This design comes from an exercise in tuning for small area, a short achievable clock period and few clock cycles on the open sky130 flow, not from production work. Where RTL was checked, it was by simulation tests only, not by an equivalence proof against the original. Not every run is shown, and edits may drop behaviour that the tests do not exercise. The RTL of runs 2 to 6 and 8 was laid out without a check of its function. In runs 2 to 12 the design's own scripts or RTL, not TritonCTS, make the clock network. The clock input has no modelled driver; a real chip could not lean on it and would need a root buffer or a full tree.

==> design/flow/design.v <==
module LZ77_Encoder(clk,reset,chardata,valid,encode,finish,offset,match_len,char_nxt);
input 				clk;
input 				reset;
input 		[7:0] 	chardata;
output  			valid;
output  			encode;
output  			finish;
output 		[3:0] 	offset;
output 		[2:0] 	match_len;
output 	 	[7:0] 	char_nxt;
reg					valid;
reg					finish;
reg			[3:0]	offset;
reg			[2:0]	match_len;
reg			[3:0]	ch;			 
reg					done;		 
reg			[3:0]	H [0:8];	 
reg			[6:0]	E [0:8];	 
reg			[11:0]	cnt;		 
reg			[2:0]	skip;		 
integer 	d, j;
assign encode = valid;
assign char_nxt = {2'b00, done, 1'b0, ch};
wire		inrange = ~cnt[11];			 
always @(posedge clk or posedge reset)
begin
	if (reset)
	begin
		cnt <= 12'd0;
		for (d = 0; d < 9; d = d + 1)
			H[d] <= 4'd3;
	end
	else
	begin
		cnt <= cnt + 12'd1;
		H[0] <= chardata[3:0];
		for (d = 1; d < 9; d = d + 1)
			H[d] <= H[d-1];
	end
end
always @(posedge clk)
begin
	for (d = 0; d < 9; d = d + 1)
		E[d] <= {E[d][5:0], inrange & (chardata[3:0] == H[d])};
end
reg			[7:0]	a [0:8];	 
reg			[7:0]	A;			 
reg			[3:0]	off [1:7];	 
reg			[2:0]	L;
reg			[3:0]	S;
reg			[3:0]	X;			 
wire		[3:0]	C [0:7];	 
reg					last;		 
assign C[7] = chardata[3:0];
assign C[6] = H[0];
assign C[5] = H[1];
assign C[4] = H[2];
assign C[3] = H[3];
assign C[2] = H[4];
assign C[1] = H[5];
assign C[0] = H[6];
always @(*)
begin
	for (d = 0; d < 9; d = d + 1)
	begin
		a[d][0] = 1'b1;
		for (j = 1; j < 8; j = j + 1)
			a[d][j] = a[d][j-1] & E[d][7-j];
	end
	for (j = 0; j < 8; j = j + 1)
	begin
		A[j] = 1'b0;
		for (d = 0; d < 9; d = d + 1)
			A[j] = A[j] | a[d][j];
	end
	for (j = 1; j < 8; j = j + 1)
	begin
		off[j] = 4'd0;
		for (d = 0; d < 9; d = d + 1)
			if (a[d][j]) off[j] = d;
	end
	L = 3'd0;
	S = 4'd0;
	X = C[0];
	for (j = 1; j < 8; j = j + 1)
		if (A[j])
		begin
			L = j;
			S = off[j];
			X = C[j];
		end
	last = cnt[11] & A[~cnt[2:0]];
end
wire		[2:0]	eff = valid ? match_len : skip;
wire				emit = (eff == 3'd0) & ~done;
always @(posedge clk)
begin
	offset <= S;
	match_len <= L;
	ch <= last ? 4'b0100 : X;
end
always @(posedge clk or posedge reset)
begin
	if (reset)
	begin
		skip <= 3'd7;
		valid <= 1'b0;
		done <= 1'b0;
		finish <= 1'b0;
	end
	else
	begin
		skip <= eff - 3'd1;
		valid <= emit;
		done <= done | (emit & last);
		finish <= done;
	end
end
endmodule
==> design/flow/run.sh <==
#!/bin/bash
# synth_recipe.tcl (not shown) runs the flow's synth.tcl, then flattens the netlist and writes it again
# the make line also repeats each setting of config.mk as NAME=value (left out here)
make -C /OpenROAD-flow-scripts/flow DESIGN_CONFIG=/design/flow/config.mk WORK_HOME=/design/flow/orfs CLKGATE_MAP_FILE= SYNTH_SCRIPT=/design/flow/synth_recipe.tcl finish
==> design/flow/config.mk <==
export PLATFORM = sky130hd
export DESIGN_NAME = LZ77_Encoder
export DESIGN_NICKNAME = LZ77_Encoder
export VERILOG_FILES = /design/flow/design.v
export SDC_FILE = /design/flow/constraint.sdc
export NUM_CORES = 4
export LEC_CHECK = 0
export CAP_MARGIN = 20
export CORE_MARGIN = 2
export CORE_UTILIZATION = 50
export PLACE_DENSITY = 0.6
export SLEW_MARGIN = 20
==> design/flow/constraint.sdc <==
create_clock -name core_clock -period 10.0 [get_ports {clk}]
set_input_delay 2.0000 -clock core_clock [delete_from_list [all_inputs] [get_ports {clk}]]
set_output_delay 2.0000 -clock core_clock [all_outputs]
set_load 0.01 [all_outputs]
Run 1, met1 routing:
Drawn at 4 px/um. Supply wires on this layer in gray.
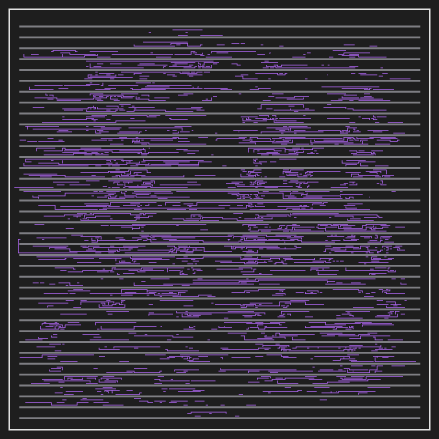
The wires run mostly horizontal. The layer carries 5150 um of wire. The longest straight run is 31.7 um. 480 nets have wire on it. The layer holds 44% of the routed length.
GRT met1 Usage: 0.284
final WL: 11700 um
Vias: 3751

Run 1, met2 routing:
Drawn at 4 px/um.
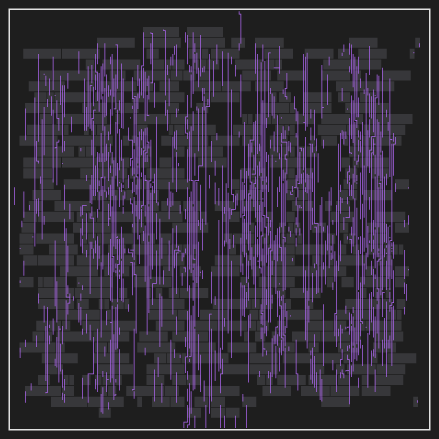
The longest straight run is 45.9 um. 440 nets have wire on it. The layer holds 49% of the routed length. The wires run mostly vertical.
GR Util met2: 0.370

Run 1, the metal 3 layer:
Drawn at 4 px/um.
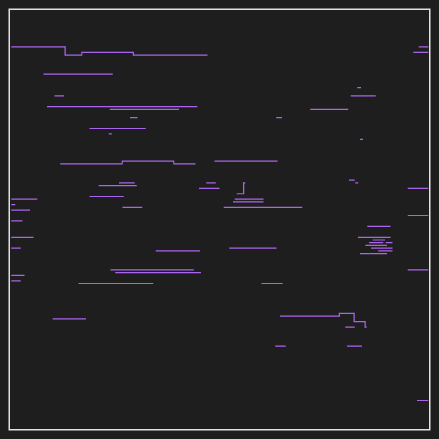
The longest straight run is 37.3 um. The wires run mostly horizontal. The layer holds 4.3% of the routed length. The layer carries 498 um of wire. 43 nets have wire on it.
M3 GR Usage: 0.0524

==> out/qor.yml, run 1 <==
global_routing:
  grt_overflow: 0
  antenna_found_initial: 0
  grt_usage: 0.226
  grt_pass1_wl_um: 19100
  grt_pass1_vias: 3732
  top_usage_layer: "met2"
  grt_max_degree: 55
logic_synthesis:
  synth_edf_count: 0
  post_synth_main_area_contributors: "dfxtp_1, dfrtp_1, dfstp_2"
  ys.warnings.count: 5
  synth_seq_cells: 128
  ys.flop_type: "dfxtp_1"
  synth-seq-area-share: 0.563
  synth_cell_types: 61
  syn_avg_cell_area_sq_um: 10.6
  synth_top_area_frac: 0.292
  async_reset_ff_frac: 0.422
  yosysTopAreaCell: "dfxtp_1"
  synthTopCellsByCount: "dfxtp_1, nand2_1, dfrtp_1, nand3_1, nor2_1"
  yosys.cell_count.top_type: "dfxtp_1"
  netlist_instances: 480
  syn_area_sq_um: 5080
sta:
  setup_viol: 0
  rsz0062_at_grt: "false"
  period_share: 0.357
  slew_viol_final: 0
  finClkSkew_ns: 0.00611
  fmax_mhz: 280
  period_needed_ns: 3.57
  relSlewSlack: 0.296
  setup_tns_ns: 0
  final_hold_viol_count: 0
  worstMarginPinSlew_ns: 1.06
worst_setup_path:
  slowest_delay_ns: 0.58
  endpoint: "encode"
  arrival_ns: 1.57
  start_kind: "flip-flop"
  critPathBufInv: 1
  reg2reg_to: "ch[2]$_SDFF_PP1_"
  path_delay_family: "buffers and inverters"
  worstReg2RegStart: "E[6][6]$_DFF_P_"
  cp_max_fo: 5
  ff2ff_path_depth: 7
  startpoint: "valid$_DFF_PP0_"
  critPathRequiredTime_ns: 8.00
  cpMaxStageDelayCell: "clkdlybuf4s50_1"
  cp_num_cells: 1
  crit_path_end_kind: "output port"
  r2r_slack_ns: 6.83
  critical_path_class: "reg2out"
  path_cells: "clkdlybuf4s50_1"
cts:
  post-cts-setup-buffers: 0
  htreeDepth: 4
  cts_buffers: 17
  clk_pin_slew_worst_paths_ns: 0.06
  clk_latency_ns: 0.53
  cts.repair.resized: 0
  clkSinkCount: 128
  clockRootBuffer: "clkbuf_8"
  ctsLongestPathBuffers: 2
  cts_tree: "yes"
  cts_hold_buf: 0
die:
  die_w_um: 105
  io_pins: 28
  rows: 36
  dieArea_sq_um: 11000
  coreArea_sq_um: 9820
  die_y_um: 105
  start_util: 0.517
finish:
  syn_to_final_growth_pct: 17.3
  drive_gt1_frac: 0.135
  final_nets: 513
  n_antenna_cell: 0
  fin_area_sq_um: 5950
  nFillCells: 840
min_path:
  min_path_type: "reg2reg"
  hp-start: "E[7][3]$_DFF_P_"
run_status:
  status: "timing/DRC/antenna clean"
drt:
  ant_nets: 0
  vias_per_cell: 5.81
  wl_per_cell_um: 18.0
  drcViolationCount: 0
  drt_iter0_drc: 211
  drt_first_pass_iters: 4
place:
  dp_hpwl_um: 8070
  io_buffer_count: 20
  gp_congestion: 0.931
  place_area_sq_um: 5330
job:
  max_cap_viol_count: 0
Testbench counts for the RTL of run 1, summed over its fixed seeds: cycles 12,332.
## run 1: cell usage in the layout (no fill, tap or decap), types with 4 or more instances in the layout
cell,count
o22ai_1,13
nand4_1,18
nor2_1,23
clkdlybuf4s50_1,20
a21oi_1,18
a211oi_1,7
dfxtp_1,74
clkbuf_16,17
xor2_1,11
inv_1,9
a31oi_1,5
dfrtp_1,33
and4_1,7
nand3_1,29
a21o_1,4
a21boi_0,5
a22oi_1,12
and3_1,15
nor3_1,11
dfstp_2,21
nand2_1,37
o21ai_0,19
mux2i_1,8
nor4_1,7
xnor2_1,21
## run 1: metal layers
layer  vias to the layer above  wire length [um]
li1                       1815                 -
met1                      1817              5150
met2                        95              5720
met3                        24               498
met4                         0               280
met5                         -                 0
## run 1: worst min-delay path by stage
stage / cells past startpoint / to / slack, ns
finish: 0 / E[7][4]$_DFF_P_ / 0.34
global route: 0 / E[7][4]$_DFF_P_ / 0.36
CTS: 0 / E[0][4]$_DFF_P_ / 0.35
detailed placement: 0 / E[7][4]$_DFF_P_ / 0.33
global placement: 0 / E[1][4]$_DFF_P_ / 0.33
floorplan: 0 / E[0][4]$_DFF_P_ / 0.32
## run 1: sequential cells by signal (all words and copies together), names as in the netlist
name / cells
E: 63
H: 36
cnt: 12
ch: 4
offset: 4
match_len: 3
skip: 3
done: 1
finish: 1
valid: 1
## run 1: through the flow
step	instances	util	hold WS, ns	worst slack (ns)
6_report	646	0.606	0.345	6.43
5_1_grt	646	0.606	0.357	6.38
2_1_floorplan	482	-	0.324	6.72
3_3_place_gp	614	0.542	0.332	6.11
4_1_cts	646	0.606	0.349	6.41
3_5_place_dp	614	0.542	0.334	6.05
## run 1: cell families after synthesis
group | synth area share
compound gates | 0.146
xor+xnor | 0.0552
fa+ha+maj | 0.00740
buf+inv | 0.0380
flops | 0.563
mux | 0.0180
other cells | 0.000739
simple gates | 0.172
## run 1: final cells by class
type                       count  area, sq um  area share
inverter                      14         52.6     0.00883
multi-input combinational    317         2040       0.342
timing repair buffer          22          215      0.0361
tap                          133          166      0.0280
clock buffer                  21          470      0.0790
clock inverter                11          153      0.0256
sequential                   128         2860       0.480
Run 1, metal 4:
Drawn at 6 px/um. Supply wires on this layer in gray.
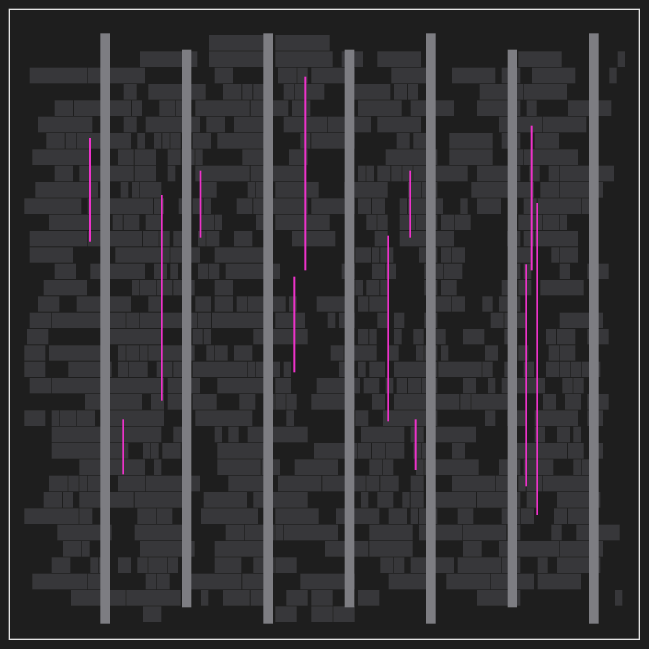

--- run 2 (changed files replaced; the others as in run 1) ---
removed: design/flow/run.sh
==> design/flow/design.v <==
module LZ77_Encoder(clk,reset,chardata,valid,encode,finish,offset,match_len,char_nxt);
input 				clk;
input 				reset;
input 		[7:0] 	chardata;
output  			valid;
output  			encode;
output  			finish;
output 		[3:0] 	offset;
output 		[2:0] 	match_len;
output 	 	[7:0] 	char_nxt;
reg					valid;
reg					finish;
reg			[3:0]	offset;
reg			[2:0]	match_len;
reg			[3:0]	ch;			 
reg					ch5;		 
reg			[3:0]	R;			 
reg			[3:0]	H [0:8];	 
reg			[6:0]	E [0:8];	 
reg			[11:0]	cnt;		 
reg			[3:0]	skip;		 
reg					tok;		 
reg					done;		 
integer 	d, j;
assign encode = valid;
assign char_nxt = {2'b00, ch5, 1'b0, ch};
wire		inrange = ~cnt[11];			 
always @(posedge clk or posedge reset)
begin
	if (reset)
	begin
		cnt <= 12'hfff;
		R <= 4'd0;
		for (d = 0; d < 9; d = d + 1)
			H[d] <= 4'd0;
	end
	else
	begin
		cnt <= cnt + 12'd1;
		R <= chardata[3:0] ^ 4'd3;
		H[0] <= R;
		for (d = 1; d < 9; d = d + 1)
			H[d] <= H[d-1];
	end
end
always @(posedge clk)
begin
	for (d = 0; d < 9; d = d + 1)
		E[d] <= {E[d][5:0], inrange & (R == H[d])};
end
reg			[7:0]	a [0:8];	 
reg			[7:0]	A;			 
reg			[8:0]	M;			 
reg			[2:0]	L;
reg			[3:0]	S;
reg			[3:0]	X;			 
wire		[3:0]	C [0:7];	 
reg					last;		 
assign C[7] = R;
assign C[6] = H[0];
assign C[5] = H[1];
assign C[4] = H[2];
assign C[3] = H[3];
assign C[2] = H[4];
assign C[1] = H[5];
assign C[0] = H[6];
always @(*)
begin
	for (d = 0; d < 9; d = d + 1)
	begin
		a[d][0] = 1'b1;
		for (j = 1; j < 8; j = j + 1)
			a[d][j] = a[d][j-1] & E[d][7-j];
	end
	for (j = 0; j < 8; j = j + 1)
	begin
		A[j] = 1'b0;
		for (d = 0; d < 9; d = d + 1)
			A[j] = A[j] | a[d][j];
	end
	for (d = 0; d < 9; d = d + 1)
	begin
		M[d] = 1'b1;
		for (j = 1; j < 8; j = j + 1)
			M[d] = M[d] & (a[d][j] | ~A[j]);
	end
	S = 4'd0;
	for (d = 0; d < 9; d = d + 1)
		if (M[d]) S = d;
	if (~A[1]) S = 4'd0;
	L = 3'd0;
	X = C[0];
	for (j = 1; j < 8; j = j + 1)
		if (A[j])
		begin
			L = j;
			X = C[j];
		end
	last = cnt[11] & A[~cnt[2:0]];
end
wire		[3:0]	eff = tok ? {1'b0, match_len} : skip;
wire				emit = (eff == 4'd0) & ~done;
always @(posedge clk)
begin
	offset <= S;
	match_len <= L;
	ch <= last ? 4'b0100 : X ^ 4'd3;
	ch5 <= last;
end
always @(posedge clk or posedge reset)
begin
	if (reset)
	begin
		skip <= 4'd8;
		tok <= 1'b0;
		valid <= 1'b0;
		done <= 1'b0;
		finish <= 1'b0;
	end
	else
	begin
		skip <= emit ? 4'd0 : eff - 4'd1;
		tok <= emit & A[1];
		valid <= emit;
		done <= done | (emit & last);
		finish <= done;
	end
end
endmodule
==> design/flow/flow/run.sh <==
#!/bin/bash
# Own layout flow: the standard flow (standard.sh), with
#  - port buffers of buf_2 instead of the default clkdlybuf4s50_1,
#  - a larger setup target for ORFS's timing repair,
#  - a one-level clock tree (flow/cts.tcl) in place of TritonCTS.
# Each step's full output goes to a log file of its own in this folder.
set -euo pipefail
export FLOW_DIR_OWN=$PWD/flow
export MCT_COLS=${MCT_COLS:-2}
export MCT_ROWS=${MCT_ROWS:-2}
VARS=("BUFFER_PORTS_ARGS=-buffer_cell sky130_fd_sc_hd__buf_2" "SETUP_SLACK_MARGIN=7")
bash standard.sh "${VARS[@]}" place > flow_place.log 2>&1
bash standard.sh "${VARS[@]}" run RUN_SCRIPT=$PWD/flow/cts.tcl RUN_LOG_NAME_STEM=4_1_cts > flow_cts.log 2>&1
bash standard.sh "${VARS[@]}" finish > flow_finish.log 2>&1
==> design/flow/flow/clkbuf.tcl <==
# Manual one-level clock tree: the clock port drives NBUF clkbuf cells, each
# driving the clock pins of one group of registers (split by position).
proc manual_clock_tree { cols rows cell } {
  set db [ord::get_db]
  set block [ord::get_db_block]
  set clk [$block findNet clk]
  set master [$db findMaster $cell]
  set sinks {}
  foreach it [$clk getITerms] {
    set inst [$it getInst]
    set loc [$inst getLocation]
    lappend sinks [list [lindex $loc 0] [lindex $loc 1] $it]
  }
  set n [llength $sinks]
  # split into cols x rows groups of nearly equal size: by x, then by y
  set sinks [lsort -integer -index 0 $sinks]
  set groups {}
  set per [expr {($n + $cols - 1) / $cols}]
  for {set c 0} {$c < $cols} {incr c} {
    set part [lsort -integer -index 1 [lrange $sinks [expr {$c * $per}] [expr {($c + 1) * $per - 1}]]]
    set m [llength $part]
    set per2 [expr {($m + $rows - 1) / $rows}]
    for {set r 0} {$r < $rows} {incr r} {
      lappend groups [lrange $part [expr {$r * $per2}] [expr {($r + 1) * $per2 - 1}]]
    }
  }
  set g 0
  foreach grp $groups {
    if { [llength $grp] == 0 } { continue }
    set sx 0; set sy 0
    foreach s $grp { incr sx [lindex $s 0]; incr sy [lindex $s 1] }
    set cx [expr {$sx / [llength $grp]}]
    set cy [expr {$sy / [llength $grp]}]
    set inst [odb::dbInst_create $block $master "clkbuf_m_$g"]
    set net [odb::dbNet_create $block "clknet_m_$g"]
    $net setSigType CLOCK
    foreach s $grp {
      set it [lindex $s 2]
      $it disconnect
      $it connect $net
    }
    [$inst findITerm A] connect $clk
    [$inst findITerm X] connect $net
    $inst setLocation $cx $cy
    $inst setPlacementStatus PLACED
    incr g
  }
  puts "manual_clock_tree: $n sinks, $g buffers of $cell"
}
==> design/flow/flow/cts.tcl <==
# Clock tree step in place of ORFS's cts.tcl: the same steps, but the clock
# tree is one level of clock buffers (see clkbuf.tcl) instead of TritonCTS's
# two-level H-tree.
utl::set_metrics_stage "cts__{}"
source $::env(SCRIPTS_DIR)/load.tcl
set mct_cols $::env(MCT_COLS)
set mct_rows $::env(MCT_ROWS)
erase_non_stage_variables cts
load_design 3_place.odb 3_place.sdc
source $::env(FLOW_DIR_OWN)/clkbuf.tcl

set_dont_use $::env(DONT_USE_CELLS)
manual_clock_tree $mct_cols $mct_rows sky130_fd_sc_hd__clkbuf_16
set_propagated_clock [all_clocks]

estimate_parasitics -placement
set_placement_padding -global \
  -left $::env(CELL_PAD_IN_SITES_DETAIL_PLACEMENT) \
  -right $::env(CELL_PAD_IN_SITES_DETAIL_PLACEMENT)
detailed_placement
estimate_parasitics -placement
report_clock_latency
repair_timing_helper
detailed_placement
check_placement -verbose
report_metrics 4 "cts final"

orfs_write_db $::env(RESULTS_DIR)/4_1_cts.odb
orfs_write_sdc $::env(RESULTS_DIR)/4_cts.sdc
==> design/flow/standard.sh <==
#!/bin/bash
# synth_recipe.tcl (not shown) runs the flow's synth.tcl, then flattens the netlist and writes it again
# the make line also repeats each setting of config.mk as NAME=value (left out here)
make -C /OpenROAD-flow-scripts/flow DESIGN_CONFIG=/design/flow/config.mk WORK_HOME=/design/flow/orfs CLKGATE_MAP_FILE= SYNTH_SCRIPT=/design/flow/synth_recipe.tcl "${@:-finish}"
Run 2, metal 4:
Drawn at 6 px/um. Supply wires on this layer in gray.
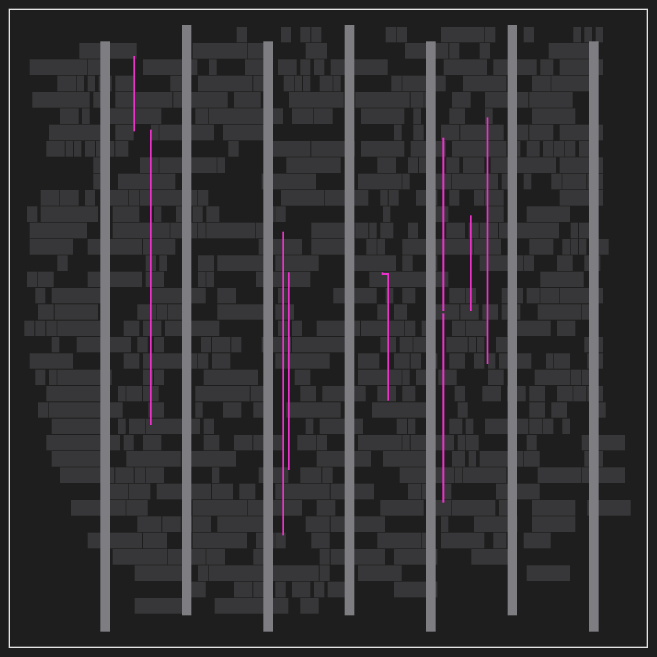
The longest straight run is 50.3 um. The layer carries 282 um of wire.
Vias: 3482
final WL: 10900 um

Run 2, the metal 3 layer:
Drawn at 4 px/um.
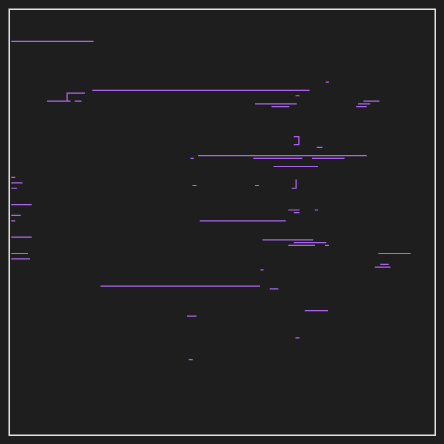
M3 GR Usage: 0.0110

Run 2, met2 routing:
Drawn at 4 px/um.
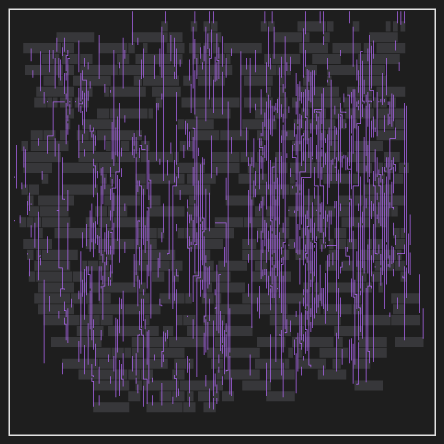
415 nets have wire on it. The longest straight run is 67.1 um.
GR Util met2: 0.332

==> run 2 against run 1 <==
  * Worst setup slack improved by 0.71 ns
  * Register-to-register slack gained 0.32 ns
  * Hold slack improved by 0.0087 ns
  * Synthesized cell count down 3.1%
  * First-iteration DRC count is 7.6% lower
  * Die area grew 2.6%
  * Fmax up 25%
==> out/qor.yml, run 2 <==
drt:
  drcViolationCount: 0
  drt_iter0_drc: 195
  wl_per_cell_um: 17.7
  drt_first_pass_iters: 4
  ant_nets: 0
  vias_per_cell: 5.65
worst_setup_path:
  path_delay_family: "compound AO/OA/AOI/OAI gates"
  start_kind: "flip-flop"
  crit_path_end_kind: "flip-flop"
  critPathBufInv: 2
  critical_path_class: "reg2reg"
  cpMaxStageDelayCell: "a2111oi_1"
  path_cells: "and4_4, nand4b_1, nor3_2, buf_4, inv_1, a2111oi_1, o22a_1, a211oi_1, o31a_1"
  arrival_ns: 2.93
  critPathRequiredTime_ns: 10.07
  cp_max_fo: 10
  slowest_delay_ns: 0.48
sta:
  setup_tns_ns: 0
  rsz0062_at_grt: "false"
  period_needed_ns: 2.85
  slew_viol_final: 0
  relSlewSlack: 0.509
  finClkSkew_ns: 0.0126
  final_hold_viol_count: 0
  period_share: 0.285
  fmax_mhz: 350
  worstMarginPinSlew_ns: 0.735
  setup_viol: 0
finish:
  largestRegisters: "E: 63 flops, H: 36 flops, cnt: 12 flops"
  largest_reg_flops: 63
  final_common_cell: "dfxtp_1"
  utilization: 0.545
  drive_gt1_frac: 0.148
  mostFrequentLayoutCells: "dfxtp_1, dfrtp_1, xnor2_1"
  final_nets: 495
  n_antenna_cell: 0
  regMostFlops: "E"
  syn_to_final_growth_pct: 6.89
  nFillCells: 921
global_routing:
  grt_overflow: 0
  grt_usage: 0.198
  grt_pass1_wl_um: 17900
  antenna_found_initial: 0
  grt_max_degree: 61
  grt_pass1_vias: 3431
die:
  io_pins: 28
  dieArea_sq_um: 11300
  rows: 37
  die_w_um: 106
  start_util: 0.509
  die_y_um: 106
  coreArea_sq_um: 10200
logic_synthesis:
  async_reset_ff_frac: 0.444
  syn_area_sq_um: 5210
  post_synth_main_area_contributors: "dfxtp_1, dfrtp_1, dfstp_2"
  syn_avg_cell_area_sq_um: 11.2
  synth_top_area_frac: 0.288
  synth_cell_types: 63
  ys.warnings.count: 4
  yosys.cell_count.top_type: "dfxtp_1"
  ys.flop_type: "dfxtp_1"
  synth_seq_cells: 135
  synth_edf_count: 0
  synthTopCellsByCount: "dfxtp_1, dfrtp_1, xnor2_1, nand3_1, nor2_1"
  synth-seq-area-share: 0.579
  netlist_instances: 465
  yosysTopAreaCell: "dfxtp_1"
cts:
  clk_latency_ns: 0.18
  clk_pin_slew_worst_paths_ns: 0.11
  cts_hold_buf: 0
place:
  dp_hpwl_um: 7920
  io_buffer_count: 20
  gp_congestion: 0.918
job:
  max_cap_viol_count: 0
run_status:
  status: "timing/DRC/antenna clean"
min_path:
  min_path_type: "reg2reg"
[run 2: cell count changes after synthesis, sizes merged, moves of 5 or more]
cell   change
dfrtp     +14
nand2     -14
xnor2     +14
and3      -10
dfstp      -8
nor2       +6
nor3       +6
nor4       -6
o22ai      -6
a22oi      -5
a31oi      -5
nand4      -5
[run 2: worst paths after layout]
check / cells past startpoint / slack, ns / to / startpoint
setup reg to reg: 9 / 7.15 / offset[0]$_SDFF_PP0_ / E[3][6]$_DFF_P_
setup / recovery: 9 / 7.15 / offset[0]$_SDFF_PP0_ / E[3][6]$_DFF_P_
min in group asynchronous: 3 / 2.05 / R[3]$_DFF_PP0_ / reset
hold / removal: 0 / 0.35 / E[3][4]$_DFF_P_ / E[3][3]$_DFF_P_
max in group asynchronous: 3 / 7.48 / H[2][1]$_DFF_PP0_ / reset
hold reg to reg: 0 / 0.35 / E[3][4]$_DFF_P_ / E[3][3]$_DFF_P_
[run 2: what timing repair did]
action	4_1_cts	5_1_grt
buffers inserted	0	4
endpoints found under the setup margin	1	3
resized for setup	1	4
pin swaps	0	1
[run 2: cells by family after synthesis]
logic type,Yosys count,share of synthesized area
and+or+nand+nor,145,0.148
other,1,0.000719
adders and majority gates,3,0.00720
muxes,11,0.0242
buffers and inverters,33,0.0307
DFF,135,0.579
xor gates and xnor gates,48,0.0807
AOI/OAI and AO/OA,89,0.129
[run 2: worst reg2reg max path, cell delays in order, from the launching register on]
cell	delay [ns]
dfxtp_1	0.39
and4_4	0.22
nand4b_1	0.24
nor3_2	0.36
buf_4	0.26
inv_1	0.15
a2111oi_1	0.49
o22a_1	0.27
a211oi_1	0.08
o31a_1	0.30
[run 2: through the flow]
stage               hold slack [ns]  cell area [sq um]  std cells  setup slack [ns]
floorplan                     0.324               5220        467              7.38
global placement              0.331               5420        608              7.02
detailed placement            0.330               5420        608              7.00
global route                  0.362               5570        616              7.00
finish                        0.353               5570        616              7.15
[run 2: per-layer routing]
| metal | part of all wire | GRT usage | up-vias |
|---|---|---|---|
| met1 | 0.47 | 0.282 | 1707 |
| met2 | 0.48 | 0.332 | 72 |
| met3 | 0.031 | 0.0110 | 19 |
| met5 | 0 | 0 | - |
| li1 | - | - | 1684 |
| met4 | 0.026 | 0.0526 | 0 |
[run 2: area by class of cell]
class	count	area, sq um	share of cell area
inverter	14	56.3	0.0101
tap	136	170	0.0305
timing repair buffer	28	160	0.0287
sequential	135	3020	0.542
multi-input combinational	299	2070	0.371
buffer	4	100	0.0180
Run 2, met1 routing:
Drawn at 4 px/um. Supply wires on this layer in gray.
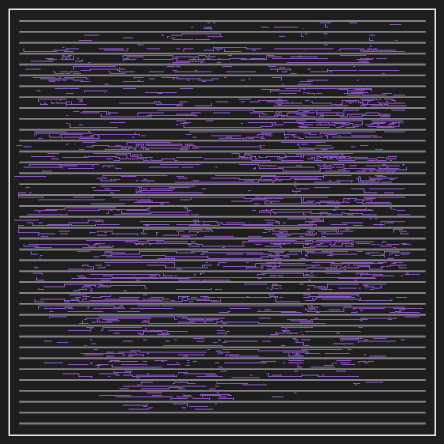

==> run 3, diff against run 2 <==
--- a/design/flow/config.mk
+++ b/design/flow/config.mk
@@ -7,6 +7,6 @@
 export LEC_CHECK = 0
 export CAP_MARGIN = 20
 export CORE_MARGIN = 2
-export CORE_UTILIZATION = 50
-export PLACE_DENSITY = 0.6
+export CORE_UTILIZATION = 65
+export PLACE_DENSITY = 0.75
 export SLEW_MARGIN = 20
Run 3, met1 routing:
Drawn at 4 px/um. Supply wires on this layer in gray.
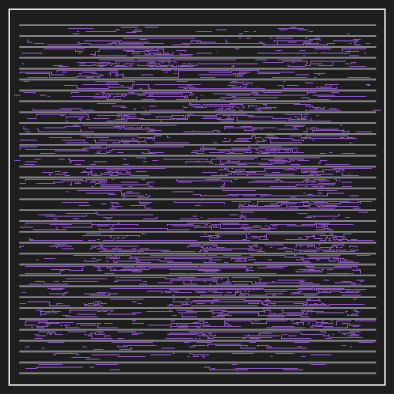
GRT met1 Usage: 0.373
Vias: 3555
final WL: 11100 um

Run 3, the metal 3 layer:
Drawn at 4 px/um.
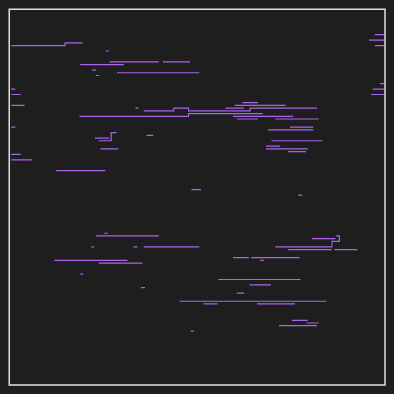
The layer carries 522 um of wire. The wires run mostly horizontal. 54 nets have wire on it.
M3 GR Usage: 0.0113

==> run 3 against run 2 <==
  * Clock skew up 0.0016 ns
  * Cell count decreased by 5.7%
  * Core utilization increased by 16 points
  * Worst setup slack improved by 0.0019 ns
  * Synthesized cell count did not move
  * Sequential cell count did not move
  * Critical path type unchanged
  * Critical endpoint unchanged
  * Largest cell class unchanged
  * Highest routed layer unchanged
==> out/qor.yml, run 3 <==
global_routing:
  grt_usage: 0.257
  antenna_found_initial: 0
  grt_max_degree: 61
  grt_overflow: 0
  grt_pass1_wl_um: 17800
  grt_pass1_vias: 3487
sta:
  fmax_mhz: 351
  fin_worst_hold_slack_ns: 0.358
  period_needed_ns: 2.85
  slew_viol_final: 0
  relSlewSlack: 0.468
  rsz0062_at_grt: "false"
  worstMarginPinSlew_ns: 0.796
  period_share: 0.285
  setup_viol: 0
  final_hold_viol_count: 0
  setup_tns_ns: 0
  finClkSkew_ns: 0.0142
logic_synthesis:
  ys.warnings.count: 4
  synth-seq-area-share: 0.579
  yosys.cell_count.top_type: "dfxtp_1"
  post_synth_main_area_contributors: "dfxtp_1, dfrtp_1, dfstp_2"
  yosysTopAreaCell: "dfxtp_1"
  ys.flop_type: "dfxtp_1"
  netlist_instances: 465
  synthTopCellsByCount: "dfxtp_1, dfrtp_1, xnor2_1, nand3_1, nor2_1"
  syn_avg_cell_area_sq_um: 11.2
  async_reset_ff_frac: 0.444
  synth_cell_types: 63
  syn_area_sq_um: 5210
  synth_top_area_frac: 0.288
  synth_seq_cells: 135
  synth_edf_count: 0
min_path:
  min_path_type: "reg2reg"
  hp-start: "E[8][0]$_DFF_P_"
die:
  dieArea_sq_um: 8750
  die_y_um: 93.6
  io_pins: 28
  die_w_um: 93.6
  start_util: 0.671
  rows: 32
  coreArea_sq_um: 7770
drt:
  drcViolationCount: 0
  vias_per_cell: 6.12
  drt_first_pass_iters: 4
  ant_nets: 0
  drt_iter0_drc: 204
  wl_per_cell_um: 19.1
finish:
  regMostFlops: "E"
  n_antenna_cell: 0
  final_common_cell: "dfxtp_1"
  largest_reg_flops: 63
  fin_cells: 581
  final_nets: 494
  syn_to_final_growth_pct: 5.69
  mostFrequentLayoutCells: "dfxtp_1, dfrtp_1, xnor2_1"
  utilization: 0.709
  drive_gt1_frac: 0.146
  largestRegisters: "E: 63 flops, H: 36 flops, cnt: 12 flops"
worst_setup_path:
  arrival_ns: 2.93
  start_kind: "flip-flop"
  startpoint: "E[5][6]$_DFF_P_"
  cp_max_fo: 10
  critical_path_class: "reg2reg"
  worstReg2RegStart: "E[5][6]$_DFF_P_"
  critPathRequiredTime_ns: 10.08
  crit_path_end_kind: "flip-flop"
place:
  dp_hpwl_um: 8040
  dpl.cell_count: 574
  gp_congestion: 0.946
  io_buffer_count: 20
cts:
  clk_latency_ns: 0.18
  clk_pin_slew_worst_paths_ns: 0.12
  cts_hold_buf: 0
run_status:
  status: "timing/DRC/antenna clean"
job:
  max_cap_viol_count: 0
Run 3, met2 routing:
Drawn at 4 px/um.
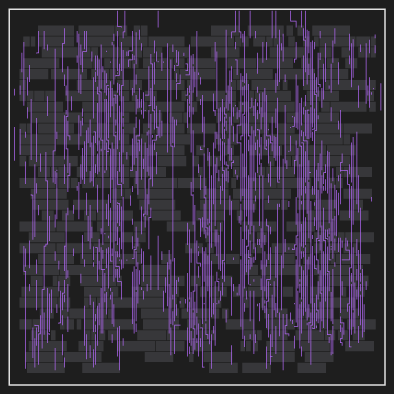
The layer carries 5220 um of wire. The longest straight run is 43.0 um. The layer holds 47% of the routed length. 415 nets have wire on it.
GR Util met2: 0.421

## run 3: layer usage
layer	share of wire	GRT usage	vias to the layer above	routed length (um)
li1	-	-	1680	-
met1	0.45	0.373	1739	4990
met2	0.47	0.421	114	5220
met3	0.047	0.0113	22	521
met4	0.036	0.0870	0	400
met5	0	0	-	0
## run 3: cells by family (layout without fill, tap and decap cells)
group,after synthesis,after routing,share of synthesized area
AND/OR/NAND/NOR,145,145,0.148
flip-flops,135,135,0.579
AO/OA/AOI/OAI,89,89,0.129
XOR/XNOR,48,48,0.0807
buffers and inverters,33,45,0.0307
multiplexers,11,11,0.0242
adder cells (fa/ha/maj),3,3,0.00720
other,1,3,0.000719
## run 3: layout make-up
| class | count | area (sq um) |
|---|---|---|
| flip-flops and latches | 135 | 3020 |
| fillers | 586 | 2260 |
| multi-input cells | 299 | 2050 |
| repair buffers | 27 | 153 |
| well taps | 102 | 128 |
| plain buffers | 4 | 100 |
| inverters | 14 | 56.3 |
## run 3: repair_timing
item,in CTS,in global routing
endpoints found under the setup margin,0,3
resized for setup,0,4
buffers inserted,0,3
## run 3: stage by stage
stage / cell area, sq um / worst slack [ns]
after global placement: 5370 / 7.02
final: 5510 / 7.15
after global routing: 5510 / 7.04
after floorplan: 5220 / 7.38
after detailed placement: 5370 / 7.03
## run 3: worst paths after layout
path | endpoint | cells past startpoint | slack [ns]
setup reg to reg | offset[0]$_SDFF_PP0_ | 8 | 7.15
setup / recovery | offset[0]$_SDFF_PP0_ | 8 | 7.15
min in group asynchronous | H[3][1]$_DFF_PP0_ | 3 | 2.04
max in group asynchronous | tok$_DFF_PP0_ | 3 | 7.50
hold / removal | E[8][1]$_DFF_P_ | 0 | 0.36
hold reg to reg | E[8][1]$_DFF_P_ | 0 | 0.36
## run 3: critical path: stages (launching register included)
cell      delay, ns
dfxtp_1        0.38
and4_1         0.23
and3_1         0.20
nor3_1         0.37
and3_1         0.53
o22ai_1        0.18
a221oi_1       0.44
a211oi_1       0.11
o31a_1         0.30
Run 3, signal routing as the flow saved it:
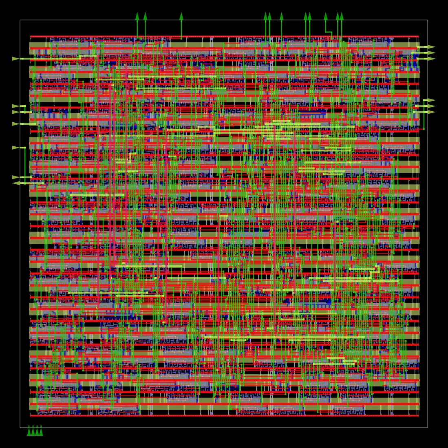

==> run 4, diff against run 3 <==
--- a/design/flow/flow/run.sh
+++ b/design/flow/flow/run.sh
@@ -8,7 +8,7 @@
 export FLOW_DIR_OWN=$PWD/flow
 export MCT_COLS=${MCT_COLS:-2}
 export MCT_ROWS=${MCT_ROWS:-2}
-VARS=("BUFFER_PORTS_ARGS=-buffer_cell sky130_fd_sc_hd__buf_2" "SETUP_SLACK_MARGIN=7")
+VARS=("BUFFER_PORTS_ARGS=-buffer_cell sky130_fd_sc_hd__buf_2" "SETUP_SLACK_MARGIN=7.4")
 bash standard.sh "${VARS[@]}" place > flow_place.log 2>&1
 bash standard.sh "${VARS[@]}" run RUN_SCRIPT=$PWD/flow/cts.tcl RUN_LOG_NAME_STEM=4_1_cts > flow_cts.log 2>&1
 bash standard.sh "${VARS[@]}" finish > flow_finish.log 2>&1
--- a/design/flow/config.mk
+++ b/design/flow/config.mk
@@ -7,6 +7,6 @@
 export LEC_CHECK = 0
 export CAP_MARGIN = 20
 export CORE_MARGIN = 2
-export CORE_UTILIZATION = 65
-export PLACE_DENSITY = 0.75
+export CORE_UTILIZATION = 50
+export PLACE_DENSITY = 0.6
 export SLEW_MARGIN = 20
Run 4, signal routing as the flow saved it:
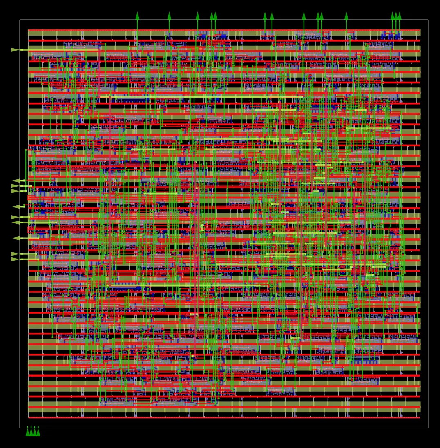
Max Used Layer: met4
met3 wire length: 437 um
routed wl met2: 5480 um
met1 WL: 5100 um

Run 4, the metal 3 layer:
Drawn at 4 px/um.
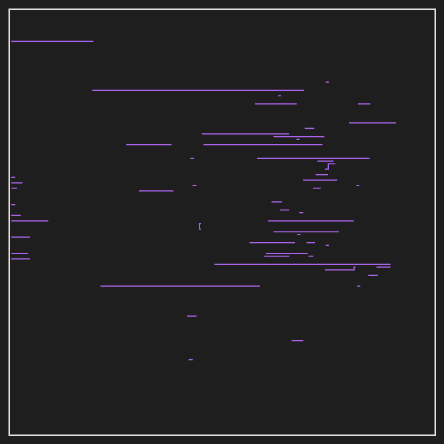
The layer holds 3.9% of the routed length. 41 nets have wire on it. The layer carries 437 um of wire. The longest straight run is 52.7 um. The wires run mostly horizontal.
Vias: 3598
final WL: 11400 um
M3 GR Usage: 0.0129

Run 4, met1 routing:
Drawn at 4 px/um. Supply wires on this layer in gray.
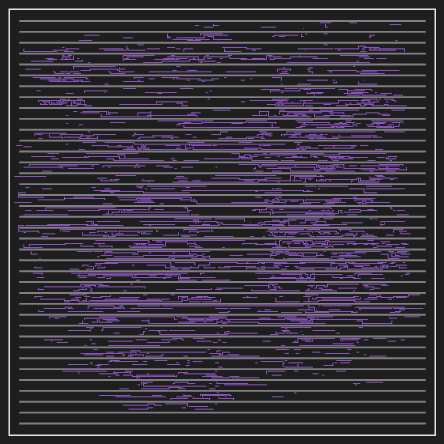
The longest straight run is 35.4 um. The wires run mostly horizontal. The layer holds 45% of the routed length. 472 nets have wire on it.
GRT met1 Usage: 0.283

==> run 4 against run 3 <==
  * Core utilization fell by 14 points
  * Critical path type is now reg2out
  * Still clean
  * Largest cell class unchanged
  * Sequential share of layout area is 2.9 points lower
  * Synthesized cell count did not move
  * Highest routed layer unchanged
==> out/qor.yml, run 4 <==
finish:
  nFillCells: 899
  final_common_cell: "dfxtp_1"
  final_nets: 511
  largestRegisters: "E: 63 flops, H: 36 flops, cnt: 12 flops"
  syn_to_final_growth_pct: 12.1
  largest_reg_flops: 63
  drive_gt1_frac: 0.218
  utilization: 0.571
  fin_area_sq_um: 5840
  regMostFlops: "E"
  n_antenna_cell: 0
  mostFrequentLayoutCells: "dfxtp_1, dfrtp_1, xnor2_1"
place:
  gp_congestion: 0.918
  io_buffer_count: 20
  dp_hpwl_um: 7920
min_path:
  hp-start: "E[8][3]$_DFF_P_"
  min_path_type: "reg2reg"
drt:
  ant_nets: 0
  drt_first_pass_iters: 5
  drcViolationCount: 0
  vias_per_cell: 5.69
  wl_per_cell_um: 18.0
  drt_iter0_drc: 189
worst_setup_path:
  reg2reg_to: "offset[0]$_SDFF_PP0_"
  critPathBufInv: 1
  worstReg2RegStart: "E[3][6]$_DFF_P_"
  arrival_ns: 0.70
  endpoint: "encode"
  path_delay_family: "flip-flops"
  crit_path_end_kind: "output port"
  slowest_delay_ns: 0.39
  cp_max_fo: 2
sta:
  final_hold_viol_count: 0
  rsz0062_at_grt: "true"
  period_needed_ns: 2.70
  fmax_mhz: 370
  setup_tns_ns: 0
  finClkSkew_ns: 0.0116
  fin_worst_hold_slack_ns: 0.356
  relSlewSlack: 0.496
  period_share: 0.270
  slew_viol_final: 0
die:
  io_pins: 28
  start_util: 0.509
  coreArea_sq_um: 10200
  dieArea_sq_um: 11300
logic_synthesis:
  synthTopCellsByCount: "dfxtp_1, dfrtp_1, xnor2_1, nand3_1, nor2_1"
  post_synth_main_area_contributors: "dfxtp_1, dfrtp_1, dfstp_2"
  syn_avg_cell_area_sq_um: 11.2
  synth_seq_cells: 135
  async_reset_ff_frac: 0.444
  synth_cell_types: 63
  synth-seq-area-share: 0.579
  yosys.cell_count.top_type: "dfxtp_1"
  yosysTopAreaCell: "dfxtp_1"
  ys.flop_type: "dfxtp_1"
  netlist_instances: 465
  synth_top_area_frac: 0.288
cts:
  clk_pin_slew_worst_paths_ns: 0.12
global_routing:
  grt_pass1_wl_um: 18200
  grt_overflow: 0
  grt_max_degree: 61
  grt_usage: 0.201
run_status:
  status: "timing/DRC/antenna clean"
==> run 4: cell counts after synthesis <==
Identical to the previous run, type by type.
==> run 4: layout make-up <==
cell class / instances / area (sq um) / area share
flip-flops and latches: 135 / 3030 / 0.519
multi-input cells: 299 / 2160 / 0.369
repair buffers: 44 / 323 / 0.0553
well taps: 136 / 170 / 0.0291
plain buffers: 4 / 100 / 0.0171
inverters: 14 / 60.1 / 0.0103
==> run 4: kinds of logic (layout without fill, tap and decap cells) <==
group | after synthesis | count (layout) | synth area share
and+or+nand+nor | 145 | 145 | 0.148
AOI/OAI and AO/OA | 89 | 89 | 0.129
DFF | 135 | 135 | 0.579
xor gates and xnor gates | 48 | 48 | 0.0807
muxes | 11 | 11 | 0.0242
other | 1 | 3 | 0.000719
adders and majority gates | 3 | 3 | 0.00720
buffers and inverters | 33 | 62 | 0.0307
==> run 4: per-stage QoR <==
stage	setup WS, ns	std cells
floorplan	7.38	467
global route	7.27	632
detailed placement	7.00	608
global placement	7.02	608
finish	7.30	632
==> run 4: how the worst min path moves through the flow <==
stage	endpoint	slack, ns	depth (start not counted)
floorplan	E[8][4]$_DFF_P_	0.32	0
global route	E[0][4]$_DFF_P_	0.36	0
CTS	E[8][4]$_DFF_P_	0.36	0
detailed placement	E[8][4]$_DFF_P_	0.33	0
global placement	E[8][4]$_DFF_P_	0.33	0
finish	E[8][4]$_DFF_P_	0.36	0
==> run 4: per-layer routing <==
layer	global-route usage	vias up	routed length (um)
met5	0	-	0
met4	0.0536	0	338
met3	0.0129	22	437
met2	0.340	83	5480
met1	0.283	1782	5100
li1	-	1711	-
==> run 4: what timing repair did <==
item,CTS,global route
endpoints found under the setup margin,24,70
pin swaps,4,8
hold buffers,0,0
buffers inserted,8,12
gates resized for setup,18,22
Run 4, met2 routing:
Drawn at 4 px/um.
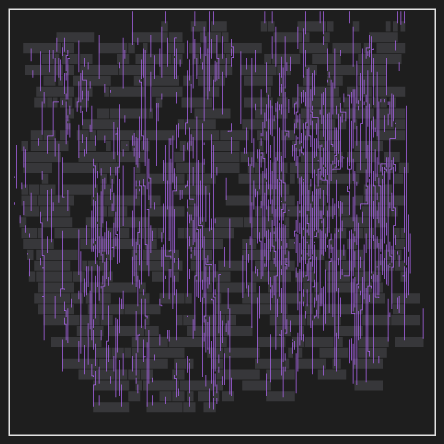

==> run 5, diff against run 4 <==
--- a/design/flow/design.v
+++ b/design/flow/design.v
@@ -50,7 +50,7 @@
 end
 reg			[7:0]	a [0:8];	 
 reg			[7:0]	A;			 
-reg			[8:0]	M;			 
+reg			[3:0]	off [1:7];	 
 reg			[2:0]	L;
 reg			[3:0]	S;
 reg			[3:0]	X;			 
@@ -78,22 +78,20 @@
 		for (d = 0; d < 9; d = d + 1)
 			A[j] = A[j] | a[d][j];
 	end
-	for (d = 0; d < 9; d = d + 1)
+	for (j = 1; j < 8; j = j + 1)
 	begin
-		M[d] = 1'b1;
-		for (j = 1; j < 8; j = j + 1)
-			M[d] = M[d] & (a[d][j] | ~A[j]);
+		off[j] = 4'd0;
+		for (d = 0; d < 9; d = d + 1)
+			if (a[d][j]) off[j] = d;
 	end
+	L = 3'd0;
 	S = 4'd0;
-	for (d = 0; d < 9; d = d + 1)
-		if (M[d]) S = d;
-	if (~A[1]) S = 4'd0;
-	L = 3'd0;
 	X = C[0];
 	for (j = 1; j < 8; j = j + 1)
 		if (A[j])
 		begin
 			L = j;
+			S = off[j];
 			X = C[j];
 		end
 	last = cnt[11] & A[~cnt[2:0]];
Run 5, met2 routing:
Drawn at 4 px/um.
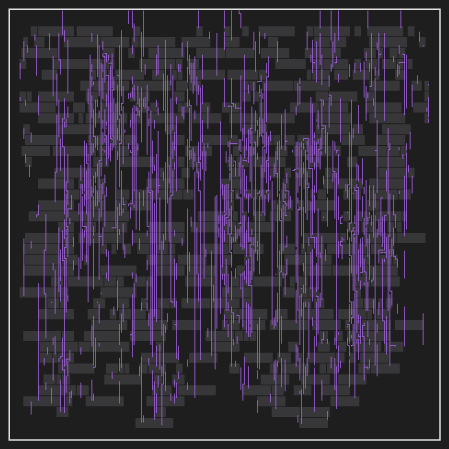
The layer carries 5370 um of wire. The longest straight run is 56.4 um. The layer holds 48% of the routed length. The wires run mostly vertical.
GR Util met2: 0.332
Vias: 3625
final WL: 11200 um

Run 5, met1 routing:
Drawn at 4 px/um. Supply wires on this layer in gray.
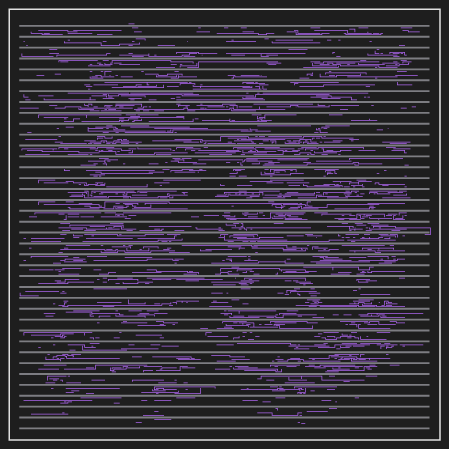
The layer carries 5220 um of wire. 477 nets have wire on it. The longest straight run is 32.2 um. The wires run mostly horizontal. The layer holds 47% of the routed length.
GRT met1 Usage: 0.285

Run 5, metal 4:
Drawn at 6 px/um. Supply wires on this layer in gray.
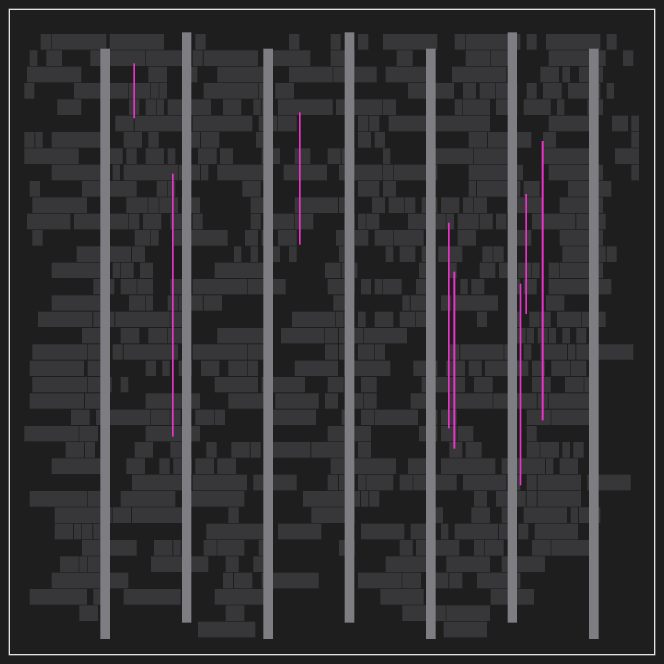
7 nets have wire on it. The wires run mostly vertical. The layer carries 237 um of wire. The longest straight run is 46.2 um. The layer holds 2.1% of the routed length.

==> run 5 against run 4 <==
  * Critical endpoint unchanged
  * Core utilization shrank 1.8 points
  * Worst setup slack gained 0.0053 ns
  * Register-to-register slack gained 0.12 ns
  * Global-route usage shrank 0.37 points
  * First-iteration DRC count shrank 7.9%
  * Critical path type unchanged
  * Critical path depth is the same
  * Clock skew shrank 0.0019 ns
  * Final area shrank 2.3%
  * Synthesized area grew 2.4%
==> out/qor.yml, run 5 <==
run_status:
  status: "timing/DRC/antenna clean"
global_routing:
  grt_pass1_vias: 3453
  antenna_found_initial: 0
  grt_max_degree: 61
  grt_overflow: 0
  grt_usage: 0.197
drt:
  drt_first_pass_iters: 4
  vias_per_cell: 5.73
  drt_iter0_drc: 174
  drcViolationCount: 0
  wl_per_cell_um: 17.7
logic_synthesis:
  synthTopCellsByCount: "dfxtp_1, dfrtp_1, nand3_1, xnor2_1, nand2_1"
  ys.warnings.count: 5
  netlist_instances: 487
  yosys.cell_count.top_type: "dfxtp_1"
  syn_avg_cell_area_sq_um: 11.0
  synth_seq_cells: 135
  syn_area_sq_um: 5340
  async_reset_ff_frac: 0.444
  synth_cell_types: 61
  synth_top_area_frac: 0.281
  synth_edf_count: 0
  post_synth_main_area_contributors: "dfxtp_1, dfrtp_1, dfstp_2"
  ys.flop_type: "dfxtp_1"
  synth-seq-area-share: 0.566
worst_setup_path:
  critical_path_class: "reg2out"
  path_cells: "buf_2"
  cp_max_fo: 2
  start_kind: "flip-flop"
  crit_path_end_kind: "output port"
  arrival_ns: 0.70
  path_delay_family: "flip-flops"
  slowest_delay_ns: 0.39
  cpMaxStageDelayCell: "dfrtp_1"
  critPathRequiredTime_ns: 8.00
  r2r_slack_ns: 7.50
sta:
  rsz0062_at_grt: "true"
  setup_slack_ns: 7.30
  period_share: 0.270
  setup_tns_ns: 0
  slew_viol_final: 0
  final_hold_viol_count: 0
  period_needed_ns: 2.70
  relSlewSlack: 0.490
  fmax_mhz: 371
  finClkSkew_ns: 0.00968
  setup_viol: 0
  worstMarginPinSlew_ns: 0.763
cts:
  clk_pin_slew_worst_paths_ns: 0.12
  clk_latency_ns: 0.18
  cts_hold_buf: 0
finish:
  largest_reg_flops: 63
  largestRegisters: "E: 63 flops, H: 36 flops, cnt: 12 flops"
  final_common_cell: "dfxtp_1"
  fin_cells: 633
  drive_gt1_frac: 0.133
  mostFrequentLayoutCells: "dfxtp_1, dfrtp_1, xnor2_1"
  syn_to_final_growth_pct: 6.96
  utilization: 0.553
  nFillCells: 909
  n_antenna_cell: 0
  final_nets: 512
  regArea_sq_um: 3020
  regMostFlops: "E"
job:
  max_cap_viol_count: 0
die:
  start_util: 0.517
  die_y_um: 107
  dieArea_sq_um: 11500
  io_pins: 28
  coreArea_sq_um: 10300
  die_w_um: 107
  rows: 37
place:
  dpl.cell_count: 624
  dp_hpwl_um: 8070
  pre_cts_ws_ns: 6.96
  io_buffer_count: 20
  gp_congestion: 0.948
min_path:
  min_path_type: "reg2reg"
run 5: cell count changes in the layout (fill, tap and decap cells not counted), sizes merged, moves of 8 or more:
cell,change
a22o,+9
xnor2,-8
buf,-16
inv,+8
and3,+10
a21oi,+8
nor2,-10
run 5: area by class of cell:
type / count / share of cell area
Tap cell: 136 / 0.0298
Inverter: 21 / 0.0145
Sequential cell: 135 / 0.530
Buffer: 4 / 0.0175
Multi-Input combinational cell: 310 / 0.377
Timing Repair Buffer: 27 / 0.0318
run 5: path summary, 6_finish.rpt:
path	start	end	cells past startpoint
setup / recovery	valid$_DFF_PP0_	encode	1
hold / removal	E[0][1]$_DFF_P_	E[0][2]$_DFF_P_	0
setup reg to reg	E[6][6]$_DFF_P_	ch[3]$_SDFF_PP0_	8
hold reg to reg	E[0][1]$_DFF_P_	E[0][2]$_DFF_P_	0
max in group asynchronous	reset	cnt[3]$_DFF_PP1_	3
min in group asynchronous	reset	H[2][1]$_DFF_PP0_	3
run 5: what timing repair did:
action | CTS | global route
pin swaps | 1 | 0
endpoints found under the hold margin | 0 | 0
resized for setup | 9 | 8
setup buffers | 4 | 1
endpoints found under the setup margin | 22 | 68
run 5: logic make-up (layout without fill, tap and decap cells):
kind of cell,count (synthesis),after routing,synth area share
AO/OA/AOI/OAI,102,102,0.140
XOR/XNOR,39,39,0.0640
adder cells (fa/ha/maj),3,3,0.00703
buffers and inverters,44,52,0.0377
flip-flops,135,135,0.566
multiplexers,11,11,0.0213
other,1,3,0.000703
AND/OR/NAND/NOR,152,152,0.164
run 5: per-stage QoR:
| step | cell area [sq um] | hold WS [ns] |
|---|---|---|
| after floorplan | 5350 | 0.324 |
| after global placement | 5510 | 0.327 |
| after detailed placement | 5510 | 0.334 |
| after global routing | 5710 | 0.360 |
| final | 5710 | 0.355 |
run 5: per-layer routing:
layer	track usage	vias up	wire length (um)
met5	0	-	0
met4	0.0380	0	236
met3	0.0121	17	358
met2	0.332	66	5370
met1	0.285	1769	5220
li1	-	1773	-
Run 5, signal routing as the flow saved it:
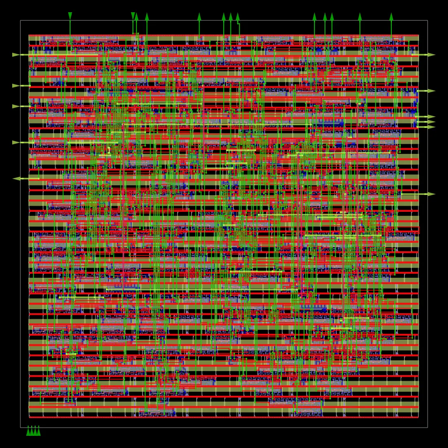

==> run 6, diff against run 5 <==
--- a/design/flow/design.v
+++ b/design/flow/design.v
@@ -9,6 +9,7 @@
 output 		[2:0] 	match_len;
 output 	 	[7:0] 	char_nxt;
 reg					valid;
+reg					encode;		 
 reg					finish;
 reg			[3:0]	offset;
 reg			[2:0]	match_len;
@@ -17,26 +18,28 @@
 reg			[3:0]	R;			 
 reg			[3:0]	H [0:8];	 
 reg			[6:0]	E [0:8];	 
-reg			[11:0]	cnt;		 
+reg			[11:0]	lfsr;		 
+reg					ended;		 
 reg			[3:0]	skip;		 
 reg					tok;		 
 reg					done;		 
 integer 	d, j;
-assign encode = valid;
 assign char_nxt = {2'b00, ch5, 1'b0, ch};
-wire		inrange = ~cnt[11];			 
+wire		inrange = ~ended;			 
 always @(posedge clk or posedge reset)
 begin
 	if (reset)
 	begin
-		cnt <= 12'hfff;
+		lfsr <= 12'he71;
+		ended <= 1'b0;
 		R <= 4'd0;
 		for (d = 0; d < 9; d = d + 1)
 			H[d] <= 4'd0;
 	end
 	else
 	begin
-		cnt <= cnt + 12'd1;
+		lfsr <= {lfsr[10:0], lfsr[11] ^ lfsr[10]};
+		ended <= ended | (lfsr == 12'h800);
 		R <= chardata[3:0] ^ 4'd3;
 		H[0] <= R;
 		for (d = 1; d < 9; d = d + 1)
@@ -94,7 +97,10 @@
 			S = off[j];
 			X = C[j];
 		end
-	last = cnt[11] & A[~cnt[2:0]];
+	last = 1'b0;
+	for (j = 0; j < 8; j = j + 1)
+		last = last | (lfsr[j] & A[7-j]);
+	last = last & ended;
 end
 wire		[3:0]	eff = tok ? {1'b0, match_len} : skip;
 wire				emit = (eff == 4'd0) & ~done;
@@ -104,6 +110,9 @@
 	match_len <= L;
 	ch <= last ? 4'b0100 : X ^ 4'd3;
 	ch5 <= last;
+	valid <= emit;
+	finish <= done;
+	encode <= ~done;
 end
 always @(posedge clk or posedge reset)
 begin
@@ -111,17 +120,13 @@
 	begin
 		skip <= 4'd8;
 		tok <= 1'b0;
-		valid <= 1'b0;
 		done <= 1'b0;
-		finish <= 1'b0;
 	end
 	else
 	begin
 		skip <= emit ? 4'd0 : eff - 4'd1;
 		tok <= emit & A[1];
-		valid <= emit;
 		done <= done | (emit & last);
-		finish <= done;
 	end
 end
 endmodule
--- a/design/flow/flow/run.sh
+++ b/design/flow/flow/run.sh
@@ -8,7 +8,7 @@
 export FLOW_DIR_OWN=$PWD/flow
 export MCT_COLS=${MCT_COLS:-2}
 export MCT_ROWS=${MCT_ROWS:-2}
-VARS=("BUFFER_PORTS_ARGS=-buffer_cell sky130_fd_sc_hd__buf_2" "SETUP_SLACK_MARGIN=7.4")
+VARS=("BUFFER_PORTS_ARGS=-buffer_cell sky130_fd_sc_hd__buf_2" "SETUP_SLACK_MARGIN=7.35")
 bash standard.sh "${VARS[@]}" place > flow_place.log 2>&1
 bash standard.sh "${VARS[@]}" run RUN_SCRIPT=$PWD/flow/cts.tcl RUN_LOG_NAME_STEM=4_1_cts > flow_cts.log 2>&1
 bash standard.sh "${VARS[@]}" finish > flow_finish.log 2>&1
Run 6, signal routing as the flow saved it:
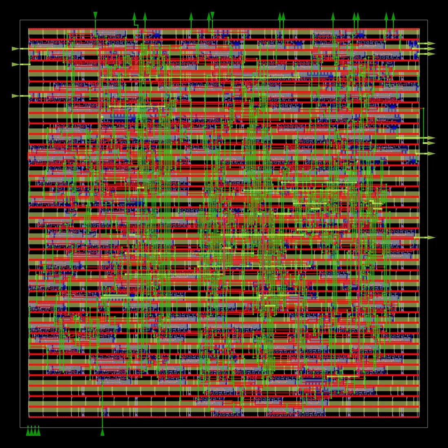
GRT Resource Usage Total: 0.200
met3 wire length: 376 um
met1 WL: 5160 um

Run 6, met2 routing:
Drawn at 4 px/um.
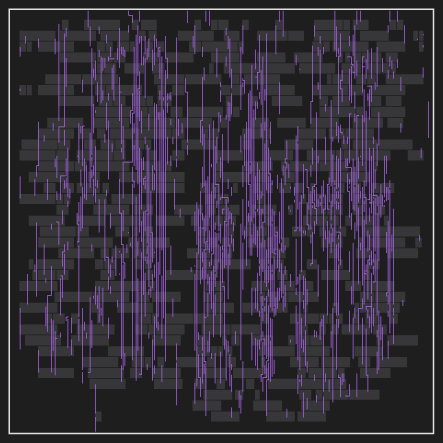
Vias: 3416
final WL: 11000 um
GR Util met2: 0.340

==> run 6 against run 5 <==
  * Fmax is 2.1% higher
  * Critical endpoint is now match_len[1]
  * Worst setup slack better by 0.057 ns
  * Global-route usage rose by 0.28 points
==> out/qor.yml, run 6 <==
sta:
  finClkSkew_ns: 0.0121
  setup_viol: 0
  slew_viol_final: 0
  worstMarginPinSlew_ns: 0.583
  setup_slack_ns: 7.36
  period_share: 0.264
  fmax_mhz: 379
  setup_tns_ns: 0
  final_hold_viol_count: 0
  relSlewSlack: 0.609
  rsz0062_at_grt: "true"
  period_needed_ns: 2.64
die:
  io_pins: 28
  coreArea_sq_um: 10200
  die_w_um: 106
  die_y_um: 106
  rows: 37
  start_util: 0.508
  dieArea_sq_um: 11200
logic_synthesis:
  yosysTopAreaCell: "dfxtp_1"
  syn_avg_cell_area_sq_um: 11.2
  synth_seq_cells: 137
  ys.warnings.count: 5
  async_reset_ff_frac: 0.431
  ys.flop_type: "dfxtp_1"
  synth_top_area_frac: 0.302
  syn_area_sq_um: 5170
  yosys.cell_count.top_type: "dfxtp_1"
  synth-seq-area-share: 0.589
  synth_edf_count: 0
  synthTopCellsByCount: "dfxtp_1, dfrtp_1, xnor2_1, nand3_1"
  netlist_instances: 463
  synth_cell_types: 62
  post_synth_main_area_contributors: "dfxtp_1, dfrtp_1, xnor2_1"
drt:
  drcViolationCount: 0
  drt_iter0_drc: 232
  ant_nets: 0
  drt_first_pass_iters: 5
  wl_per_cell_um: 17.7
  vias_per_cell: 5.52
global_routing:
  grt_overflow: 0
  grt_pass1_wl_um: 18000
  grt_pass1_vias: 3403
  grt_max_degree: 60
  antenna_found_initial: 0
finish:
  nFillCells: 911
  drive_gt1_frac: 0.178
  final_common_cell: "dfxtp_1"
  n_antenna_cell: 0
  mostFrequentLayoutCells: "dfxtp_1, dfrtp_1, xnor2_1"
  largestRegisters: "E: 63 flops, H: 36 flops, lfsr: 12 flops"
  largest_reg_flops: 63
  final_nets: 498
  syn_to_final_growth_pct: 10.5
  regMostFlops: "E"
worst_setup_path:
  critPathBufInv: 1
  worstReg2RegStart: "E[6][6]$_DFF_P_"
  cp_max_fo: 2
  slowest_delay_ns: 0.37
  path_cells: "buf_6"
  critPathRequiredTime_ns: 8.00
  startpoint: "match_len[1]$_SDFF_PP1_"
  start_kind: "flip-flop"
  cpMaxStageDelayCell: "dfxtp_2"
  crit_path_end_kind: "output port"
  path_delay_family: "flip-flops"
  critical_path_class: "reg2out"
  arrival_ns: 0.64
cts:
  cts_hold_buf: 0
  clk_latency_ns: 0.18
  clk_pin_slew_worst_paths_ns: 0.12
place:
  dp_hpwl_um: 7920
  gp_congestion: 0.844
  io_buffer_count: 20
  pre_cts_ws_ns: 6.78
job:
  max_cap_viol_count: 0
min_path:
  min_path_type: "reg2reg"
  hp-start: "E[2][1]$_DFF_P_"
run_status:
  status: "timing/DRC/antenna clean"
Run 6, met1 routing:
Drawn at 4 px/um. Supply wires on this layer in gray.
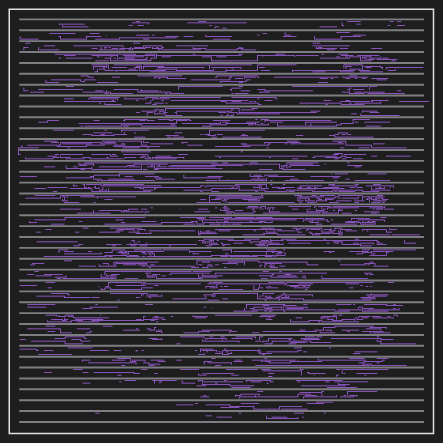
GRT met1 Usage: 0.287

[run 6: cell count changes after synthesis, moves of 6 or more]
cell / change
a21oi_1: -8
nor3_1: +8
inv_1: -6
nor2b_1: +6
and2_1: +7
[run 6: cell families after synthesis]
group                      Yosys count  share of synthesized area
AOI/OAI and AO/OA                   88                      0.125
xor gates and xnor gates            38                     0.0643
adders and majority gates            3                    0.00726
buffers and inverters               35                     0.0314
DFF                                137                      0.589
muxes                                6                     0.0116
other                                1                   0.000725
and+or+nand+nor                    155                      0.170
[run 6: layout make-up]
class	count	area [sq um]	area share
sequential	137	3070	0.537
multi-input combinational	293	2060	0.360
timing repair buffer	34	259	0.0453
tap	136	170	0.0298
buffer	4	100	0.0175
inverter	15	60.1	0.0105
[run 6: path summary, 6_finish.rpt]
check	endpoint	slack (ns)	cells after the start
worst max-delay path	match_len[1]	7.36	1
worst min-delay path	E[2][2]$_DFF_P_	0.34	0
worst max register to register	ch[2]$_SDFF_PP1_	7.40	7
worst min register to register	E[2][2]$_DFF_P_	0.34	0
max in group asynchronous	lfsr[5]$_DFF_PP1_	7.68	3
min in group asynchronous	H[1][3]$_DFF_PP0_	1.94	3
[run 6: what timing repair did]
item / CTS / global route
gates resized for setup: 21 / 21
setup endpoints to repair: 10 / 63
buffers inserted: 7 / 4
pin swaps: 7 / 8
[run 6: per-stage QoR]
stage                     hold slack [ns]  std cells  utilization  cell area, sq um
after global routing                0.363        619        0.561              5720
final                               0.341        619        0.561              5720
after detailed placement            0.331        604        0.528              5380
after floorplan                     0.324        465            -              5180
after global placement              0.329        604        0.528              5380
[run 6: metal layers]
metal  wire length [um]  share of wire  track usage
met3                376          0.034       0.0155
met4                204          0.019       0.0338
met1               5160           0.47        0.287
met5                  0              0            0
met2               5230           0.48        0.340
Run 6, the metal 3 layer:
Drawn at 4 px/um.
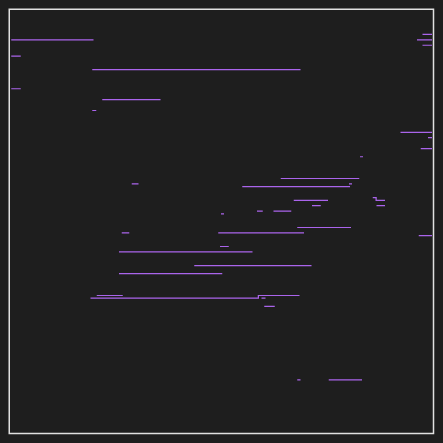

==> run 7, diff against run 6 <==
--- a/design/flow/design.v
+++ b/design/flow/design.v
@@ -108,7 +108,7 @@
 begin
 	offset <= S;
 	match_len <= L;
-	ch <= last ? 4'b0100 : X ^ 4'd3;
+	ch <= X ^ 4'd3;
 	ch5 <= last;
 	valid <= emit;
 	finish <= done;
Run 7, the metal 3 layer:
Drawn at 4 px/um.
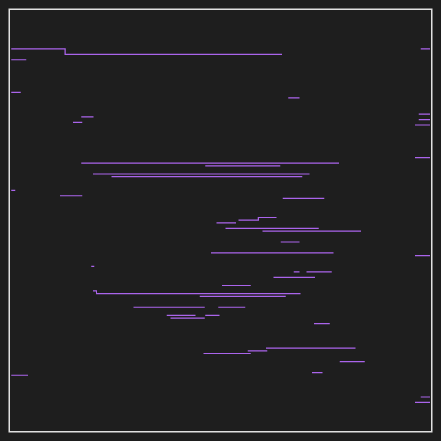
38 nets have wire on it. The longest straight run is 64.2 um. The layer carries 595 um of wire. The layer holds 5.8% of the routed length.
M3 GR Usage: 0.0105
final WL: 10300 um
Vias: 3428

Run 7, met1 routing:
Drawn at 4 px/um. Supply wires on this layer in gray.
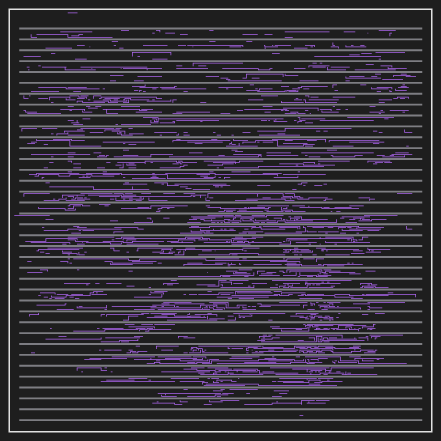
GRT met1 Usage: 0.277

==> run 7 against run 6 <==
  * Still clean
  * Via count is 0.35% higher
  * Sequential share of layout area up 2.3 points
  * Final area is 4.7% lower
  * Die area decreased by 0.86%
  * Global-route usage down 1.4 points
  * Fmax hardly changed
  * Worst setup slack about the same
  * Sequential cell count did not move
  * Hold slack better by 0.0048 ns
  * First-iteration DRC count decreased by 3.9%
==> out/qor.yml, run 7 <==
sta:
  worstMarginPinSlew_ns: 0.723
  final_hold_viol_count: 0
  setup_tns_ns: 0
  relSlewSlack: 0.518
  slew_viol_final: 0
  setup_viol: 0
  fmax_mhz: 379
  finClkSkew_ns: 0.0150
  period_needed_ns: 2.64
  rsz0062_at_grt: "true"
  period_share: 0.264
cts:
  clk_pin_slew_worst_paths_ns: 0.12
  clk_latency_ns: 0.18
drt:
  drt_first_pass_iters: 4
  highest_layer: "met4"
  dr_wl_met2_um: 4880
  ant_nets: 0
  drt_iter0_drc: 223
  wl_per_cell_um: 17.0
  vias_per_cell: 5.66
  m1WireLength_um: 4730
  routed-wl-met3_um: 595
  drcViolationCount: 0
finish:
  largest_reg_flops: 63
  fin_area_sq_um: 5450
  mostFrequentLayoutCells: "dfxtp_1, dfrtp_1, nand2_1"
  n_antenna_cell: 0
  syn_to_final_growth_pct: 6.30
  regMostFlops: "E"
  regArea_sq_um: 3050
  drive_gt1_frac: 0.116
  final_common_cell: "dfxtp_1"
  largestRegisters: "E: 63 flops, H: 36 flops, lfsr: 12 flops"
  final_nets: 488
  multi_input_area_sq_um: 1940
  nFillCells: 888
die:
  die_w_um: 105
  dieArea_sq_um: 11100
  coreArea_sq_um: 9860
  io_pins: 28
  start_util: 0.520
  die_y_um: 105
  rows: 36
logic_synthesis:
  yosys.cell_count.top_type: "dfxtp_1"
  syn_avg_cell_area_sq_um: 11.0
  post_synth_main_area_contributors: "dfxtp_1, dfrtp_1, xnor2_1"
  synth_top_area_frac: 0.305
  async_reset_ff_frac: 0.431
  yosysTopAreaCell: "dfxtp_1"
  synth-seq-area-share: 0.595
  netlist_instances: 468
  synth_cell_types: 64
  synth_edf_count: 0
  ys.warnings.count: 5
  synthTopCellsByCount: "dfxtp_1, dfrtp_1, nand2_1, nand3_1, xnor2_1"
  ys.flop_type: "dfxtp_1"
  synth_seq_cells: 137
  syn_area_sq_um: 5130
worst_setup_path:
  arrival_ns: 0.64
  critPathBufInv: 1
  crit_path_end_kind: "output port"
  start_kind: "flip-flop"
  slowest_delay_ns: 0.37
  cpMaxStageDelayCell: "dfxtp_2"
  critPathRequiredTime_ns: 8.00
  critical_path_class: "reg2out"
  path_cells: "buf_6"
  cp_max_fo: 3
  path_delay_family: "flip-flops"
global_routing:
  grt_max_degree: 60
  grt_usage: 0.186
  grt_pass1_wl_um: 16800
  grt_overflow: 0
  antenna_found_initial: 0
  grt_pass1_vias: 3270
place:
  gp_congestion: 0.899
  dp_hpwl_um: 7720
  io_buffer_count: 20
  place_area_sq_um: 5300
run_status:
  status: "timing/DRC/antenna clean"
min_path:
  min_path_type: "reg2reg"
job:
  max_cap_viol_count: 0
Testbench counts for the RTL of run 7, summed over its fixed seeds: cycles 12,338.
Run 7, met2 routing:
Drawn at 4 px/um.
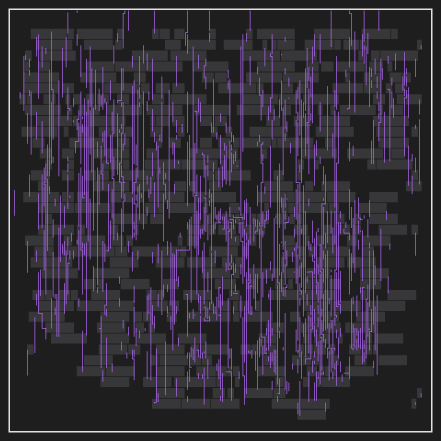
GR Util met2: 0.312

-- run 7: final timing paths --
check	startpoint	end	slack (ns)	cells after the start
setup / recovery	match_len[2]$_SDFF_PP1_	match_len[2]	7.36	1
hold / removal	E[4][0]$_DFF_P_	E[4][1]$_DFF_P_	0.35	0
setup reg to reg	E[7][6]$_DFF_P_	ch[0]$_DFF_P_	7.49	6
hold reg to reg	E[4][0]$_DFF_P_	E[4][1]$_DFF_P_	0.35	0
max in group asynchronous	reset	H[3][2]$_DFF_PP0_	7.50	3
min in group asynchronous	reset	H[8][3]$_DFF_PP0_	2.03	3
-- run 7: repair_timing --
action                                  CTS  global route
resized for setup                         5             8
hold buffers                              0             0
pin swaps                                 1             0
endpoints found under the setup margin    7            14
setup buffers                             1             0
-- run 7: layout make-up --
class,count,share of cell area
plain buffers,4,0.0184
inverters,11,0.00873
repair buffers,22,0.0257
well taps,133,0.0305
flip-flops and latches,137,0.560
multi-input cells,299,0.356
-- run 7: cells by family after synthesis --
family                   count (synthesis)  synth area share
AO/OA/AOI/OAI                           72             0.101
XOR/XNOR                                38            0.0649
adder cells (fa/ha/maj)                  3           0.00732
buffers and inverters                   34            0.0303
flip-flops                             137             0.595
multiplexers                             7            0.0137
other                                    1          0.000732
AND/OR/NAND/NOR                        176             0.187
-- run 7: layer usage --
metal | up-vias | global-route usage
met5 | - | 0
met4 | 0 | 0.0200
met3 | 10 | 0.0105
met2 | 76 | 0.312
met1 | 1663 | 0.277
li1 | 1679 | -
-- run 7: per-stage QoR --
| step | worst slack (ns) | utilization | hold WS, ns | std cells |
|---|---|---|---|---|
| after floorplan | 7.39 | - | 0.323 | 470 |
| final | 7.36 | 0.552 | 0.346 | 606 |
| after global placement | 7.23 | 0.537 | 0.333 | 601 |
| after global routing | 7.33 | 0.552 | 0.365 | 606 |
| after detailed placement | 7.22 | 0.537 | 0.338 | 601 |
Run 7, signal routing as the flow saved it:
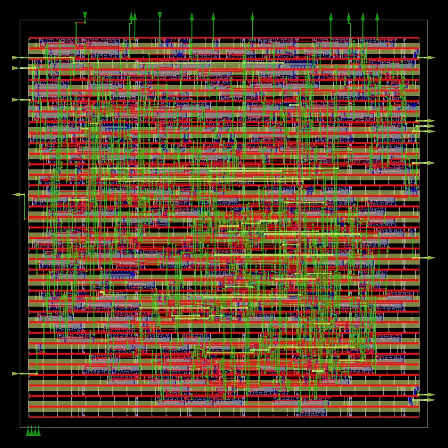

==> run 8, diff against run 7 <==
--- a/design/flow/design.v
+++ b/design/flow/design.v
@@ -21,7 +21,6 @@
 reg			[11:0]	lfsr;		 
 reg					ended;		 
 reg			[3:0]	skip;		 
-reg					tok;		 
 reg					done;		 
 integer 	d, j;
 assign char_nxt = {2'b00, ch5, 1'b0, ch};
@@ -102,8 +101,7 @@
 		last = last | (lfsr[j] & A[7-j]);
 	last = last & ended;
 end
-wire		[3:0]	eff = tok ? {1'b0, match_len} : skip;
-wire				emit = (eff == 4'd0) & ~done;
+wire				emit = (skip == 4'd0) & ~done;
 always @(posedge clk)
 begin
 	offset <= S;
@@ -119,13 +117,11 @@
 	if (reset)
 	begin
 		skip <= 4'd8;
-		tok <= 1'b0;
 		done <= 1'b0;
 	end
 	else
 	begin
-		skip <= emit ? 4'd0 : eff - 4'd1;
-		tok <= emit & A[1];
+		skip <= emit ? {1'b0, L} : skip - 4'd1;
 		done <= done | (emit & last);
 	end
 end
Run 8, signal routing as the flow saved it:
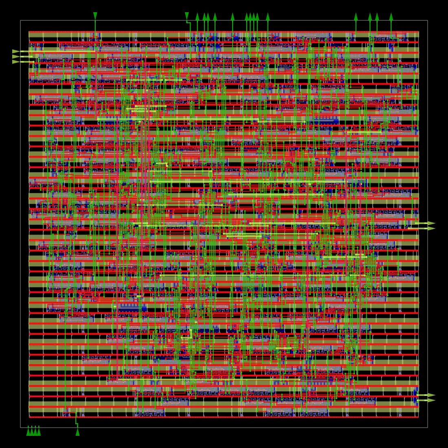
met3 wire length: 472 um
WL/cell: 18.0 um
GRT Resource Usage Total: 0.194

Run 8, metal 4:
Drawn at 6 px/um. Supply wires on this layer in gray.
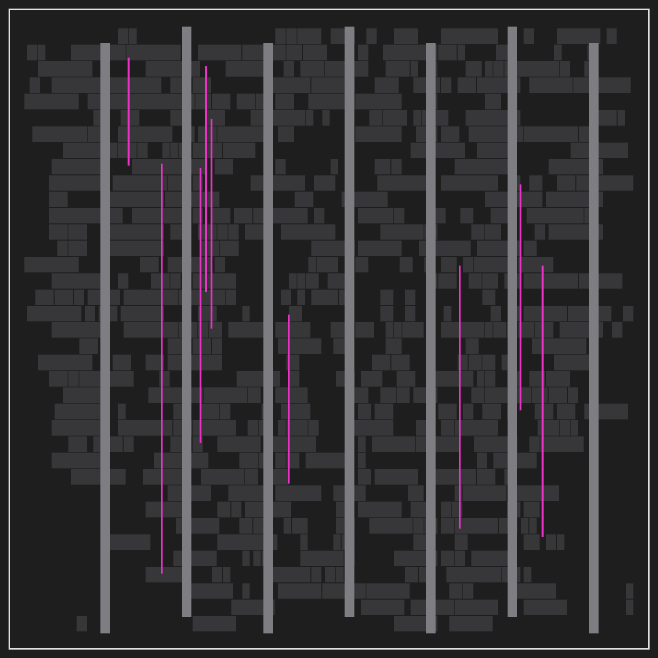
final WL: 10900 um
Vias: 3518

Run 8, met2 routing:
Drawn at 4 px/um.
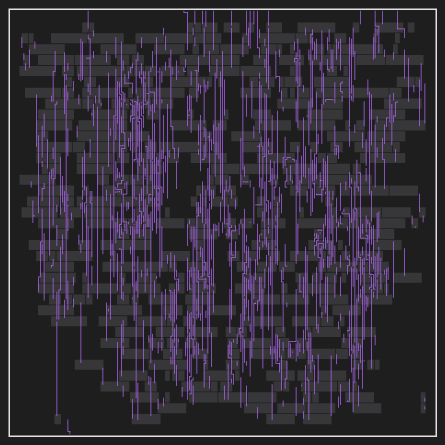
The layer carries 5030 um of wire. 420 nets have wire on it. The longest straight run is 53.4 um. The layer holds 46% of the routed length.
GR Util met2: 0.320

==> run 8 against run 7 <==
  * Synthesized cell count decreased by 1.1%
  * Die area grew 2.1%
  * Via count up 2.6%
  * Sequential cell count down 1
  * Register-to-register slack got worse by 0.03 ns
  * First-iteration DRC count shrank 9.0%
  * Sequential share of layout area decreased by 1.6 points
  * Largest cell class unchanged
==> out/qor.yml, run 8 <==
run_status:
  status: "timing/DRC/antenna clean"
die:
  die_y_um: 106
  coreArea_sq_um: 10200
  die_w_um: 106
  start_util: 0.512
  io_pins: 28
  dieArea_sq_um: 11300
sta:
  period_share: 0.263
  rsz0062_at_grt: "true"
  slew_viol_final: 0
  setup_viol: 0
  fmax_mhz: 381
  finClkSkew_ns: 0.00840
  worstMarginPinSlew_ns: 0.620
  period_needed_ns: 2.63
  final_hold_viol_count: 0
  relSlewSlack: 0.584
logic_synthesis:
  yosys.cell_count.top_type: "dfxtp_1"
  netlist_instances: 463
  ys.warnings.count: 5
  yosysTopAreaCell: "dfxtp_1"
  post_synth_main_area_contributors: "dfxtp_1, dfrtp_1, xnor2_1"
  syn_area_sq_um: 5240
  synth-seq-area-share: 0.577
  synth_edf_count: 0
  async_reset_ff_frac: 0.426
  synthTopCellsByCount: "dfxtp_1, dfrtp_1, xnor2_1, nand3_1, nand2_1"
  syn_avg_cell_area_sq_um: 11.3
  synth_top_area_frac: 0.298
  synth_seq_cells: 136
drt:
  drt_iter0_drc: 203
  vias_per_cell: 5.81
  drt_first_pass_iters: 4
  ant_nets: 0
  drcViolationCount: 0
worst_setup_path:
  cp_max_fo: 1
  arrival_ns: 0.63
  critPathBufInv: 1
  critical_path_class: "reg2out"
  start_kind: "flip-flop"
  path_delay_family: "flip-flops"
  cpMaxStageDelayCell: "dfxtp_2"
  path_cells: "buf_6"
  critPathRequiredTime_ns: 8.00
  slowest_delay_ns: 0.34
finish:
  mostFrequentLayoutCells: "dfxtp_1, dfrtp_1, xnor2_1"
  regMostFlops: "E"
  final_nets: 484
  drive_gt1_frac: 0.130
  fin_area_sq_um: 5570
  largest_reg_flops: 63
  final_common_cell: "dfxtp_1"
cts:
  post-cts-setup-buffers: 0
  clk_pin_slew_worst_paths_ns: 0.12
  clk_latency_ns: 0.18
  cts_hold_buf: 0
min_path:
  min_path_type: "reg2reg"
global_routing:
  grt_max_degree: 59
  grt_pass1_vias: 3385
  grt_overflow: 0
  antenna_found_initial: 0
  grt_pass1_wl_um: 17600
place:
  io_buffer_count: 20
  place_area_sq_um: 5410
  dp_hpwl_um: 7970
  gp_congestion: 0.870
job:
  max_cap_viol_count: 0
==> run 8: cell count changes in the layout (fill, tap and decap cells not counted), sizes merged, moves of 5 or more <==
cell	delta
a211o	+5
a211oi	+6
a21oi	+11
a22o	+5
a22oi	-6
a31oi	+5
and3	-11
inv	+7
nand2	-11
nor2	-10
==> run 8: worst reg2reg max path: stages (launching register included) <==
cell and delay (ns):
dfxtp_1 0.53, and4_1 0.49, and3_1 0.43, nand2_1 0.20, nand3_1 0.27, a21oi_1 0.15
a221oi_2 0.38
==> run 8: metrics by stage <==
stage / hold slack [ns] / std cells / util / setup WS, ns
after global placement: 0.327 / 601 / 0.528 / 7.25
after detailed placement: 0.329 / 601 / 0.528 / 7.24
final: 0.352 / 605 / 0.544 / 7.37
after global routing: 0.356 / 605 / 0.544 / 7.35
after floorplan: 0.324 / 465 / - / 7.40
==> run 8: final timing paths <==
kind / from / endpoint / slack (ns) / depth (start not counted)
worst max-delay path: offset[2]$_DFF_P_ / offset[2] / 7.37 / 1
worst min-delay path: E[6][1]$_DFF_P_ / E[6][2]$_DFF_P_ / 0.35 / 0
worst max register to register: E[8][6]$_DFF_P_ / ch[2]$_DFF_P_ / 7.46 / 6
worst min register to register: E[6][1]$_DFF_P_ / E[6][2]$_DFF_P_ / 0.35 / 0
max in group asynchronous: reset / H[7][1]$_DFF_PP0_ / 7.69 / 3
min in group asynchronous: reset / skip[1]$_DFF_PP0_ / 1.93 / 3
==> run 8: layout make-up <==
| type | instances | area, sq um |
|---|---|---|
| multi-input combinational | 289 | 2040 |
| inverter | 18 | 71.3 |
| timing repair buffer | 22 | 156 |
| fill | 875 | 4660 |
| sequential | 136 | 3030 |
| tap | 136 | 170 |
| buffer | 4 | 100 |
==> run 8: cell families (layout without fill, tap and decap cells) <==
family	Yosys count	in the layout	share of synthesized area
DFF	136	136	0.577
AOI/OAI and AO/OA	101	101	0.147
other	1	3	0.000716
muxes	6	6	0.0117
adders and majority gates	3	3	0.00717
xor gates and xnor gates	38	38	0.0635
and+or+nand+nor	138	138	0.155
buffers and inverters	40	44	0.0377
==> run 8: metal layers <==
metal,part of all wire,GRT usage,vias up
met5,0,0,-
met4,0.033,0.0526,0
met3,0.043,0.0153,19
met2,0.46,0.320,66
met1,0.46,0.277,1733
li1,-,-,1700
==> run 8: timing repair <==
action	4_1_cts	5_1_grt
pin swaps	0	0
endpoints found under the setup margin	2	46
resized for setup	2	14
Run 8, the metal 3 layer:
Drawn at 4 px/um.
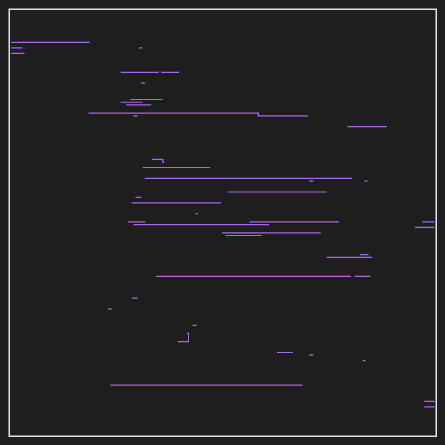

==> run 9, diff against run 8 <==
--- a/design/flow/design.v
+++ b/design/flow/design.v
@@ -21,6 +21,7 @@
 reg			[11:0]	lfsr;		 
 reg					ended;		 
 reg			[3:0]	skip;		 
+reg					tok;		 
 reg					done;		 
 integer 	d, j;
 assign char_nxt = {2'b00, ch5, 1'b0, ch};
@@ -101,7 +102,8 @@
 		last = last | (lfsr[j] & A[7-j]);
 	last = last & ended;
 end
-wire				emit = (skip == 4'd0) & ~done;
+wire		[3:0]	eff = tok ? {1'b0, match_len} : skip;
+wire				emit = (eff == 4'd0) & ~done;
 always @(posedge clk)
 begin
 	offset <= S;
@@ -117,11 +119,13 @@
 	if (reset)
 	begin
 		skip <= 4'd8;
+		tok <= 1'b0;
 		done <= 1'b0;
 	end
 	else
 	begin
-		skip <= emit ? {1'b0, L} : skip - 4'd1;
+		skip <= emit ? 4'd0 : eff - 4'd1;
+		tok <= emit & A[1];
 		done <= done | (emit & last);
 	end
 end
==> design/flow/flow/run.sh (replaced) <==
#!/bin/bash
# Own layout flow: the standard flow (standard.sh), with
#  - synthesis by flow/synth.tcl: the standard synthesis script, but ABC
#    maps the logic with an area-oriented script (flow/abc_area.script),
#  - port buffers of buf_2 instead of the default clkdlybuf4s50_1,
#  - a larger setup target for ORFS's timing repair,
#  - a one-level clock tree (flow/cts.tcl) in place of TritonCTS.
# Each step's full output goes to a log file of its own in this folder.
set -euo pipefail
export FLOW_DIR_OWN=$PWD/flow
export OWN_ABC_SCRIPT=$PWD/flow/abc_area.script
export MCT_COLS=${MCT_COLS:-2}
export MCT_ROWS=${MCT_ROWS:-2}
VARS=("SYNTH_SCRIPT=$PWD/flow/synth.tcl" "BUFFER_PORTS_ARGS=-buffer_cell sky130_fd_sc_hd__buf_2" "SETUP_SLACK_MARGIN=7.35")
bash standard.sh "${VARS[@]}" place > flow_place.log 2>&1
bash standard.sh "${VARS[@]}" run RUN_SCRIPT=$PWD/flow/cts.tcl RUN_LOG_NAME_STEM=4_1_cts > flow_cts.log 2>&1
bash standard.sh "${VARS[@]}" finish > flow_finish.log 2>&1
==> design/flow/flow/abc_area.script (new file) <==
strash
&get -n
&st
&dch -f
&nf -R 1000 -a
&put
topo
==> design/flow/flow/synth.tcl (new file) <==
# The standard synthesis (synth_recipe.tcl), with one change: ABC maps the
# logic with flow/abc_area.script instead of ORFS's speed script. Registers are
# not touched by ABC, so they are the standard synthesis's.
proc synth {args} { yosys synth -nofsm -noshare {*}$args }
proc abc {args} {
  set i [lsearch -exact $args -script]
  if { $i >= 0 } { lset args [expr {$i + 1}] $::env(OWN_ABC_SCRIPT) }
  yosys abc {*}$args
}
source $::env(SCRIPTS_DIR)/synth.tcl
# left out here: clear keep_hierarchy, flatten, clean up, hide names made inside functions, write 1_2_yosys.v
Run 9, the metal 3 layer:
Drawn at 4 px/um.
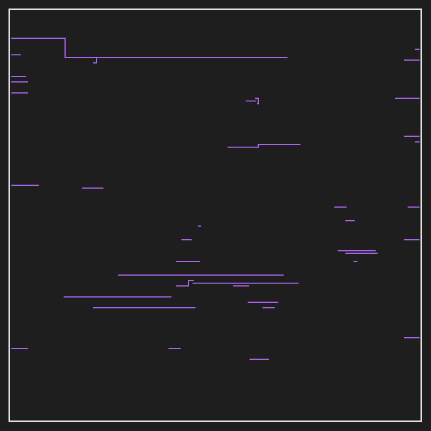
Vias: 3287
final WL: 9680 um

Run 9, signal routing as the flow saved it:
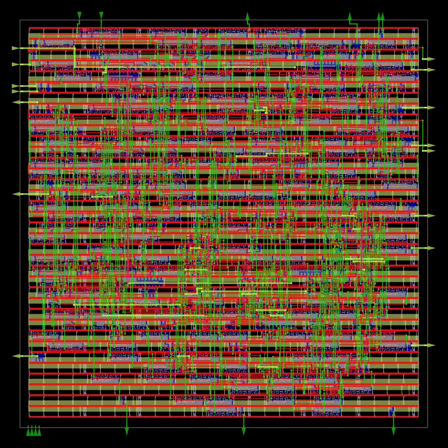
met3 wire length: 329 um
GRT Resource Usage Total: 0.181
met1 WL: 4470 um

Run 9, met2 routing:
Drawn at 4 px/um.
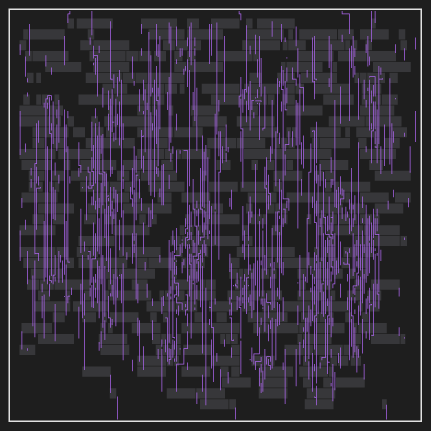
416 nets have wire on it. The layer carries 4800 um of wire. The wires run mostly vertical. The longest straight run is 44.5 um.
GR Util met2: 0.319

==> run 9 against run 8 <==
  * Still clean on timing, DRC and antenna
  * Sequential share of layout area is 2.4 points higher
  * Fmax shrank 0.50%
  * Hold slack improved by 0.0020 ns
  * Register-to-register slack improved by 0.10 ns
  * Via count shrank 6.6%
  * Cell count up 2.0%
  * Clock skew up 0.0034 ns
  * Critical path type unchanged
==> out/qor.yml, run 9 <==
die:
  io_pins: 28
  start_util: 0.507
  dieArea_sq_um: 10500
  rows: 36
  die_y_um: 103
  coreArea_sq_um: 9590
  die_w_um: 103
logic_synthesis:
  synth_edf_count: 0
  synth_cell_types: 38
  syn_area_sq_um: 4870
  synth-seq-area-share: 0.626
  netlist_instances: 455
  syn_avg_cell_area_sq_um: 10.7
  ys.warnings.count: 5
  async_reset_ff_frac: 0.431
  synth_top_area_frac: 0.321
  synthTopCellsByCount: "dfxtp_1, dfrtp_1, nand2_1, nor2_1, xnor2_1"
  post_synth_main_area_contributors: "dfxtp_1, dfrtp_1, xnor2_1"
  synth_seq_cells: 137
  yosys.cell_count.top_type: "dfxtp_1"
  yosysTopAreaCell: "dfxtp_1"
  ys.flop_type: "dfxtp_1"
finish:
  regMostFlops: "E"
  mostFrequentLayoutCells: "dfxtp_1, dfrtp_1, nand2_1"
  final_nets: 499
  largestRegisters: "E: 63 flops, H: 36 flops, lfsr: 12 flops"
  syn_to_final_growth_pct: 10.6
  final_common_cell: "dfxtp_1"
  drive_gt1_frac: 0.110
  nFillCells: 841
  largest_reg_flops: 63
  n_antenna_cell: 0
place:
  dp_hpwl_um: 7050
  gp_congestion: 0.844
  io_buffer_count: 20
  pre_cts_ws_ns: 6.67
worst_setup_path:
  slowest_delay_ns: 0.35
  path_cells: "buf_6"
  cp_num_cells: 1
  start_kind: "flip-flop"
  critPathRequiredTime_ns: 8.00
  crit_path_end_kind: "output port"
  path_delay_family: "flip-flops"
  cpMaxStageDelayCell: "dfxtp_2"
  critical_path_class: "reg2out"
  cp_max_fo: 2
  critPathBufInv: 1
  arrival_ns: 0.64
  ff2ff_path_depth: 12
job:
  max_cap_viol_count: 0
sta:
  relSlewSlack: 0.561
  period_share: 0.264
  slew_viol_final: 0
  period_needed_ns: 2.64
  finClkSkew_ns: 0.0118
  rsz0062_at_grt: "true"
  worstMarginPinSlew_ns: 0.653
  setup_tns_ns: 0
  setup_slack_ns: 7.36
  final_hold_viol_count: 0
  setup_viol: 0
  fmax_mhz: 379
drt:
  vias_per_cell: 5.33
  ant_nets: 0
  drt_first_pass_iters: 6
  drt_iter0_drc: 153
  drcViolationCount: 0
  wl_per_cell_um: 15.7
global_routing:
  antenna_found_initial: 0
  use_met1: 0.257
  top_usage_layer: "met2"
  grt_overflow: 0
  use_met3: 0.0108
  grt_pass1_wl_um: 15200
  grt_max_degree: 60
  grt_pass1_vias: 3066
min_path:
  min_path_type: "reg2reg"
  hold_depth: 0
cts:
  cts_hold_buf: 0
  clk_pin_slew_worst_paths_ns: 0.12
  clk_latency_ns: 0.18
run_status:
  status: "timing/DRC/antenna clean"
Testbench counts for the RTL of run 9, summed over its fixed seeds: cycles 12,338.
## run 9: metal layers
layer / share of wire / up-vias
li1: - / 1632
met1: 0.46 / 1592
met2: 0.50 / 57
met3: 0.034 / 6
met4: 0.0075 / 0
met5: 0 / -
## run 9: kinds of logic (layout without fill, tap and decap cells)
group | count (synthesis) | after routing | share of synthesized area
multiplexers | 8 | 8 | 0.0167
XOR/XNOR | 38 | 38 | 0.0684
other | 1 | 3 | 0.000771
AND/OR/NAND/NOR | 172 | 172 | 0.169
buffers and inverters | 19 | 46 | 0.0177
flip-flops | 137 | 137 | 0.626
AO/OA/AOI/OAI | 77 | 77 | 0.0933
adder cells (fa/ha/maj) | 3 | 3 | 0.00771
## run 9: cell type report
cell class | instances | area, sq um | share of cell area
well taps | 133 | 166 | 0.0309
repair buffers | 27 | 209 | 0.0388
multi-input cells | 301 | 1790 | 0.332
flip-flops and latches | 137 | 3060 | 0.568
plain buffers | 4 | 100 | 0.0186
inverters | 15 | 61.3 | 0.0114
## run 9: repair_timing
item                                    in CTS  in global routing
gates resized for setup                      9                 16
cloned                                       0                  0
pin swaps                                    0                  1
endpoints found under the setup margin      24                 21
buffers inserted                             0                  4
## run 9: worst paths after layout
kind / startpoint / end / slack, ns
hold / removal: E[8][4]$_DFF_P_ / E[8][5]$_DFF_P_ / 0.35
max in group asynchronous: reset / skip[3]$_DFF_PP1_ / 7.78
setup reg to reg: E[4][6]$_DFF_P_ / ch[0]$_DFF_P_ / 7.56
setup / recovery: match_len[1]$_SDFF_PP1_ / match_len[1] / 7.36
hold reg to reg: E[8][4]$_DFF_P_ / E[8][5]$_DFF_P_ / 0.35
min in group asynchronous: reset / R[0]$_DFF_PP0_ / 1.84
## run 9: per-stage QoR
stage / util / area, sq um / hold slack, ns / cells
3_3_place_gp: 0.535 / 5130 / 0.329 / 609
6_report: 0.561 / 5380 / 0.354 / 617
2_1_floorplan: - / 4870 / 0.323 / 457
5_1_grt: 0.561 / 5380 / 0.364 / 617
3_5_place_dp: 0.535 / 5130 / 0.332 / 609
Run 9, met1 routing:
Drawn at 4 px/um. Supply wires on this layer in gray.
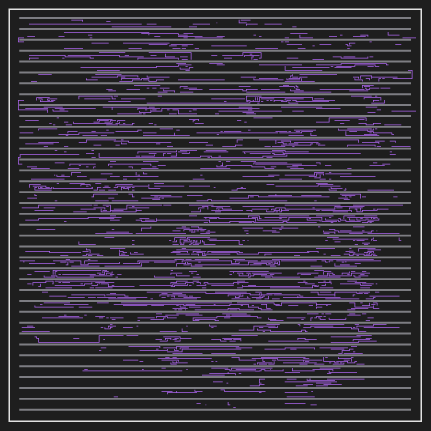

==> run 10, diff against run 9 <==
==> design/flow/flow/abc_area.script (replaced) <==
strash
&get -n
&st
&deepsyn -T 20
&dch -f
&nf -R 1000 -a
&put
topo
--- a/design/flow/config.mk
+++ b/design/flow/config.mk
@@ -8,5 +8,5 @@
 export CAP_MARGIN = 20
 export CORE_MARGIN = 2
 export CORE_UTILIZATION = 50
-export PLACE_DENSITY = 0.6
+export PLACE_DENSITY = 0.85
 export SLEW_MARGIN = 20
Run 10, met1 routing:
Drawn at 4 px/um. Supply wires on this layer in gray.
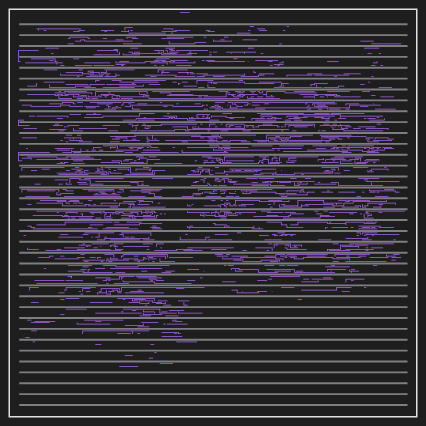
GRT met1 Usage: 0.252
final WL: 10300 um
Vias: 3418

Run 10, metal 4:
Drawn at 6 px/um. Supply wires on this layer in gray.
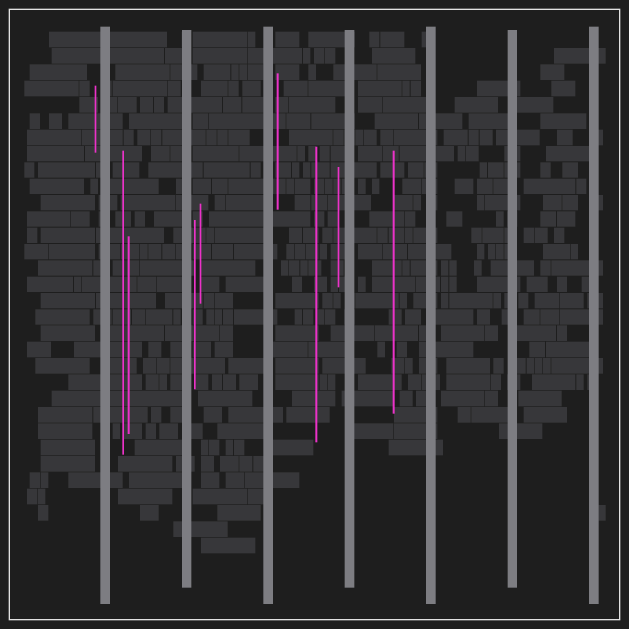
The layer holds 2.7% of the routed length. The wires run mostly vertical. The longest straight run is 50.3 um.

Run 10, met2 routing:
Drawn at 4 px/um.
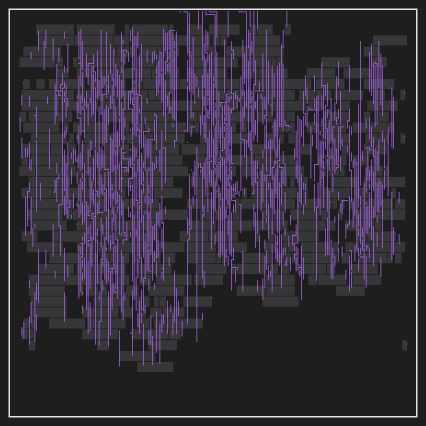
The wires run mostly vertical. The longest straight run is 48.6 um.
GR Util met2: 0.359

==> run 10 against run 9 <==
  * Still clean on timing, DRC and antenna
  * First-iteration DRC count decreased by 0.65%
  * Worst setup slack worse by 0.12 ns
  * Wire length rose by 6.1%
  * Sequential share of layout area down 0.23 points
  * Synthesized cell count down 4.6%
  * Cell count is 2.9% lower
  * Register-to-register slack got worse by 0.32 ns
  * Critical path depth rose by 10
  * Critical endpoint is now offset[0]$_DFF_P_
  * Largest cell class unchanged
==> out/qor.yml, run 10 <==
finish:
  nFillCells: 741
  drive_gt1_frac: 0.185
  utilization: 0.588
  final_nets: 485
  n_antenna_cell: 0
  mostFrequentLayoutCells: "dfxtp_1, nand2_1, dfrtp_1"
  final_common_cell: "dfxtp_1"
  fin_cells: 599
  regArea_sq_um: 3080
  regMostFlops: "E"
sta:
  final_hold_viol_count: 0
  setup_slack_ns: 7.24
  setup_viol: 0
  relSlewSlack: 0.544
  finClkSkew_ns: 0.0153
  setup_tns_ns: 0
  slew_viol_final: 0
  period_share: 0.276
global_routing:
  grt_pass1_vias: 3375
  grt_usage: 0.196
  grt_max_degree: 60
  antenna_found_initial: 0
drt:
  drcViolationCount: 0
  vias_per_cell: 5.71
  ant_nets: 0
  drt_first_pass_iters: 5
  wl_per_cell_um: 17.1
logic_synthesis:
  synthTopCellsByCount: "dfxtp_1, nand2_1, dfrtp_1, xor2_1"
  synth_top_area_frac: 0.329
  synth_edf_count: 0
  netlist_instances: 434
  yosys.cell_count.top_type: "dfxtp_1"
  syn_avg_cell_area_sq_um: 10.9
  post_synth_main_area_contributors: "dfxtp_1, dfrtp_1, xor2_1"
  ys.flop_type: "dfxtp_1"
  synth_seq_cells: 137
  yosysTopAreaCell: "dfxtp_1"
  ys.warnings.count: 5
  synth_cell_types: 44
worst_setup_path:
  r2r_slack_ns: 7.24
  path_cells: "and3_4, and3_4, or4_4, or4b_4, a21oi_4, buf_4, a222oi_1, o211ai_1, a222oi_1, a21oi_1, o21a_1"
  cp_max_fo: 3
  slowest_delay_ns: 0.54
  path_delay_family: "simple AND/OR/NAND/NOR gates"
  arrival_ns: 2.89
  critPathBufInv: 1
  critPathRequiredTime_ns: 10.13
  cpMaxStageDelayCell: "or4b_4"
  start_kind: "flip-flop"
die:
  die_y_um: 101
  dieArea_sq_um: 10300
  coreArea_sq_um: 9240
  start_util: 0.514
  die_w_um: 101
place:
  io_buffer_count: 20
  gp_congestion: 0.888
  dpl.cell_count: 581
  dp_hpwl_um: 7140
run_status:
  status: "timing/DRC/antenna clean"
-- run 10: cell types whose count changed in the layout (fill, tap and decap cells not counted), moves of 9 or more --
cell / delta
xnor2_1: -36
xor2_1: +26
a21oi_1: -16
nor2_1: -16
nor4_1: +9
o22ai_1: +9
-- run 10: final timing paths --
kind | startpoint | endpoint | depth (start not counted)
min in group asynchronous | reset | H[1][0]$_DFF_PP0_ | 2
setup / recovery | E[7][6]$_DFF_P_ | offset[0]$_DFF_P_ | 11
hold / removal | E[4][2]$_DFF_P_ | E[4][3]$_DFF_P_ | 0
setup reg to reg | E[7][6]$_DFF_P_ | offset[0]$_DFF_P_ | 11
hold reg to reg | E[4][2]$_DFF_P_ | E[4][3]$_DFF_P_ | 0
max in group asynchronous | reset | H[4][1]$_DFF_PP0_ | 2
-- run 10: area by class of cell --
| class | count | area share |
|---|---|---|
| Multi-Input combinational cell | 283 | 0.328 |
| Timing Repair Buffer | 34 | 0.0495 |
| Sequential cell | 137 | 0.566 |
| Buffer | 4 | 0.0184 |
| Tap cell | 129 | 0.0297 |
| Inverter | 12 | 0.00874 |
-- run 10: cell families after synthesis --
logic type               after synthesis  share of synthesized area
AND/OR/NAND/NOR                      161                      0.165
buffers and inverters                 16                     0.0158
XOR/XNOR                              28                     0.0516
AO/OA/AOI/OAI                         85                      0.111
other                                  1                   0.000789
flip-flops                           137                      0.642
adder cells (fa/ha/maj)                3                    0.00790
multiplexers                           3                    0.00632
-- run 10: per-layer routing --
metal,GRT usage,part of all wire,vias to the layer above
met5,0,0,-
met4,0.0561,0.026,0
met1,0.252,0.41,1678
met3,0.0138,0.048,19
li1,-,-,1594
met2,0.359,0.51,127
-- run 10: timing repair --
item	in CTS	in global routing
setup buffers	8	6
pin swaps	11	16
gates resized for setup	39	34
setup endpoints to repair	14	71
-- run 10: per-stage QoR --
step / instance area [sq um] / hold WS (ns)
3_3_place_gp: 4990 / 0.327
3_5_place_dp: 4990 / 0.331
2_1_floorplan: 4760 / 0.323
6_report: 5440 / 0.354
5_1_grt: 5440 / 0.352
Run 10, the metal 3 layer:
Drawn at 4 px/um.
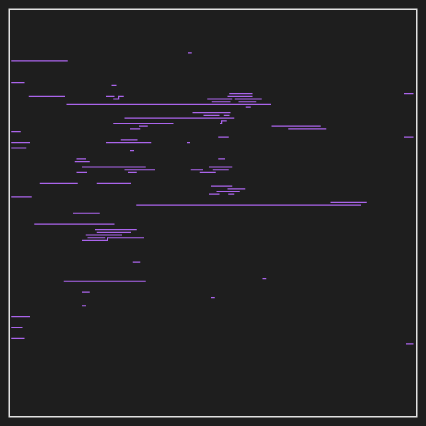

==> run 11, diff against run 10 <==
==> design/flow/flow/abc_area.script (replaced) <==
strash
&get -n
&st
&dch -f
&nf -R 1000
&put
topo
Run 11, the metal 3 layer:
Drawn at 4 px/um.
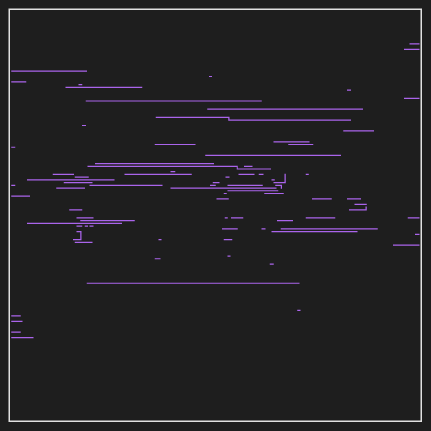
The wires run mostly horizontal. The layer carries 694 um of wire.
M3 GR Usage: 0.0197
final WL: 9980 um
Vias: 3510

Run 11, metal 4:
Drawn at 6 px/um. Supply wires on this layer in gray.
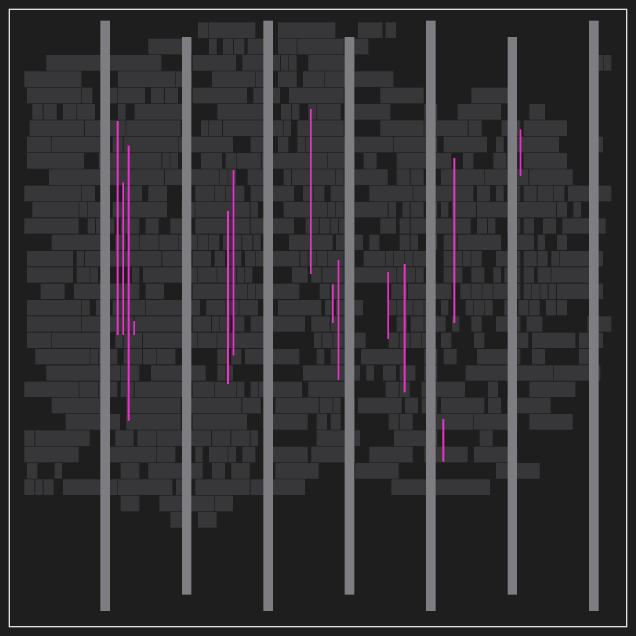
The layer carries 294 um of wire. 12 nets have wire on it. The wires run mostly vertical.

Run 11, signal routing as the flow saved it:
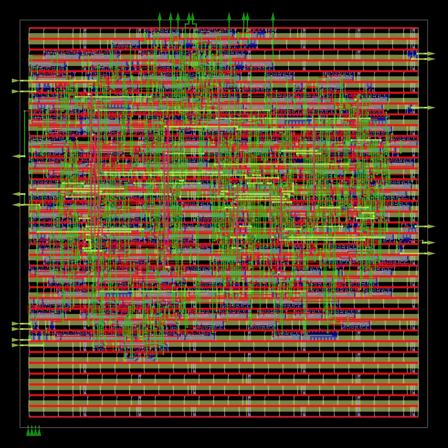
met1 WL: 4060 um
routed wl met2: 4940 um
met3 wire length: 694 um
GRT Resource Usage Total: 0.190

==> run 11 against run 10 <==
  * Via count is 2.7% higher
  * Sequential share of layout area is 0.15 points higher
  * Hold slack worse by 0.0019 ns
  * Final area is 0.71% lower
  * Register-to-register slack better by 0.29 ns
  * Critical path type is now reg2out
==> out/qor.yml, run 11 <==
run_status:
  status: "timing/DRC/antenna clean"
min_path:
  min_path_type: "reg2reg"
  whs_endpoint: "E[0][5]$_DFF_P_"
  hp-start: "E[0][4]$_DFF_P_"
  hold_depth: 0
die:
  coreArea_sq_um: 9590
  start_util: 0.507
  die_w_um: 103
  dieArea_sq_um: 10500
  die_y_um: 103
  rows: 36
  io_pins: 28
drt:
  drt_iter0_drc: 175
  drcViolationCount: 0
  ant_nets: 0
  drt_first_pass_iters: 7
  wl_per_cell_um: 16.3
  vias_per_cell: 5.72
logic_synthesis:
  yosys.cell_count.top_type: "dfxtp_1"
  ys.flop_type: "dfxtp_1"
  synthTopCellsByCount: "dfxtp_1, dfrtp_1, nand2_1, nor2_1, xnor2_1"
  synth_seq_cells: 137
  yosysTopAreaCell: "dfxtp_1"
  ys.warnings.count: 5
  netlist_instances: 455
  synth_edf_count: 0
  synth-seq-area-share: 0.626
  syn_avg_cell_area_sq_um: 10.7
  synth_cell_types: 38
  async_reset_ff_frac: 0.431
  syn_area_sq_um: 4870
  post_synth_main_area_contributors: "dfxtp_1, dfrtp_1, xnor2_1"
  synth_top_area_frac: 0.321
worst_setup_path:
  crit_path_end_kind: "output port"
  worstReg2RegStart: "E[2][6]$_DFF_P_"
  r2r_slack_ns: 7.53
  arrival_ns: 0.63
  cpMaxStageDelayCell: "dfxtp_2"
  cp_max_fo: 2
  reg2reg_to: "ch[3]$_DFF_P_"
  critPathRequiredTime_ns: 8.00
  ff2ff_path_depth: 9
  path_delay_family: "flip-flops"
  critical_path_class: "reg2out"
  path_cells: "buf_6"
  start_kind: "flip-flop"
  critPathBufInv: 1
  slowest_delay_ns: 0.35
  startpoint: "match_len[2]$_SDFF_PP1_"
finish:
  nFillCells: 781
  drive_gt1_frac: 0.121
  n_antenna_cell: 0
  mostFrequentLayoutCells: "dfxtp_1, dfrtp_1, nand2_1"
  final_common_cell: "dfxtp_1"
  utilization: 0.563
  syn_to_final_growth_pct: 11.0
  largest_reg_flops: 63
  final_nets: 496
  largestRegisters: "E: 63 flops, H: 36 flops, lfsr: 12 flops"
  regMostFlops: "E"
sta:
  worstMarginPinSlew_ns: 0.699
  period_needed_ns: 2.63
  setup_slack_ns: 7.37
  relSlewSlack: 0.534
  setup_tns_ns: 0
  slew_viol_final: 0
  final_hold_viol_count: 0
  finClkSkew_ns: 0.00886
  rsz0062_at_grt: "true"
  fmax_mhz: 380
  setup_viol: 0
  period_share: 0.263
global_routing:
  grt_pass1_vias: 3445
  grt_pass1_wl_um: 16100
  grt_max_degree: 60
  antenna_found_initial: 0
  grt_overflow: 0
place:
  dp_hpwl_um: 6890
  pre_cts_ws_ns: 6.88
  gp_congestion: 0.892
  io_buffer_count: 20
cts:
  clk_latency_ns: 0.18
  clk_pin_slew_worst_paths_ns: 0.11
job:
  max_cap_viol_count: 0
## run 11: cell count changes after synthesis, sizes merged, moves of 11 or more
cell | previous run | this run
a21oi | 21 | 35
xor2 | 27 | 1
nor4 | 14 | 3
o22ai | 11 | 0
xnor2 | 1 | 37
nor2 | 25 | 40
## run 11: final cells by class
| cell class | instances | area, sq um | area share |
|---|---|---|---|
| inverter | 15 | 58.8 | 0.0109 |
| tap | 133 | 166 | 0.0308 |
| timing repair buffer | 24 | 205 | 0.0380 |
| buffer | 4 | 100 | 0.0185 |
| sequential | 137 | 3060 | 0.567 |
| multi-input combinational | 301 | 1810 | 0.334 |
## run 11: timing repair
| action | 4_1_cts | 5_1_grt |
|---|---|---|
| hold buffers | 0 | 0 |
| endpoints found under the setup margin | 14 | 22 |
| pin swaps | 2 | 3 |
| hold endpoints to repair | 0 | 0 |
| resized for setup | 7 | 27 |
| setup buffers | 2 | 1 |
## run 11: worst reg2reg max path, delay by kind of cell, from the launching register on
family             cells  cell delay [ns]
and+or+nand+nor        4             0.73
AOI/OAI and AO/OA      5             1.29
DFF                    1             0.36
## run 11: per-stage QoR
step / hold slack (ns) / instance area, sq um / cells
after detailed placement: 0.330 / 5120 / 607
after global routing: 0.359 / 5400 / 614
after global placement: 0.327 / 5120 / 607
after floorplan: 0.323 / 4870 / 457
final: 0.352 / 5400 / 614
## run 11: how the worst max path moves through the flow
stage | endpoint | slack, ns | cells past startpoint
floorplan | done$_DFF_PP0_ | 7.45 | 10
global placement | ch[2]$_DFF_P_ | 6.93 | 8
detailed placement | ch[3]$_DFF_P_ | 6.88 | 8
CTS | char_nxt[1] | 7.35 | 1
global route | match_len[1] | 7.34 | 1
finish | match_len[2] | 7.37 | 1
## run 11: cells by family after synthesis
| family | count (synthesis) | share of synthesized area |
|---|---|---|
| simple gates | 172 | 0.169 |
| flops | 137 | 0.626 |
| compound gates | 77 | 0.0933 |
| xor+xnor | 38 | 0.0684 |
| buf+inv | 19 | 0.0177 |
| mux | 8 | 0.0167 |
| fa+ha+maj | 3 | 0.00771 |
| other cells | 1 | 0.000771 |
## run 11: routing by layer
metal,routed length (um),part of all wire,GRT usage
met1,4060,0.41,0.250
met2,4940,0.49,0.337
met3,694,0.070,0.0197
met4,293,0.029,0.0492
met5,0,0,0
==> run 12, diff against run 11 <==
==> design/flow/flow/abc_area.script (replaced) <==
strash
&get -n
&st
&dch -f
&nf -R 1000 -a
&put
topo
Run 12, met1 routing:
Drawn at 4 px/um. Supply wires on this layer in gray.
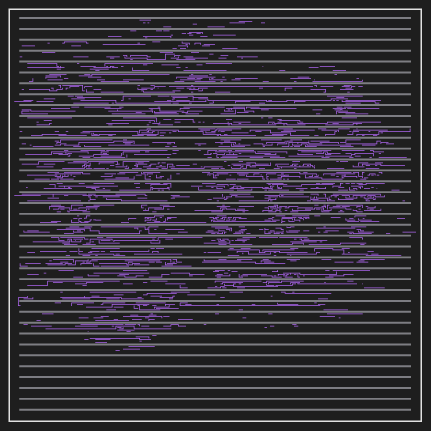
The longest straight run is 35.9 um. 460 nets have wire on it. The wires run mostly horizontal.
GRT met1 Usage: 0.250

Run 12, met2 routing:
Drawn at 4 px/um.
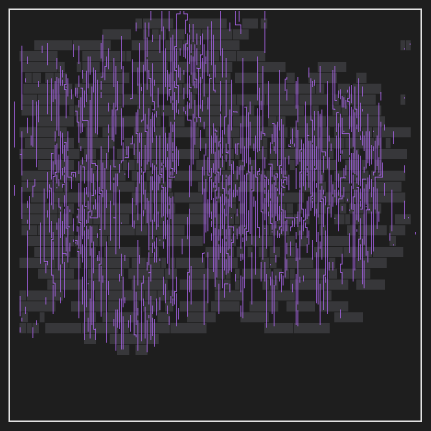
The longest straight run is 27.9 um. The layer carries 4940 um of wire. The wires run mostly vertical.
GR Util met2: 0.337

==> run 12 against run 11 <==
  * Worst setup slack stayed put
  * Global-route usage unchanged
  * Core utilization did not move
  * Sequential cell count stayed put
  * Synthesized cell count unchanged
  * Critical endpoint unchanged
==> out/qor.yml, run 12 <==
global_routing:
  grt_pass1_wl_um: 16100
  grt_usage: 0.190
  grt_max_degree: 60
  antenna_found_initial: 0
  grt_overflow: 0
  grt_pass1_vias: 3445
min_path:
  min_path_type: "reg2reg"
  hold_depth: 0
die:
  die_w_um: 103
  coreArea_sq_um: 9590
  io_pins: 28
  die_y_um: 103
  dieArea_sq_um: 10500
  start_util: 0.507
finish:
  drive_gt1_frac: 0.121
  regMostFlops: "E"
  regArea_sq_um: 3060
  mostFrequentLayoutCells: "dfxtp_1, dfrtp_1, nand2_1"
  n_antenna_cell: 0
  fin_cells: 614
  nFillCells: 781
  syn_to_final_growth_pct: 11.0
  multi_input_area_sq_um: 1810
  largestRegisters: "E: 63 flops, H: 36 flops, lfsr: 12 flops"
  final_nets: 496
  largest_reg_flops: 63
drt:
  vias_per_cell: 5.72
  vias: 3510
  drt_first_pass_iters: 7
  ant_nets: 0
  wl_per_cell_um: 16.3
  drcViolationCount: 0
  drt_iter0_drc: 175
worst_setup_path:
  path_cells: "buf_6"
  cp_max_fo: 2
  critPathRequiredTime_ns: 8.00
  path_delay_family: "flip-flops"
  crit_path_end_kind: "output port"
  cpMaxStageDelayCell: "dfxtp_2"
  r2r_slack_ns: 7.53
  start_kind: "flip-flop"
  cp_num_cells: 1
  critical_path_class: "reg2out"
  critPathBufInv: 1
  startpoint: "match_len[2]$_SDFF_PP1_"
  slowest_delay_ns: 0.35
  endpoint: "match_len[2]"
  worstReg2RegStart: "E[2][6]$_DFF_P_"
place:
  dp_hpwl_um: 6890
  dpl.cell_count: 607
  gp_congestion: 0.892
  io_buffer_count: 20
sta:
  period_needed_ns: 2.63
  worstMarginPinSlew_ns: 0.699
  setup_tns_ns: 0
  relSlewSlack: 0.534
  final_hold_viol_count: 0
  finClkSkew_ns: 0.00886
  period_share: 0.263
  rsz0062_at_grt: "true"
  fin_worst_hold_slack_ns: 0.352
  fmax_mhz: 380
  setup_viol: 0
cts:
  clk_pin_slew_worst_paths_ns: 0.11
  clk_latency_ns: 0.18
  cts_hold_buf: 0
logic_synthesis:
  synth_seq_cells: 137
  synth_cell_types: 38
  netlist_instances: 455
  synth_edf_count: 0
  ys.flop_type: "dfxtp_1"
  synth_top_area_frac: 0.321
  post_synth_main_area_contributors: "dfxtp_1, dfrtp_1, xnor2_1"
  synth-seq-area-share: 0.626
  yosys.cell_count.top_type: "dfxtp_1"
  ys.warnings.count: 5
  async_reset_ff_frac: 0.431
  syn_area_sq_um: 4870
  yosysTopAreaCell: "dfxtp_1"
  synthTopCellsByCount: "dfxtp_1, dfrtp_1, nand2_1, nor2_1, xnor2_1"
  syn_avg_cell_area_sq_um: 10.7
run_status:
  status: "timing/DRC/antenna clean"
[run 12: cell counts after synthesis]
Identical to the previous run, type by type.
[run 12: cell families after synthesis]
family / share of synthesized area
mux: 0.0167
other cells: 0.000771
buf+inv: 0.0177
flops: 0.626
simple gates: 0.169
fa+ha+maj: 0.00771
compound gates: 0.0933
xor+xnor: 0.0684
[run 12: cell type report]
| class | instances | area share |
|---|---|---|
| multi-input cells | 301 | 0.334 |
| flip-flops and latches | 137 | 0.567 |
| inverters | 15 | 0.0109 |
| repair buffers | 24 | 0.0380 |
| well taps | 133 | 0.0308 |
| plain buffers | 4 | 0.0185 |
[run 12: routing by layer]
| layer | global-route usage | wire (um) | up-vias | part of all wire |
|---|---|---|---|---|
| met5 | 0 | 0 | - | 0 |
| met4 | 0.0492 | 293 | 0 | 0.029 |
| met3 | 0.0197 | 694 | 30 | 0.070 |
| met2 | 0.337 | 4940 | 132 | 0.49 |
| met1 | 0.250 | 4060 | 1717 | 0.41 |
| li1 | - | - | 1631 | - |
[run 12: how the worst min path moves through the flow]
| stage | start | end | slack [ns] |
|---|---|---|---|
| 2_1_floorplan | E[0][4]$_DFF_P_ | E[0][5]$_DFF_P_ | 0.32 |
| 3_5_place_dp | E[0][4]$_DFF_P_ | E[0][5]$_DFF_P_ | 0.33 |
| 6_report | E[0][4]$_DFF_P_ | E[0][5]$_DFF_P_ | 0.35 |
| 4_1_cts | E[0][4]$_DFF_P_ | E[0][5]$_DFF_P_ | 0.35 |
| 3_3_place_gp | E[3][4]$_DFF_P_ | E[3][5]$_DFF_P_ | 0.33 |
| 5_1_grt | E[0][1]$_DFF_P_ | E[0][2]$_DFF_P_ | 0.36 |
[run 12: stage by stage]
step | utilization | setup slack (ns) | instance area [sq um]
after floorplan | - | 7.45 | 4870
after global placement | 0.534 | 6.93 | 5120
after detailed placement | 0.534 | 6.88 | 5120
after global routing | 0.563 | 7.34 | 5400
final | 0.563 | 7.37 | 5400
[run 12: timing repair]
item                                    CTS  global route
cloned                                    0             0
endpoints found under the setup margin   14            22
pin swaps                                 2             3
buffers inserted                          2             1
gates resized for setup                   7            27

## Gallery

Signal routing as the flow saved it.
picture 1
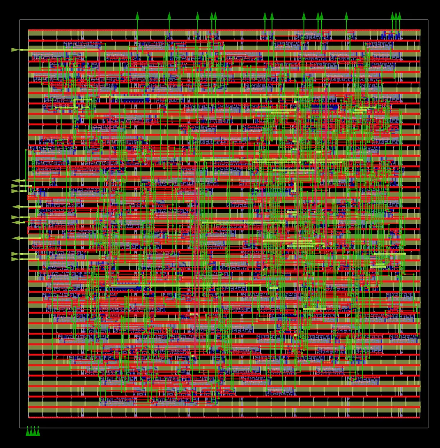
picture 2
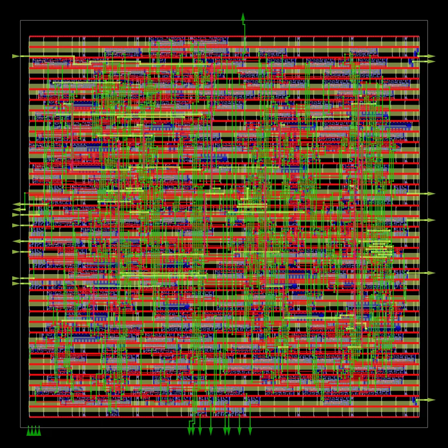
picture 3
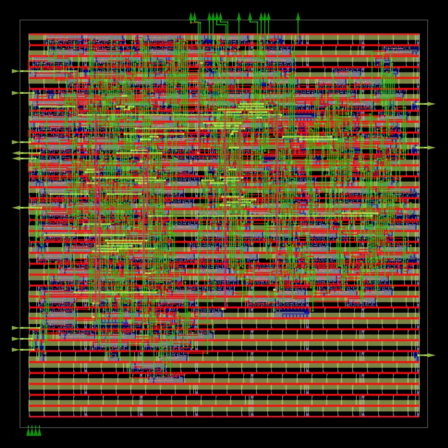
| from | picture |
|---|---|
| run 10 | picture 3 |
| run 2 | picture 1 |
| run 1 | picture 2 |


## Gallery

Metal 4.
Plate I
Drawn at 6 px/um. Supply wires on this layer in gray.
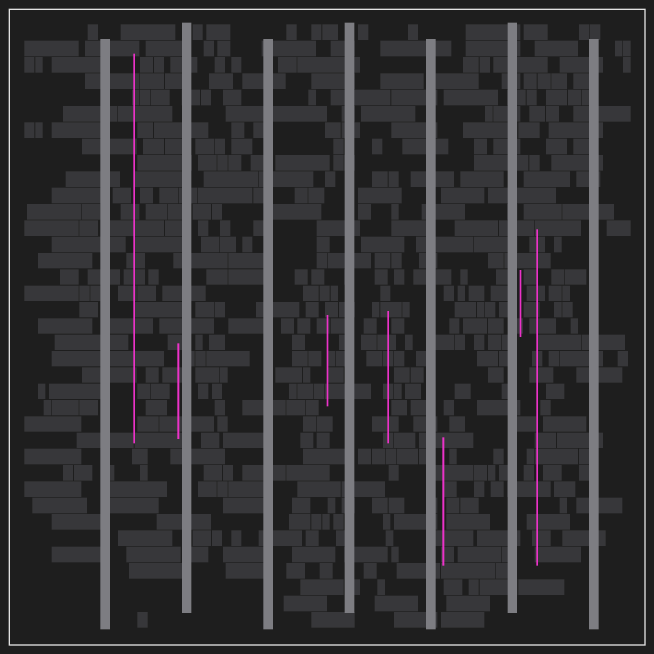
Plate II
Drawn at 8 px/um. Supply wires on this layer in gray.
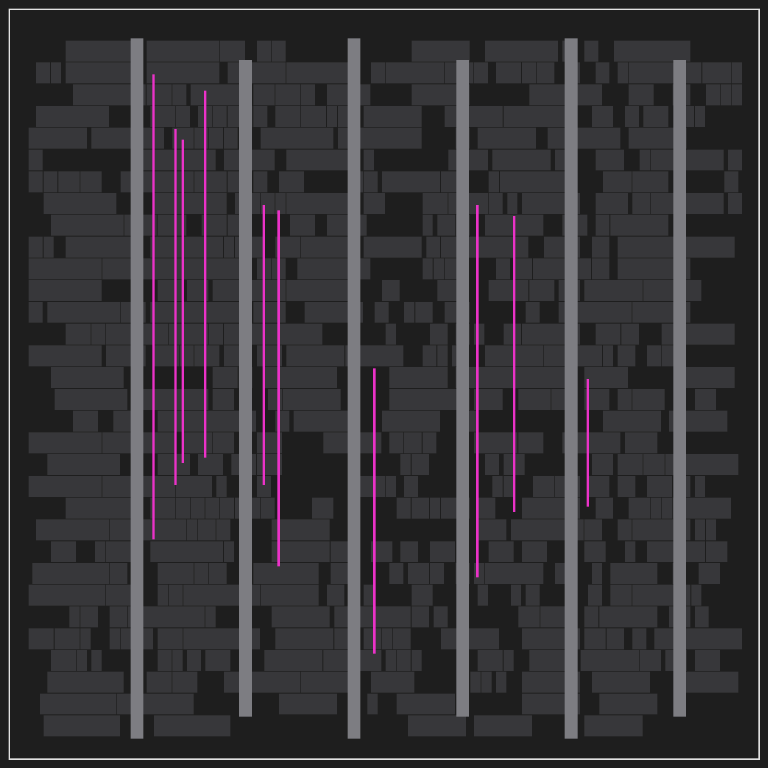
Plate III
Drawn at 6 px/um. Supply wires on this layer in gray.
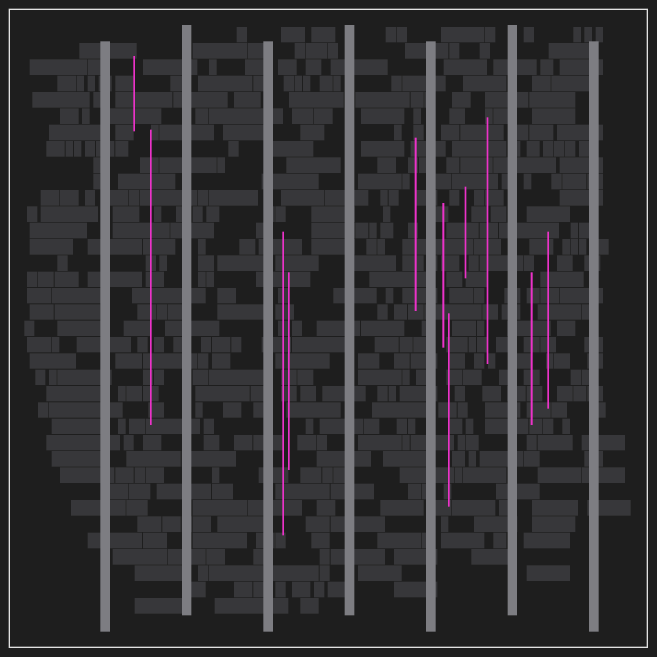
- smallest die: Plate II
Plate II -> run 3
Plate I -> run 6
Plate III -> run 4

## separate check: timing with driven ports
The flow's constraints put no driver on any port. The routed layouts listed below were extracted and timed again, unchanged, in two steps.
Step 1 sets driving cells, clkbuf_16 on the clock port and buf_2 on the other inputs (assumed; they add their load-dependent delay and slew).
Step 2 adds t to the input delays and takes it off the output delays; t is the mean of the earliest and latest rising clock arrival at the registers after step 1. Input paths then give back, and output paths get back, about the clock's delay inside the block.
Slacks: ideal / step 1 / step 2; pairs: ideal / step 1.
run | t, ns | setup WS [ns] | hold WS [ns] | cell pins on the clock port's net
run 1 | 0.559 | 6.431 / 6.398 / 5.932 | 0.345 / 0.345 / 0.345 | 1
run 2 | 0.251 | 7.145 / 7.145 / 7.145 | 0.353 / 0.353 / 0.353 | 4
run 3 | 0.256 | 7.147 / 7.147 / 7.147 | 0.358 / 0.358 / 0.358 | 4
run 4 | 0.250 | 7.299 / 7.219 / 7.382 | 0.356 / 0.356 / 0.356 | 4
run 5 | 0.257 | 7.305 / 7.224 / 7.464 | 0.355 / 0.355 / 0.355 | 4
run 6 | 0.264 | 7.361 / 7.274 / 7.405 | 0.341 / 0.342 / 0.342 | 4
run 7 | 0.254 | 7.361 / 7.280 / 7.305 | 0.346 / 0.346 / 0.346 | 4
run 8 | 0.260 | 7.374 / 7.290 / 7.461 | 0.352 / 0.352 / 0.352 | 4
run 9 | 0.253 | 7.361 / 7.283 / 7.536 | 0.354 / 0.354 / 0.354 | 4
run 10 | 0.259 | 7.242 / 7.242 / 7.242 | 0.354 / 0.354 / 0.354 | 4
run 11 | 0.254 | 7.366 / 7.284 / 7.423 | 0.352 / 0.352 / 0.352 | 4
run 12 | 0.254 | 7.366 / 7.284 / 7.423 | 0.352 / 0.352 / 0.352 | 4
After both steps setup and hold are still met in every run listed. The setup slack of run 1, which loses most, moves by -0.033 ns with the drivers and by -0.499 ns with both steps. The worst setup slack also covers recovery checks on asynchronous resets.
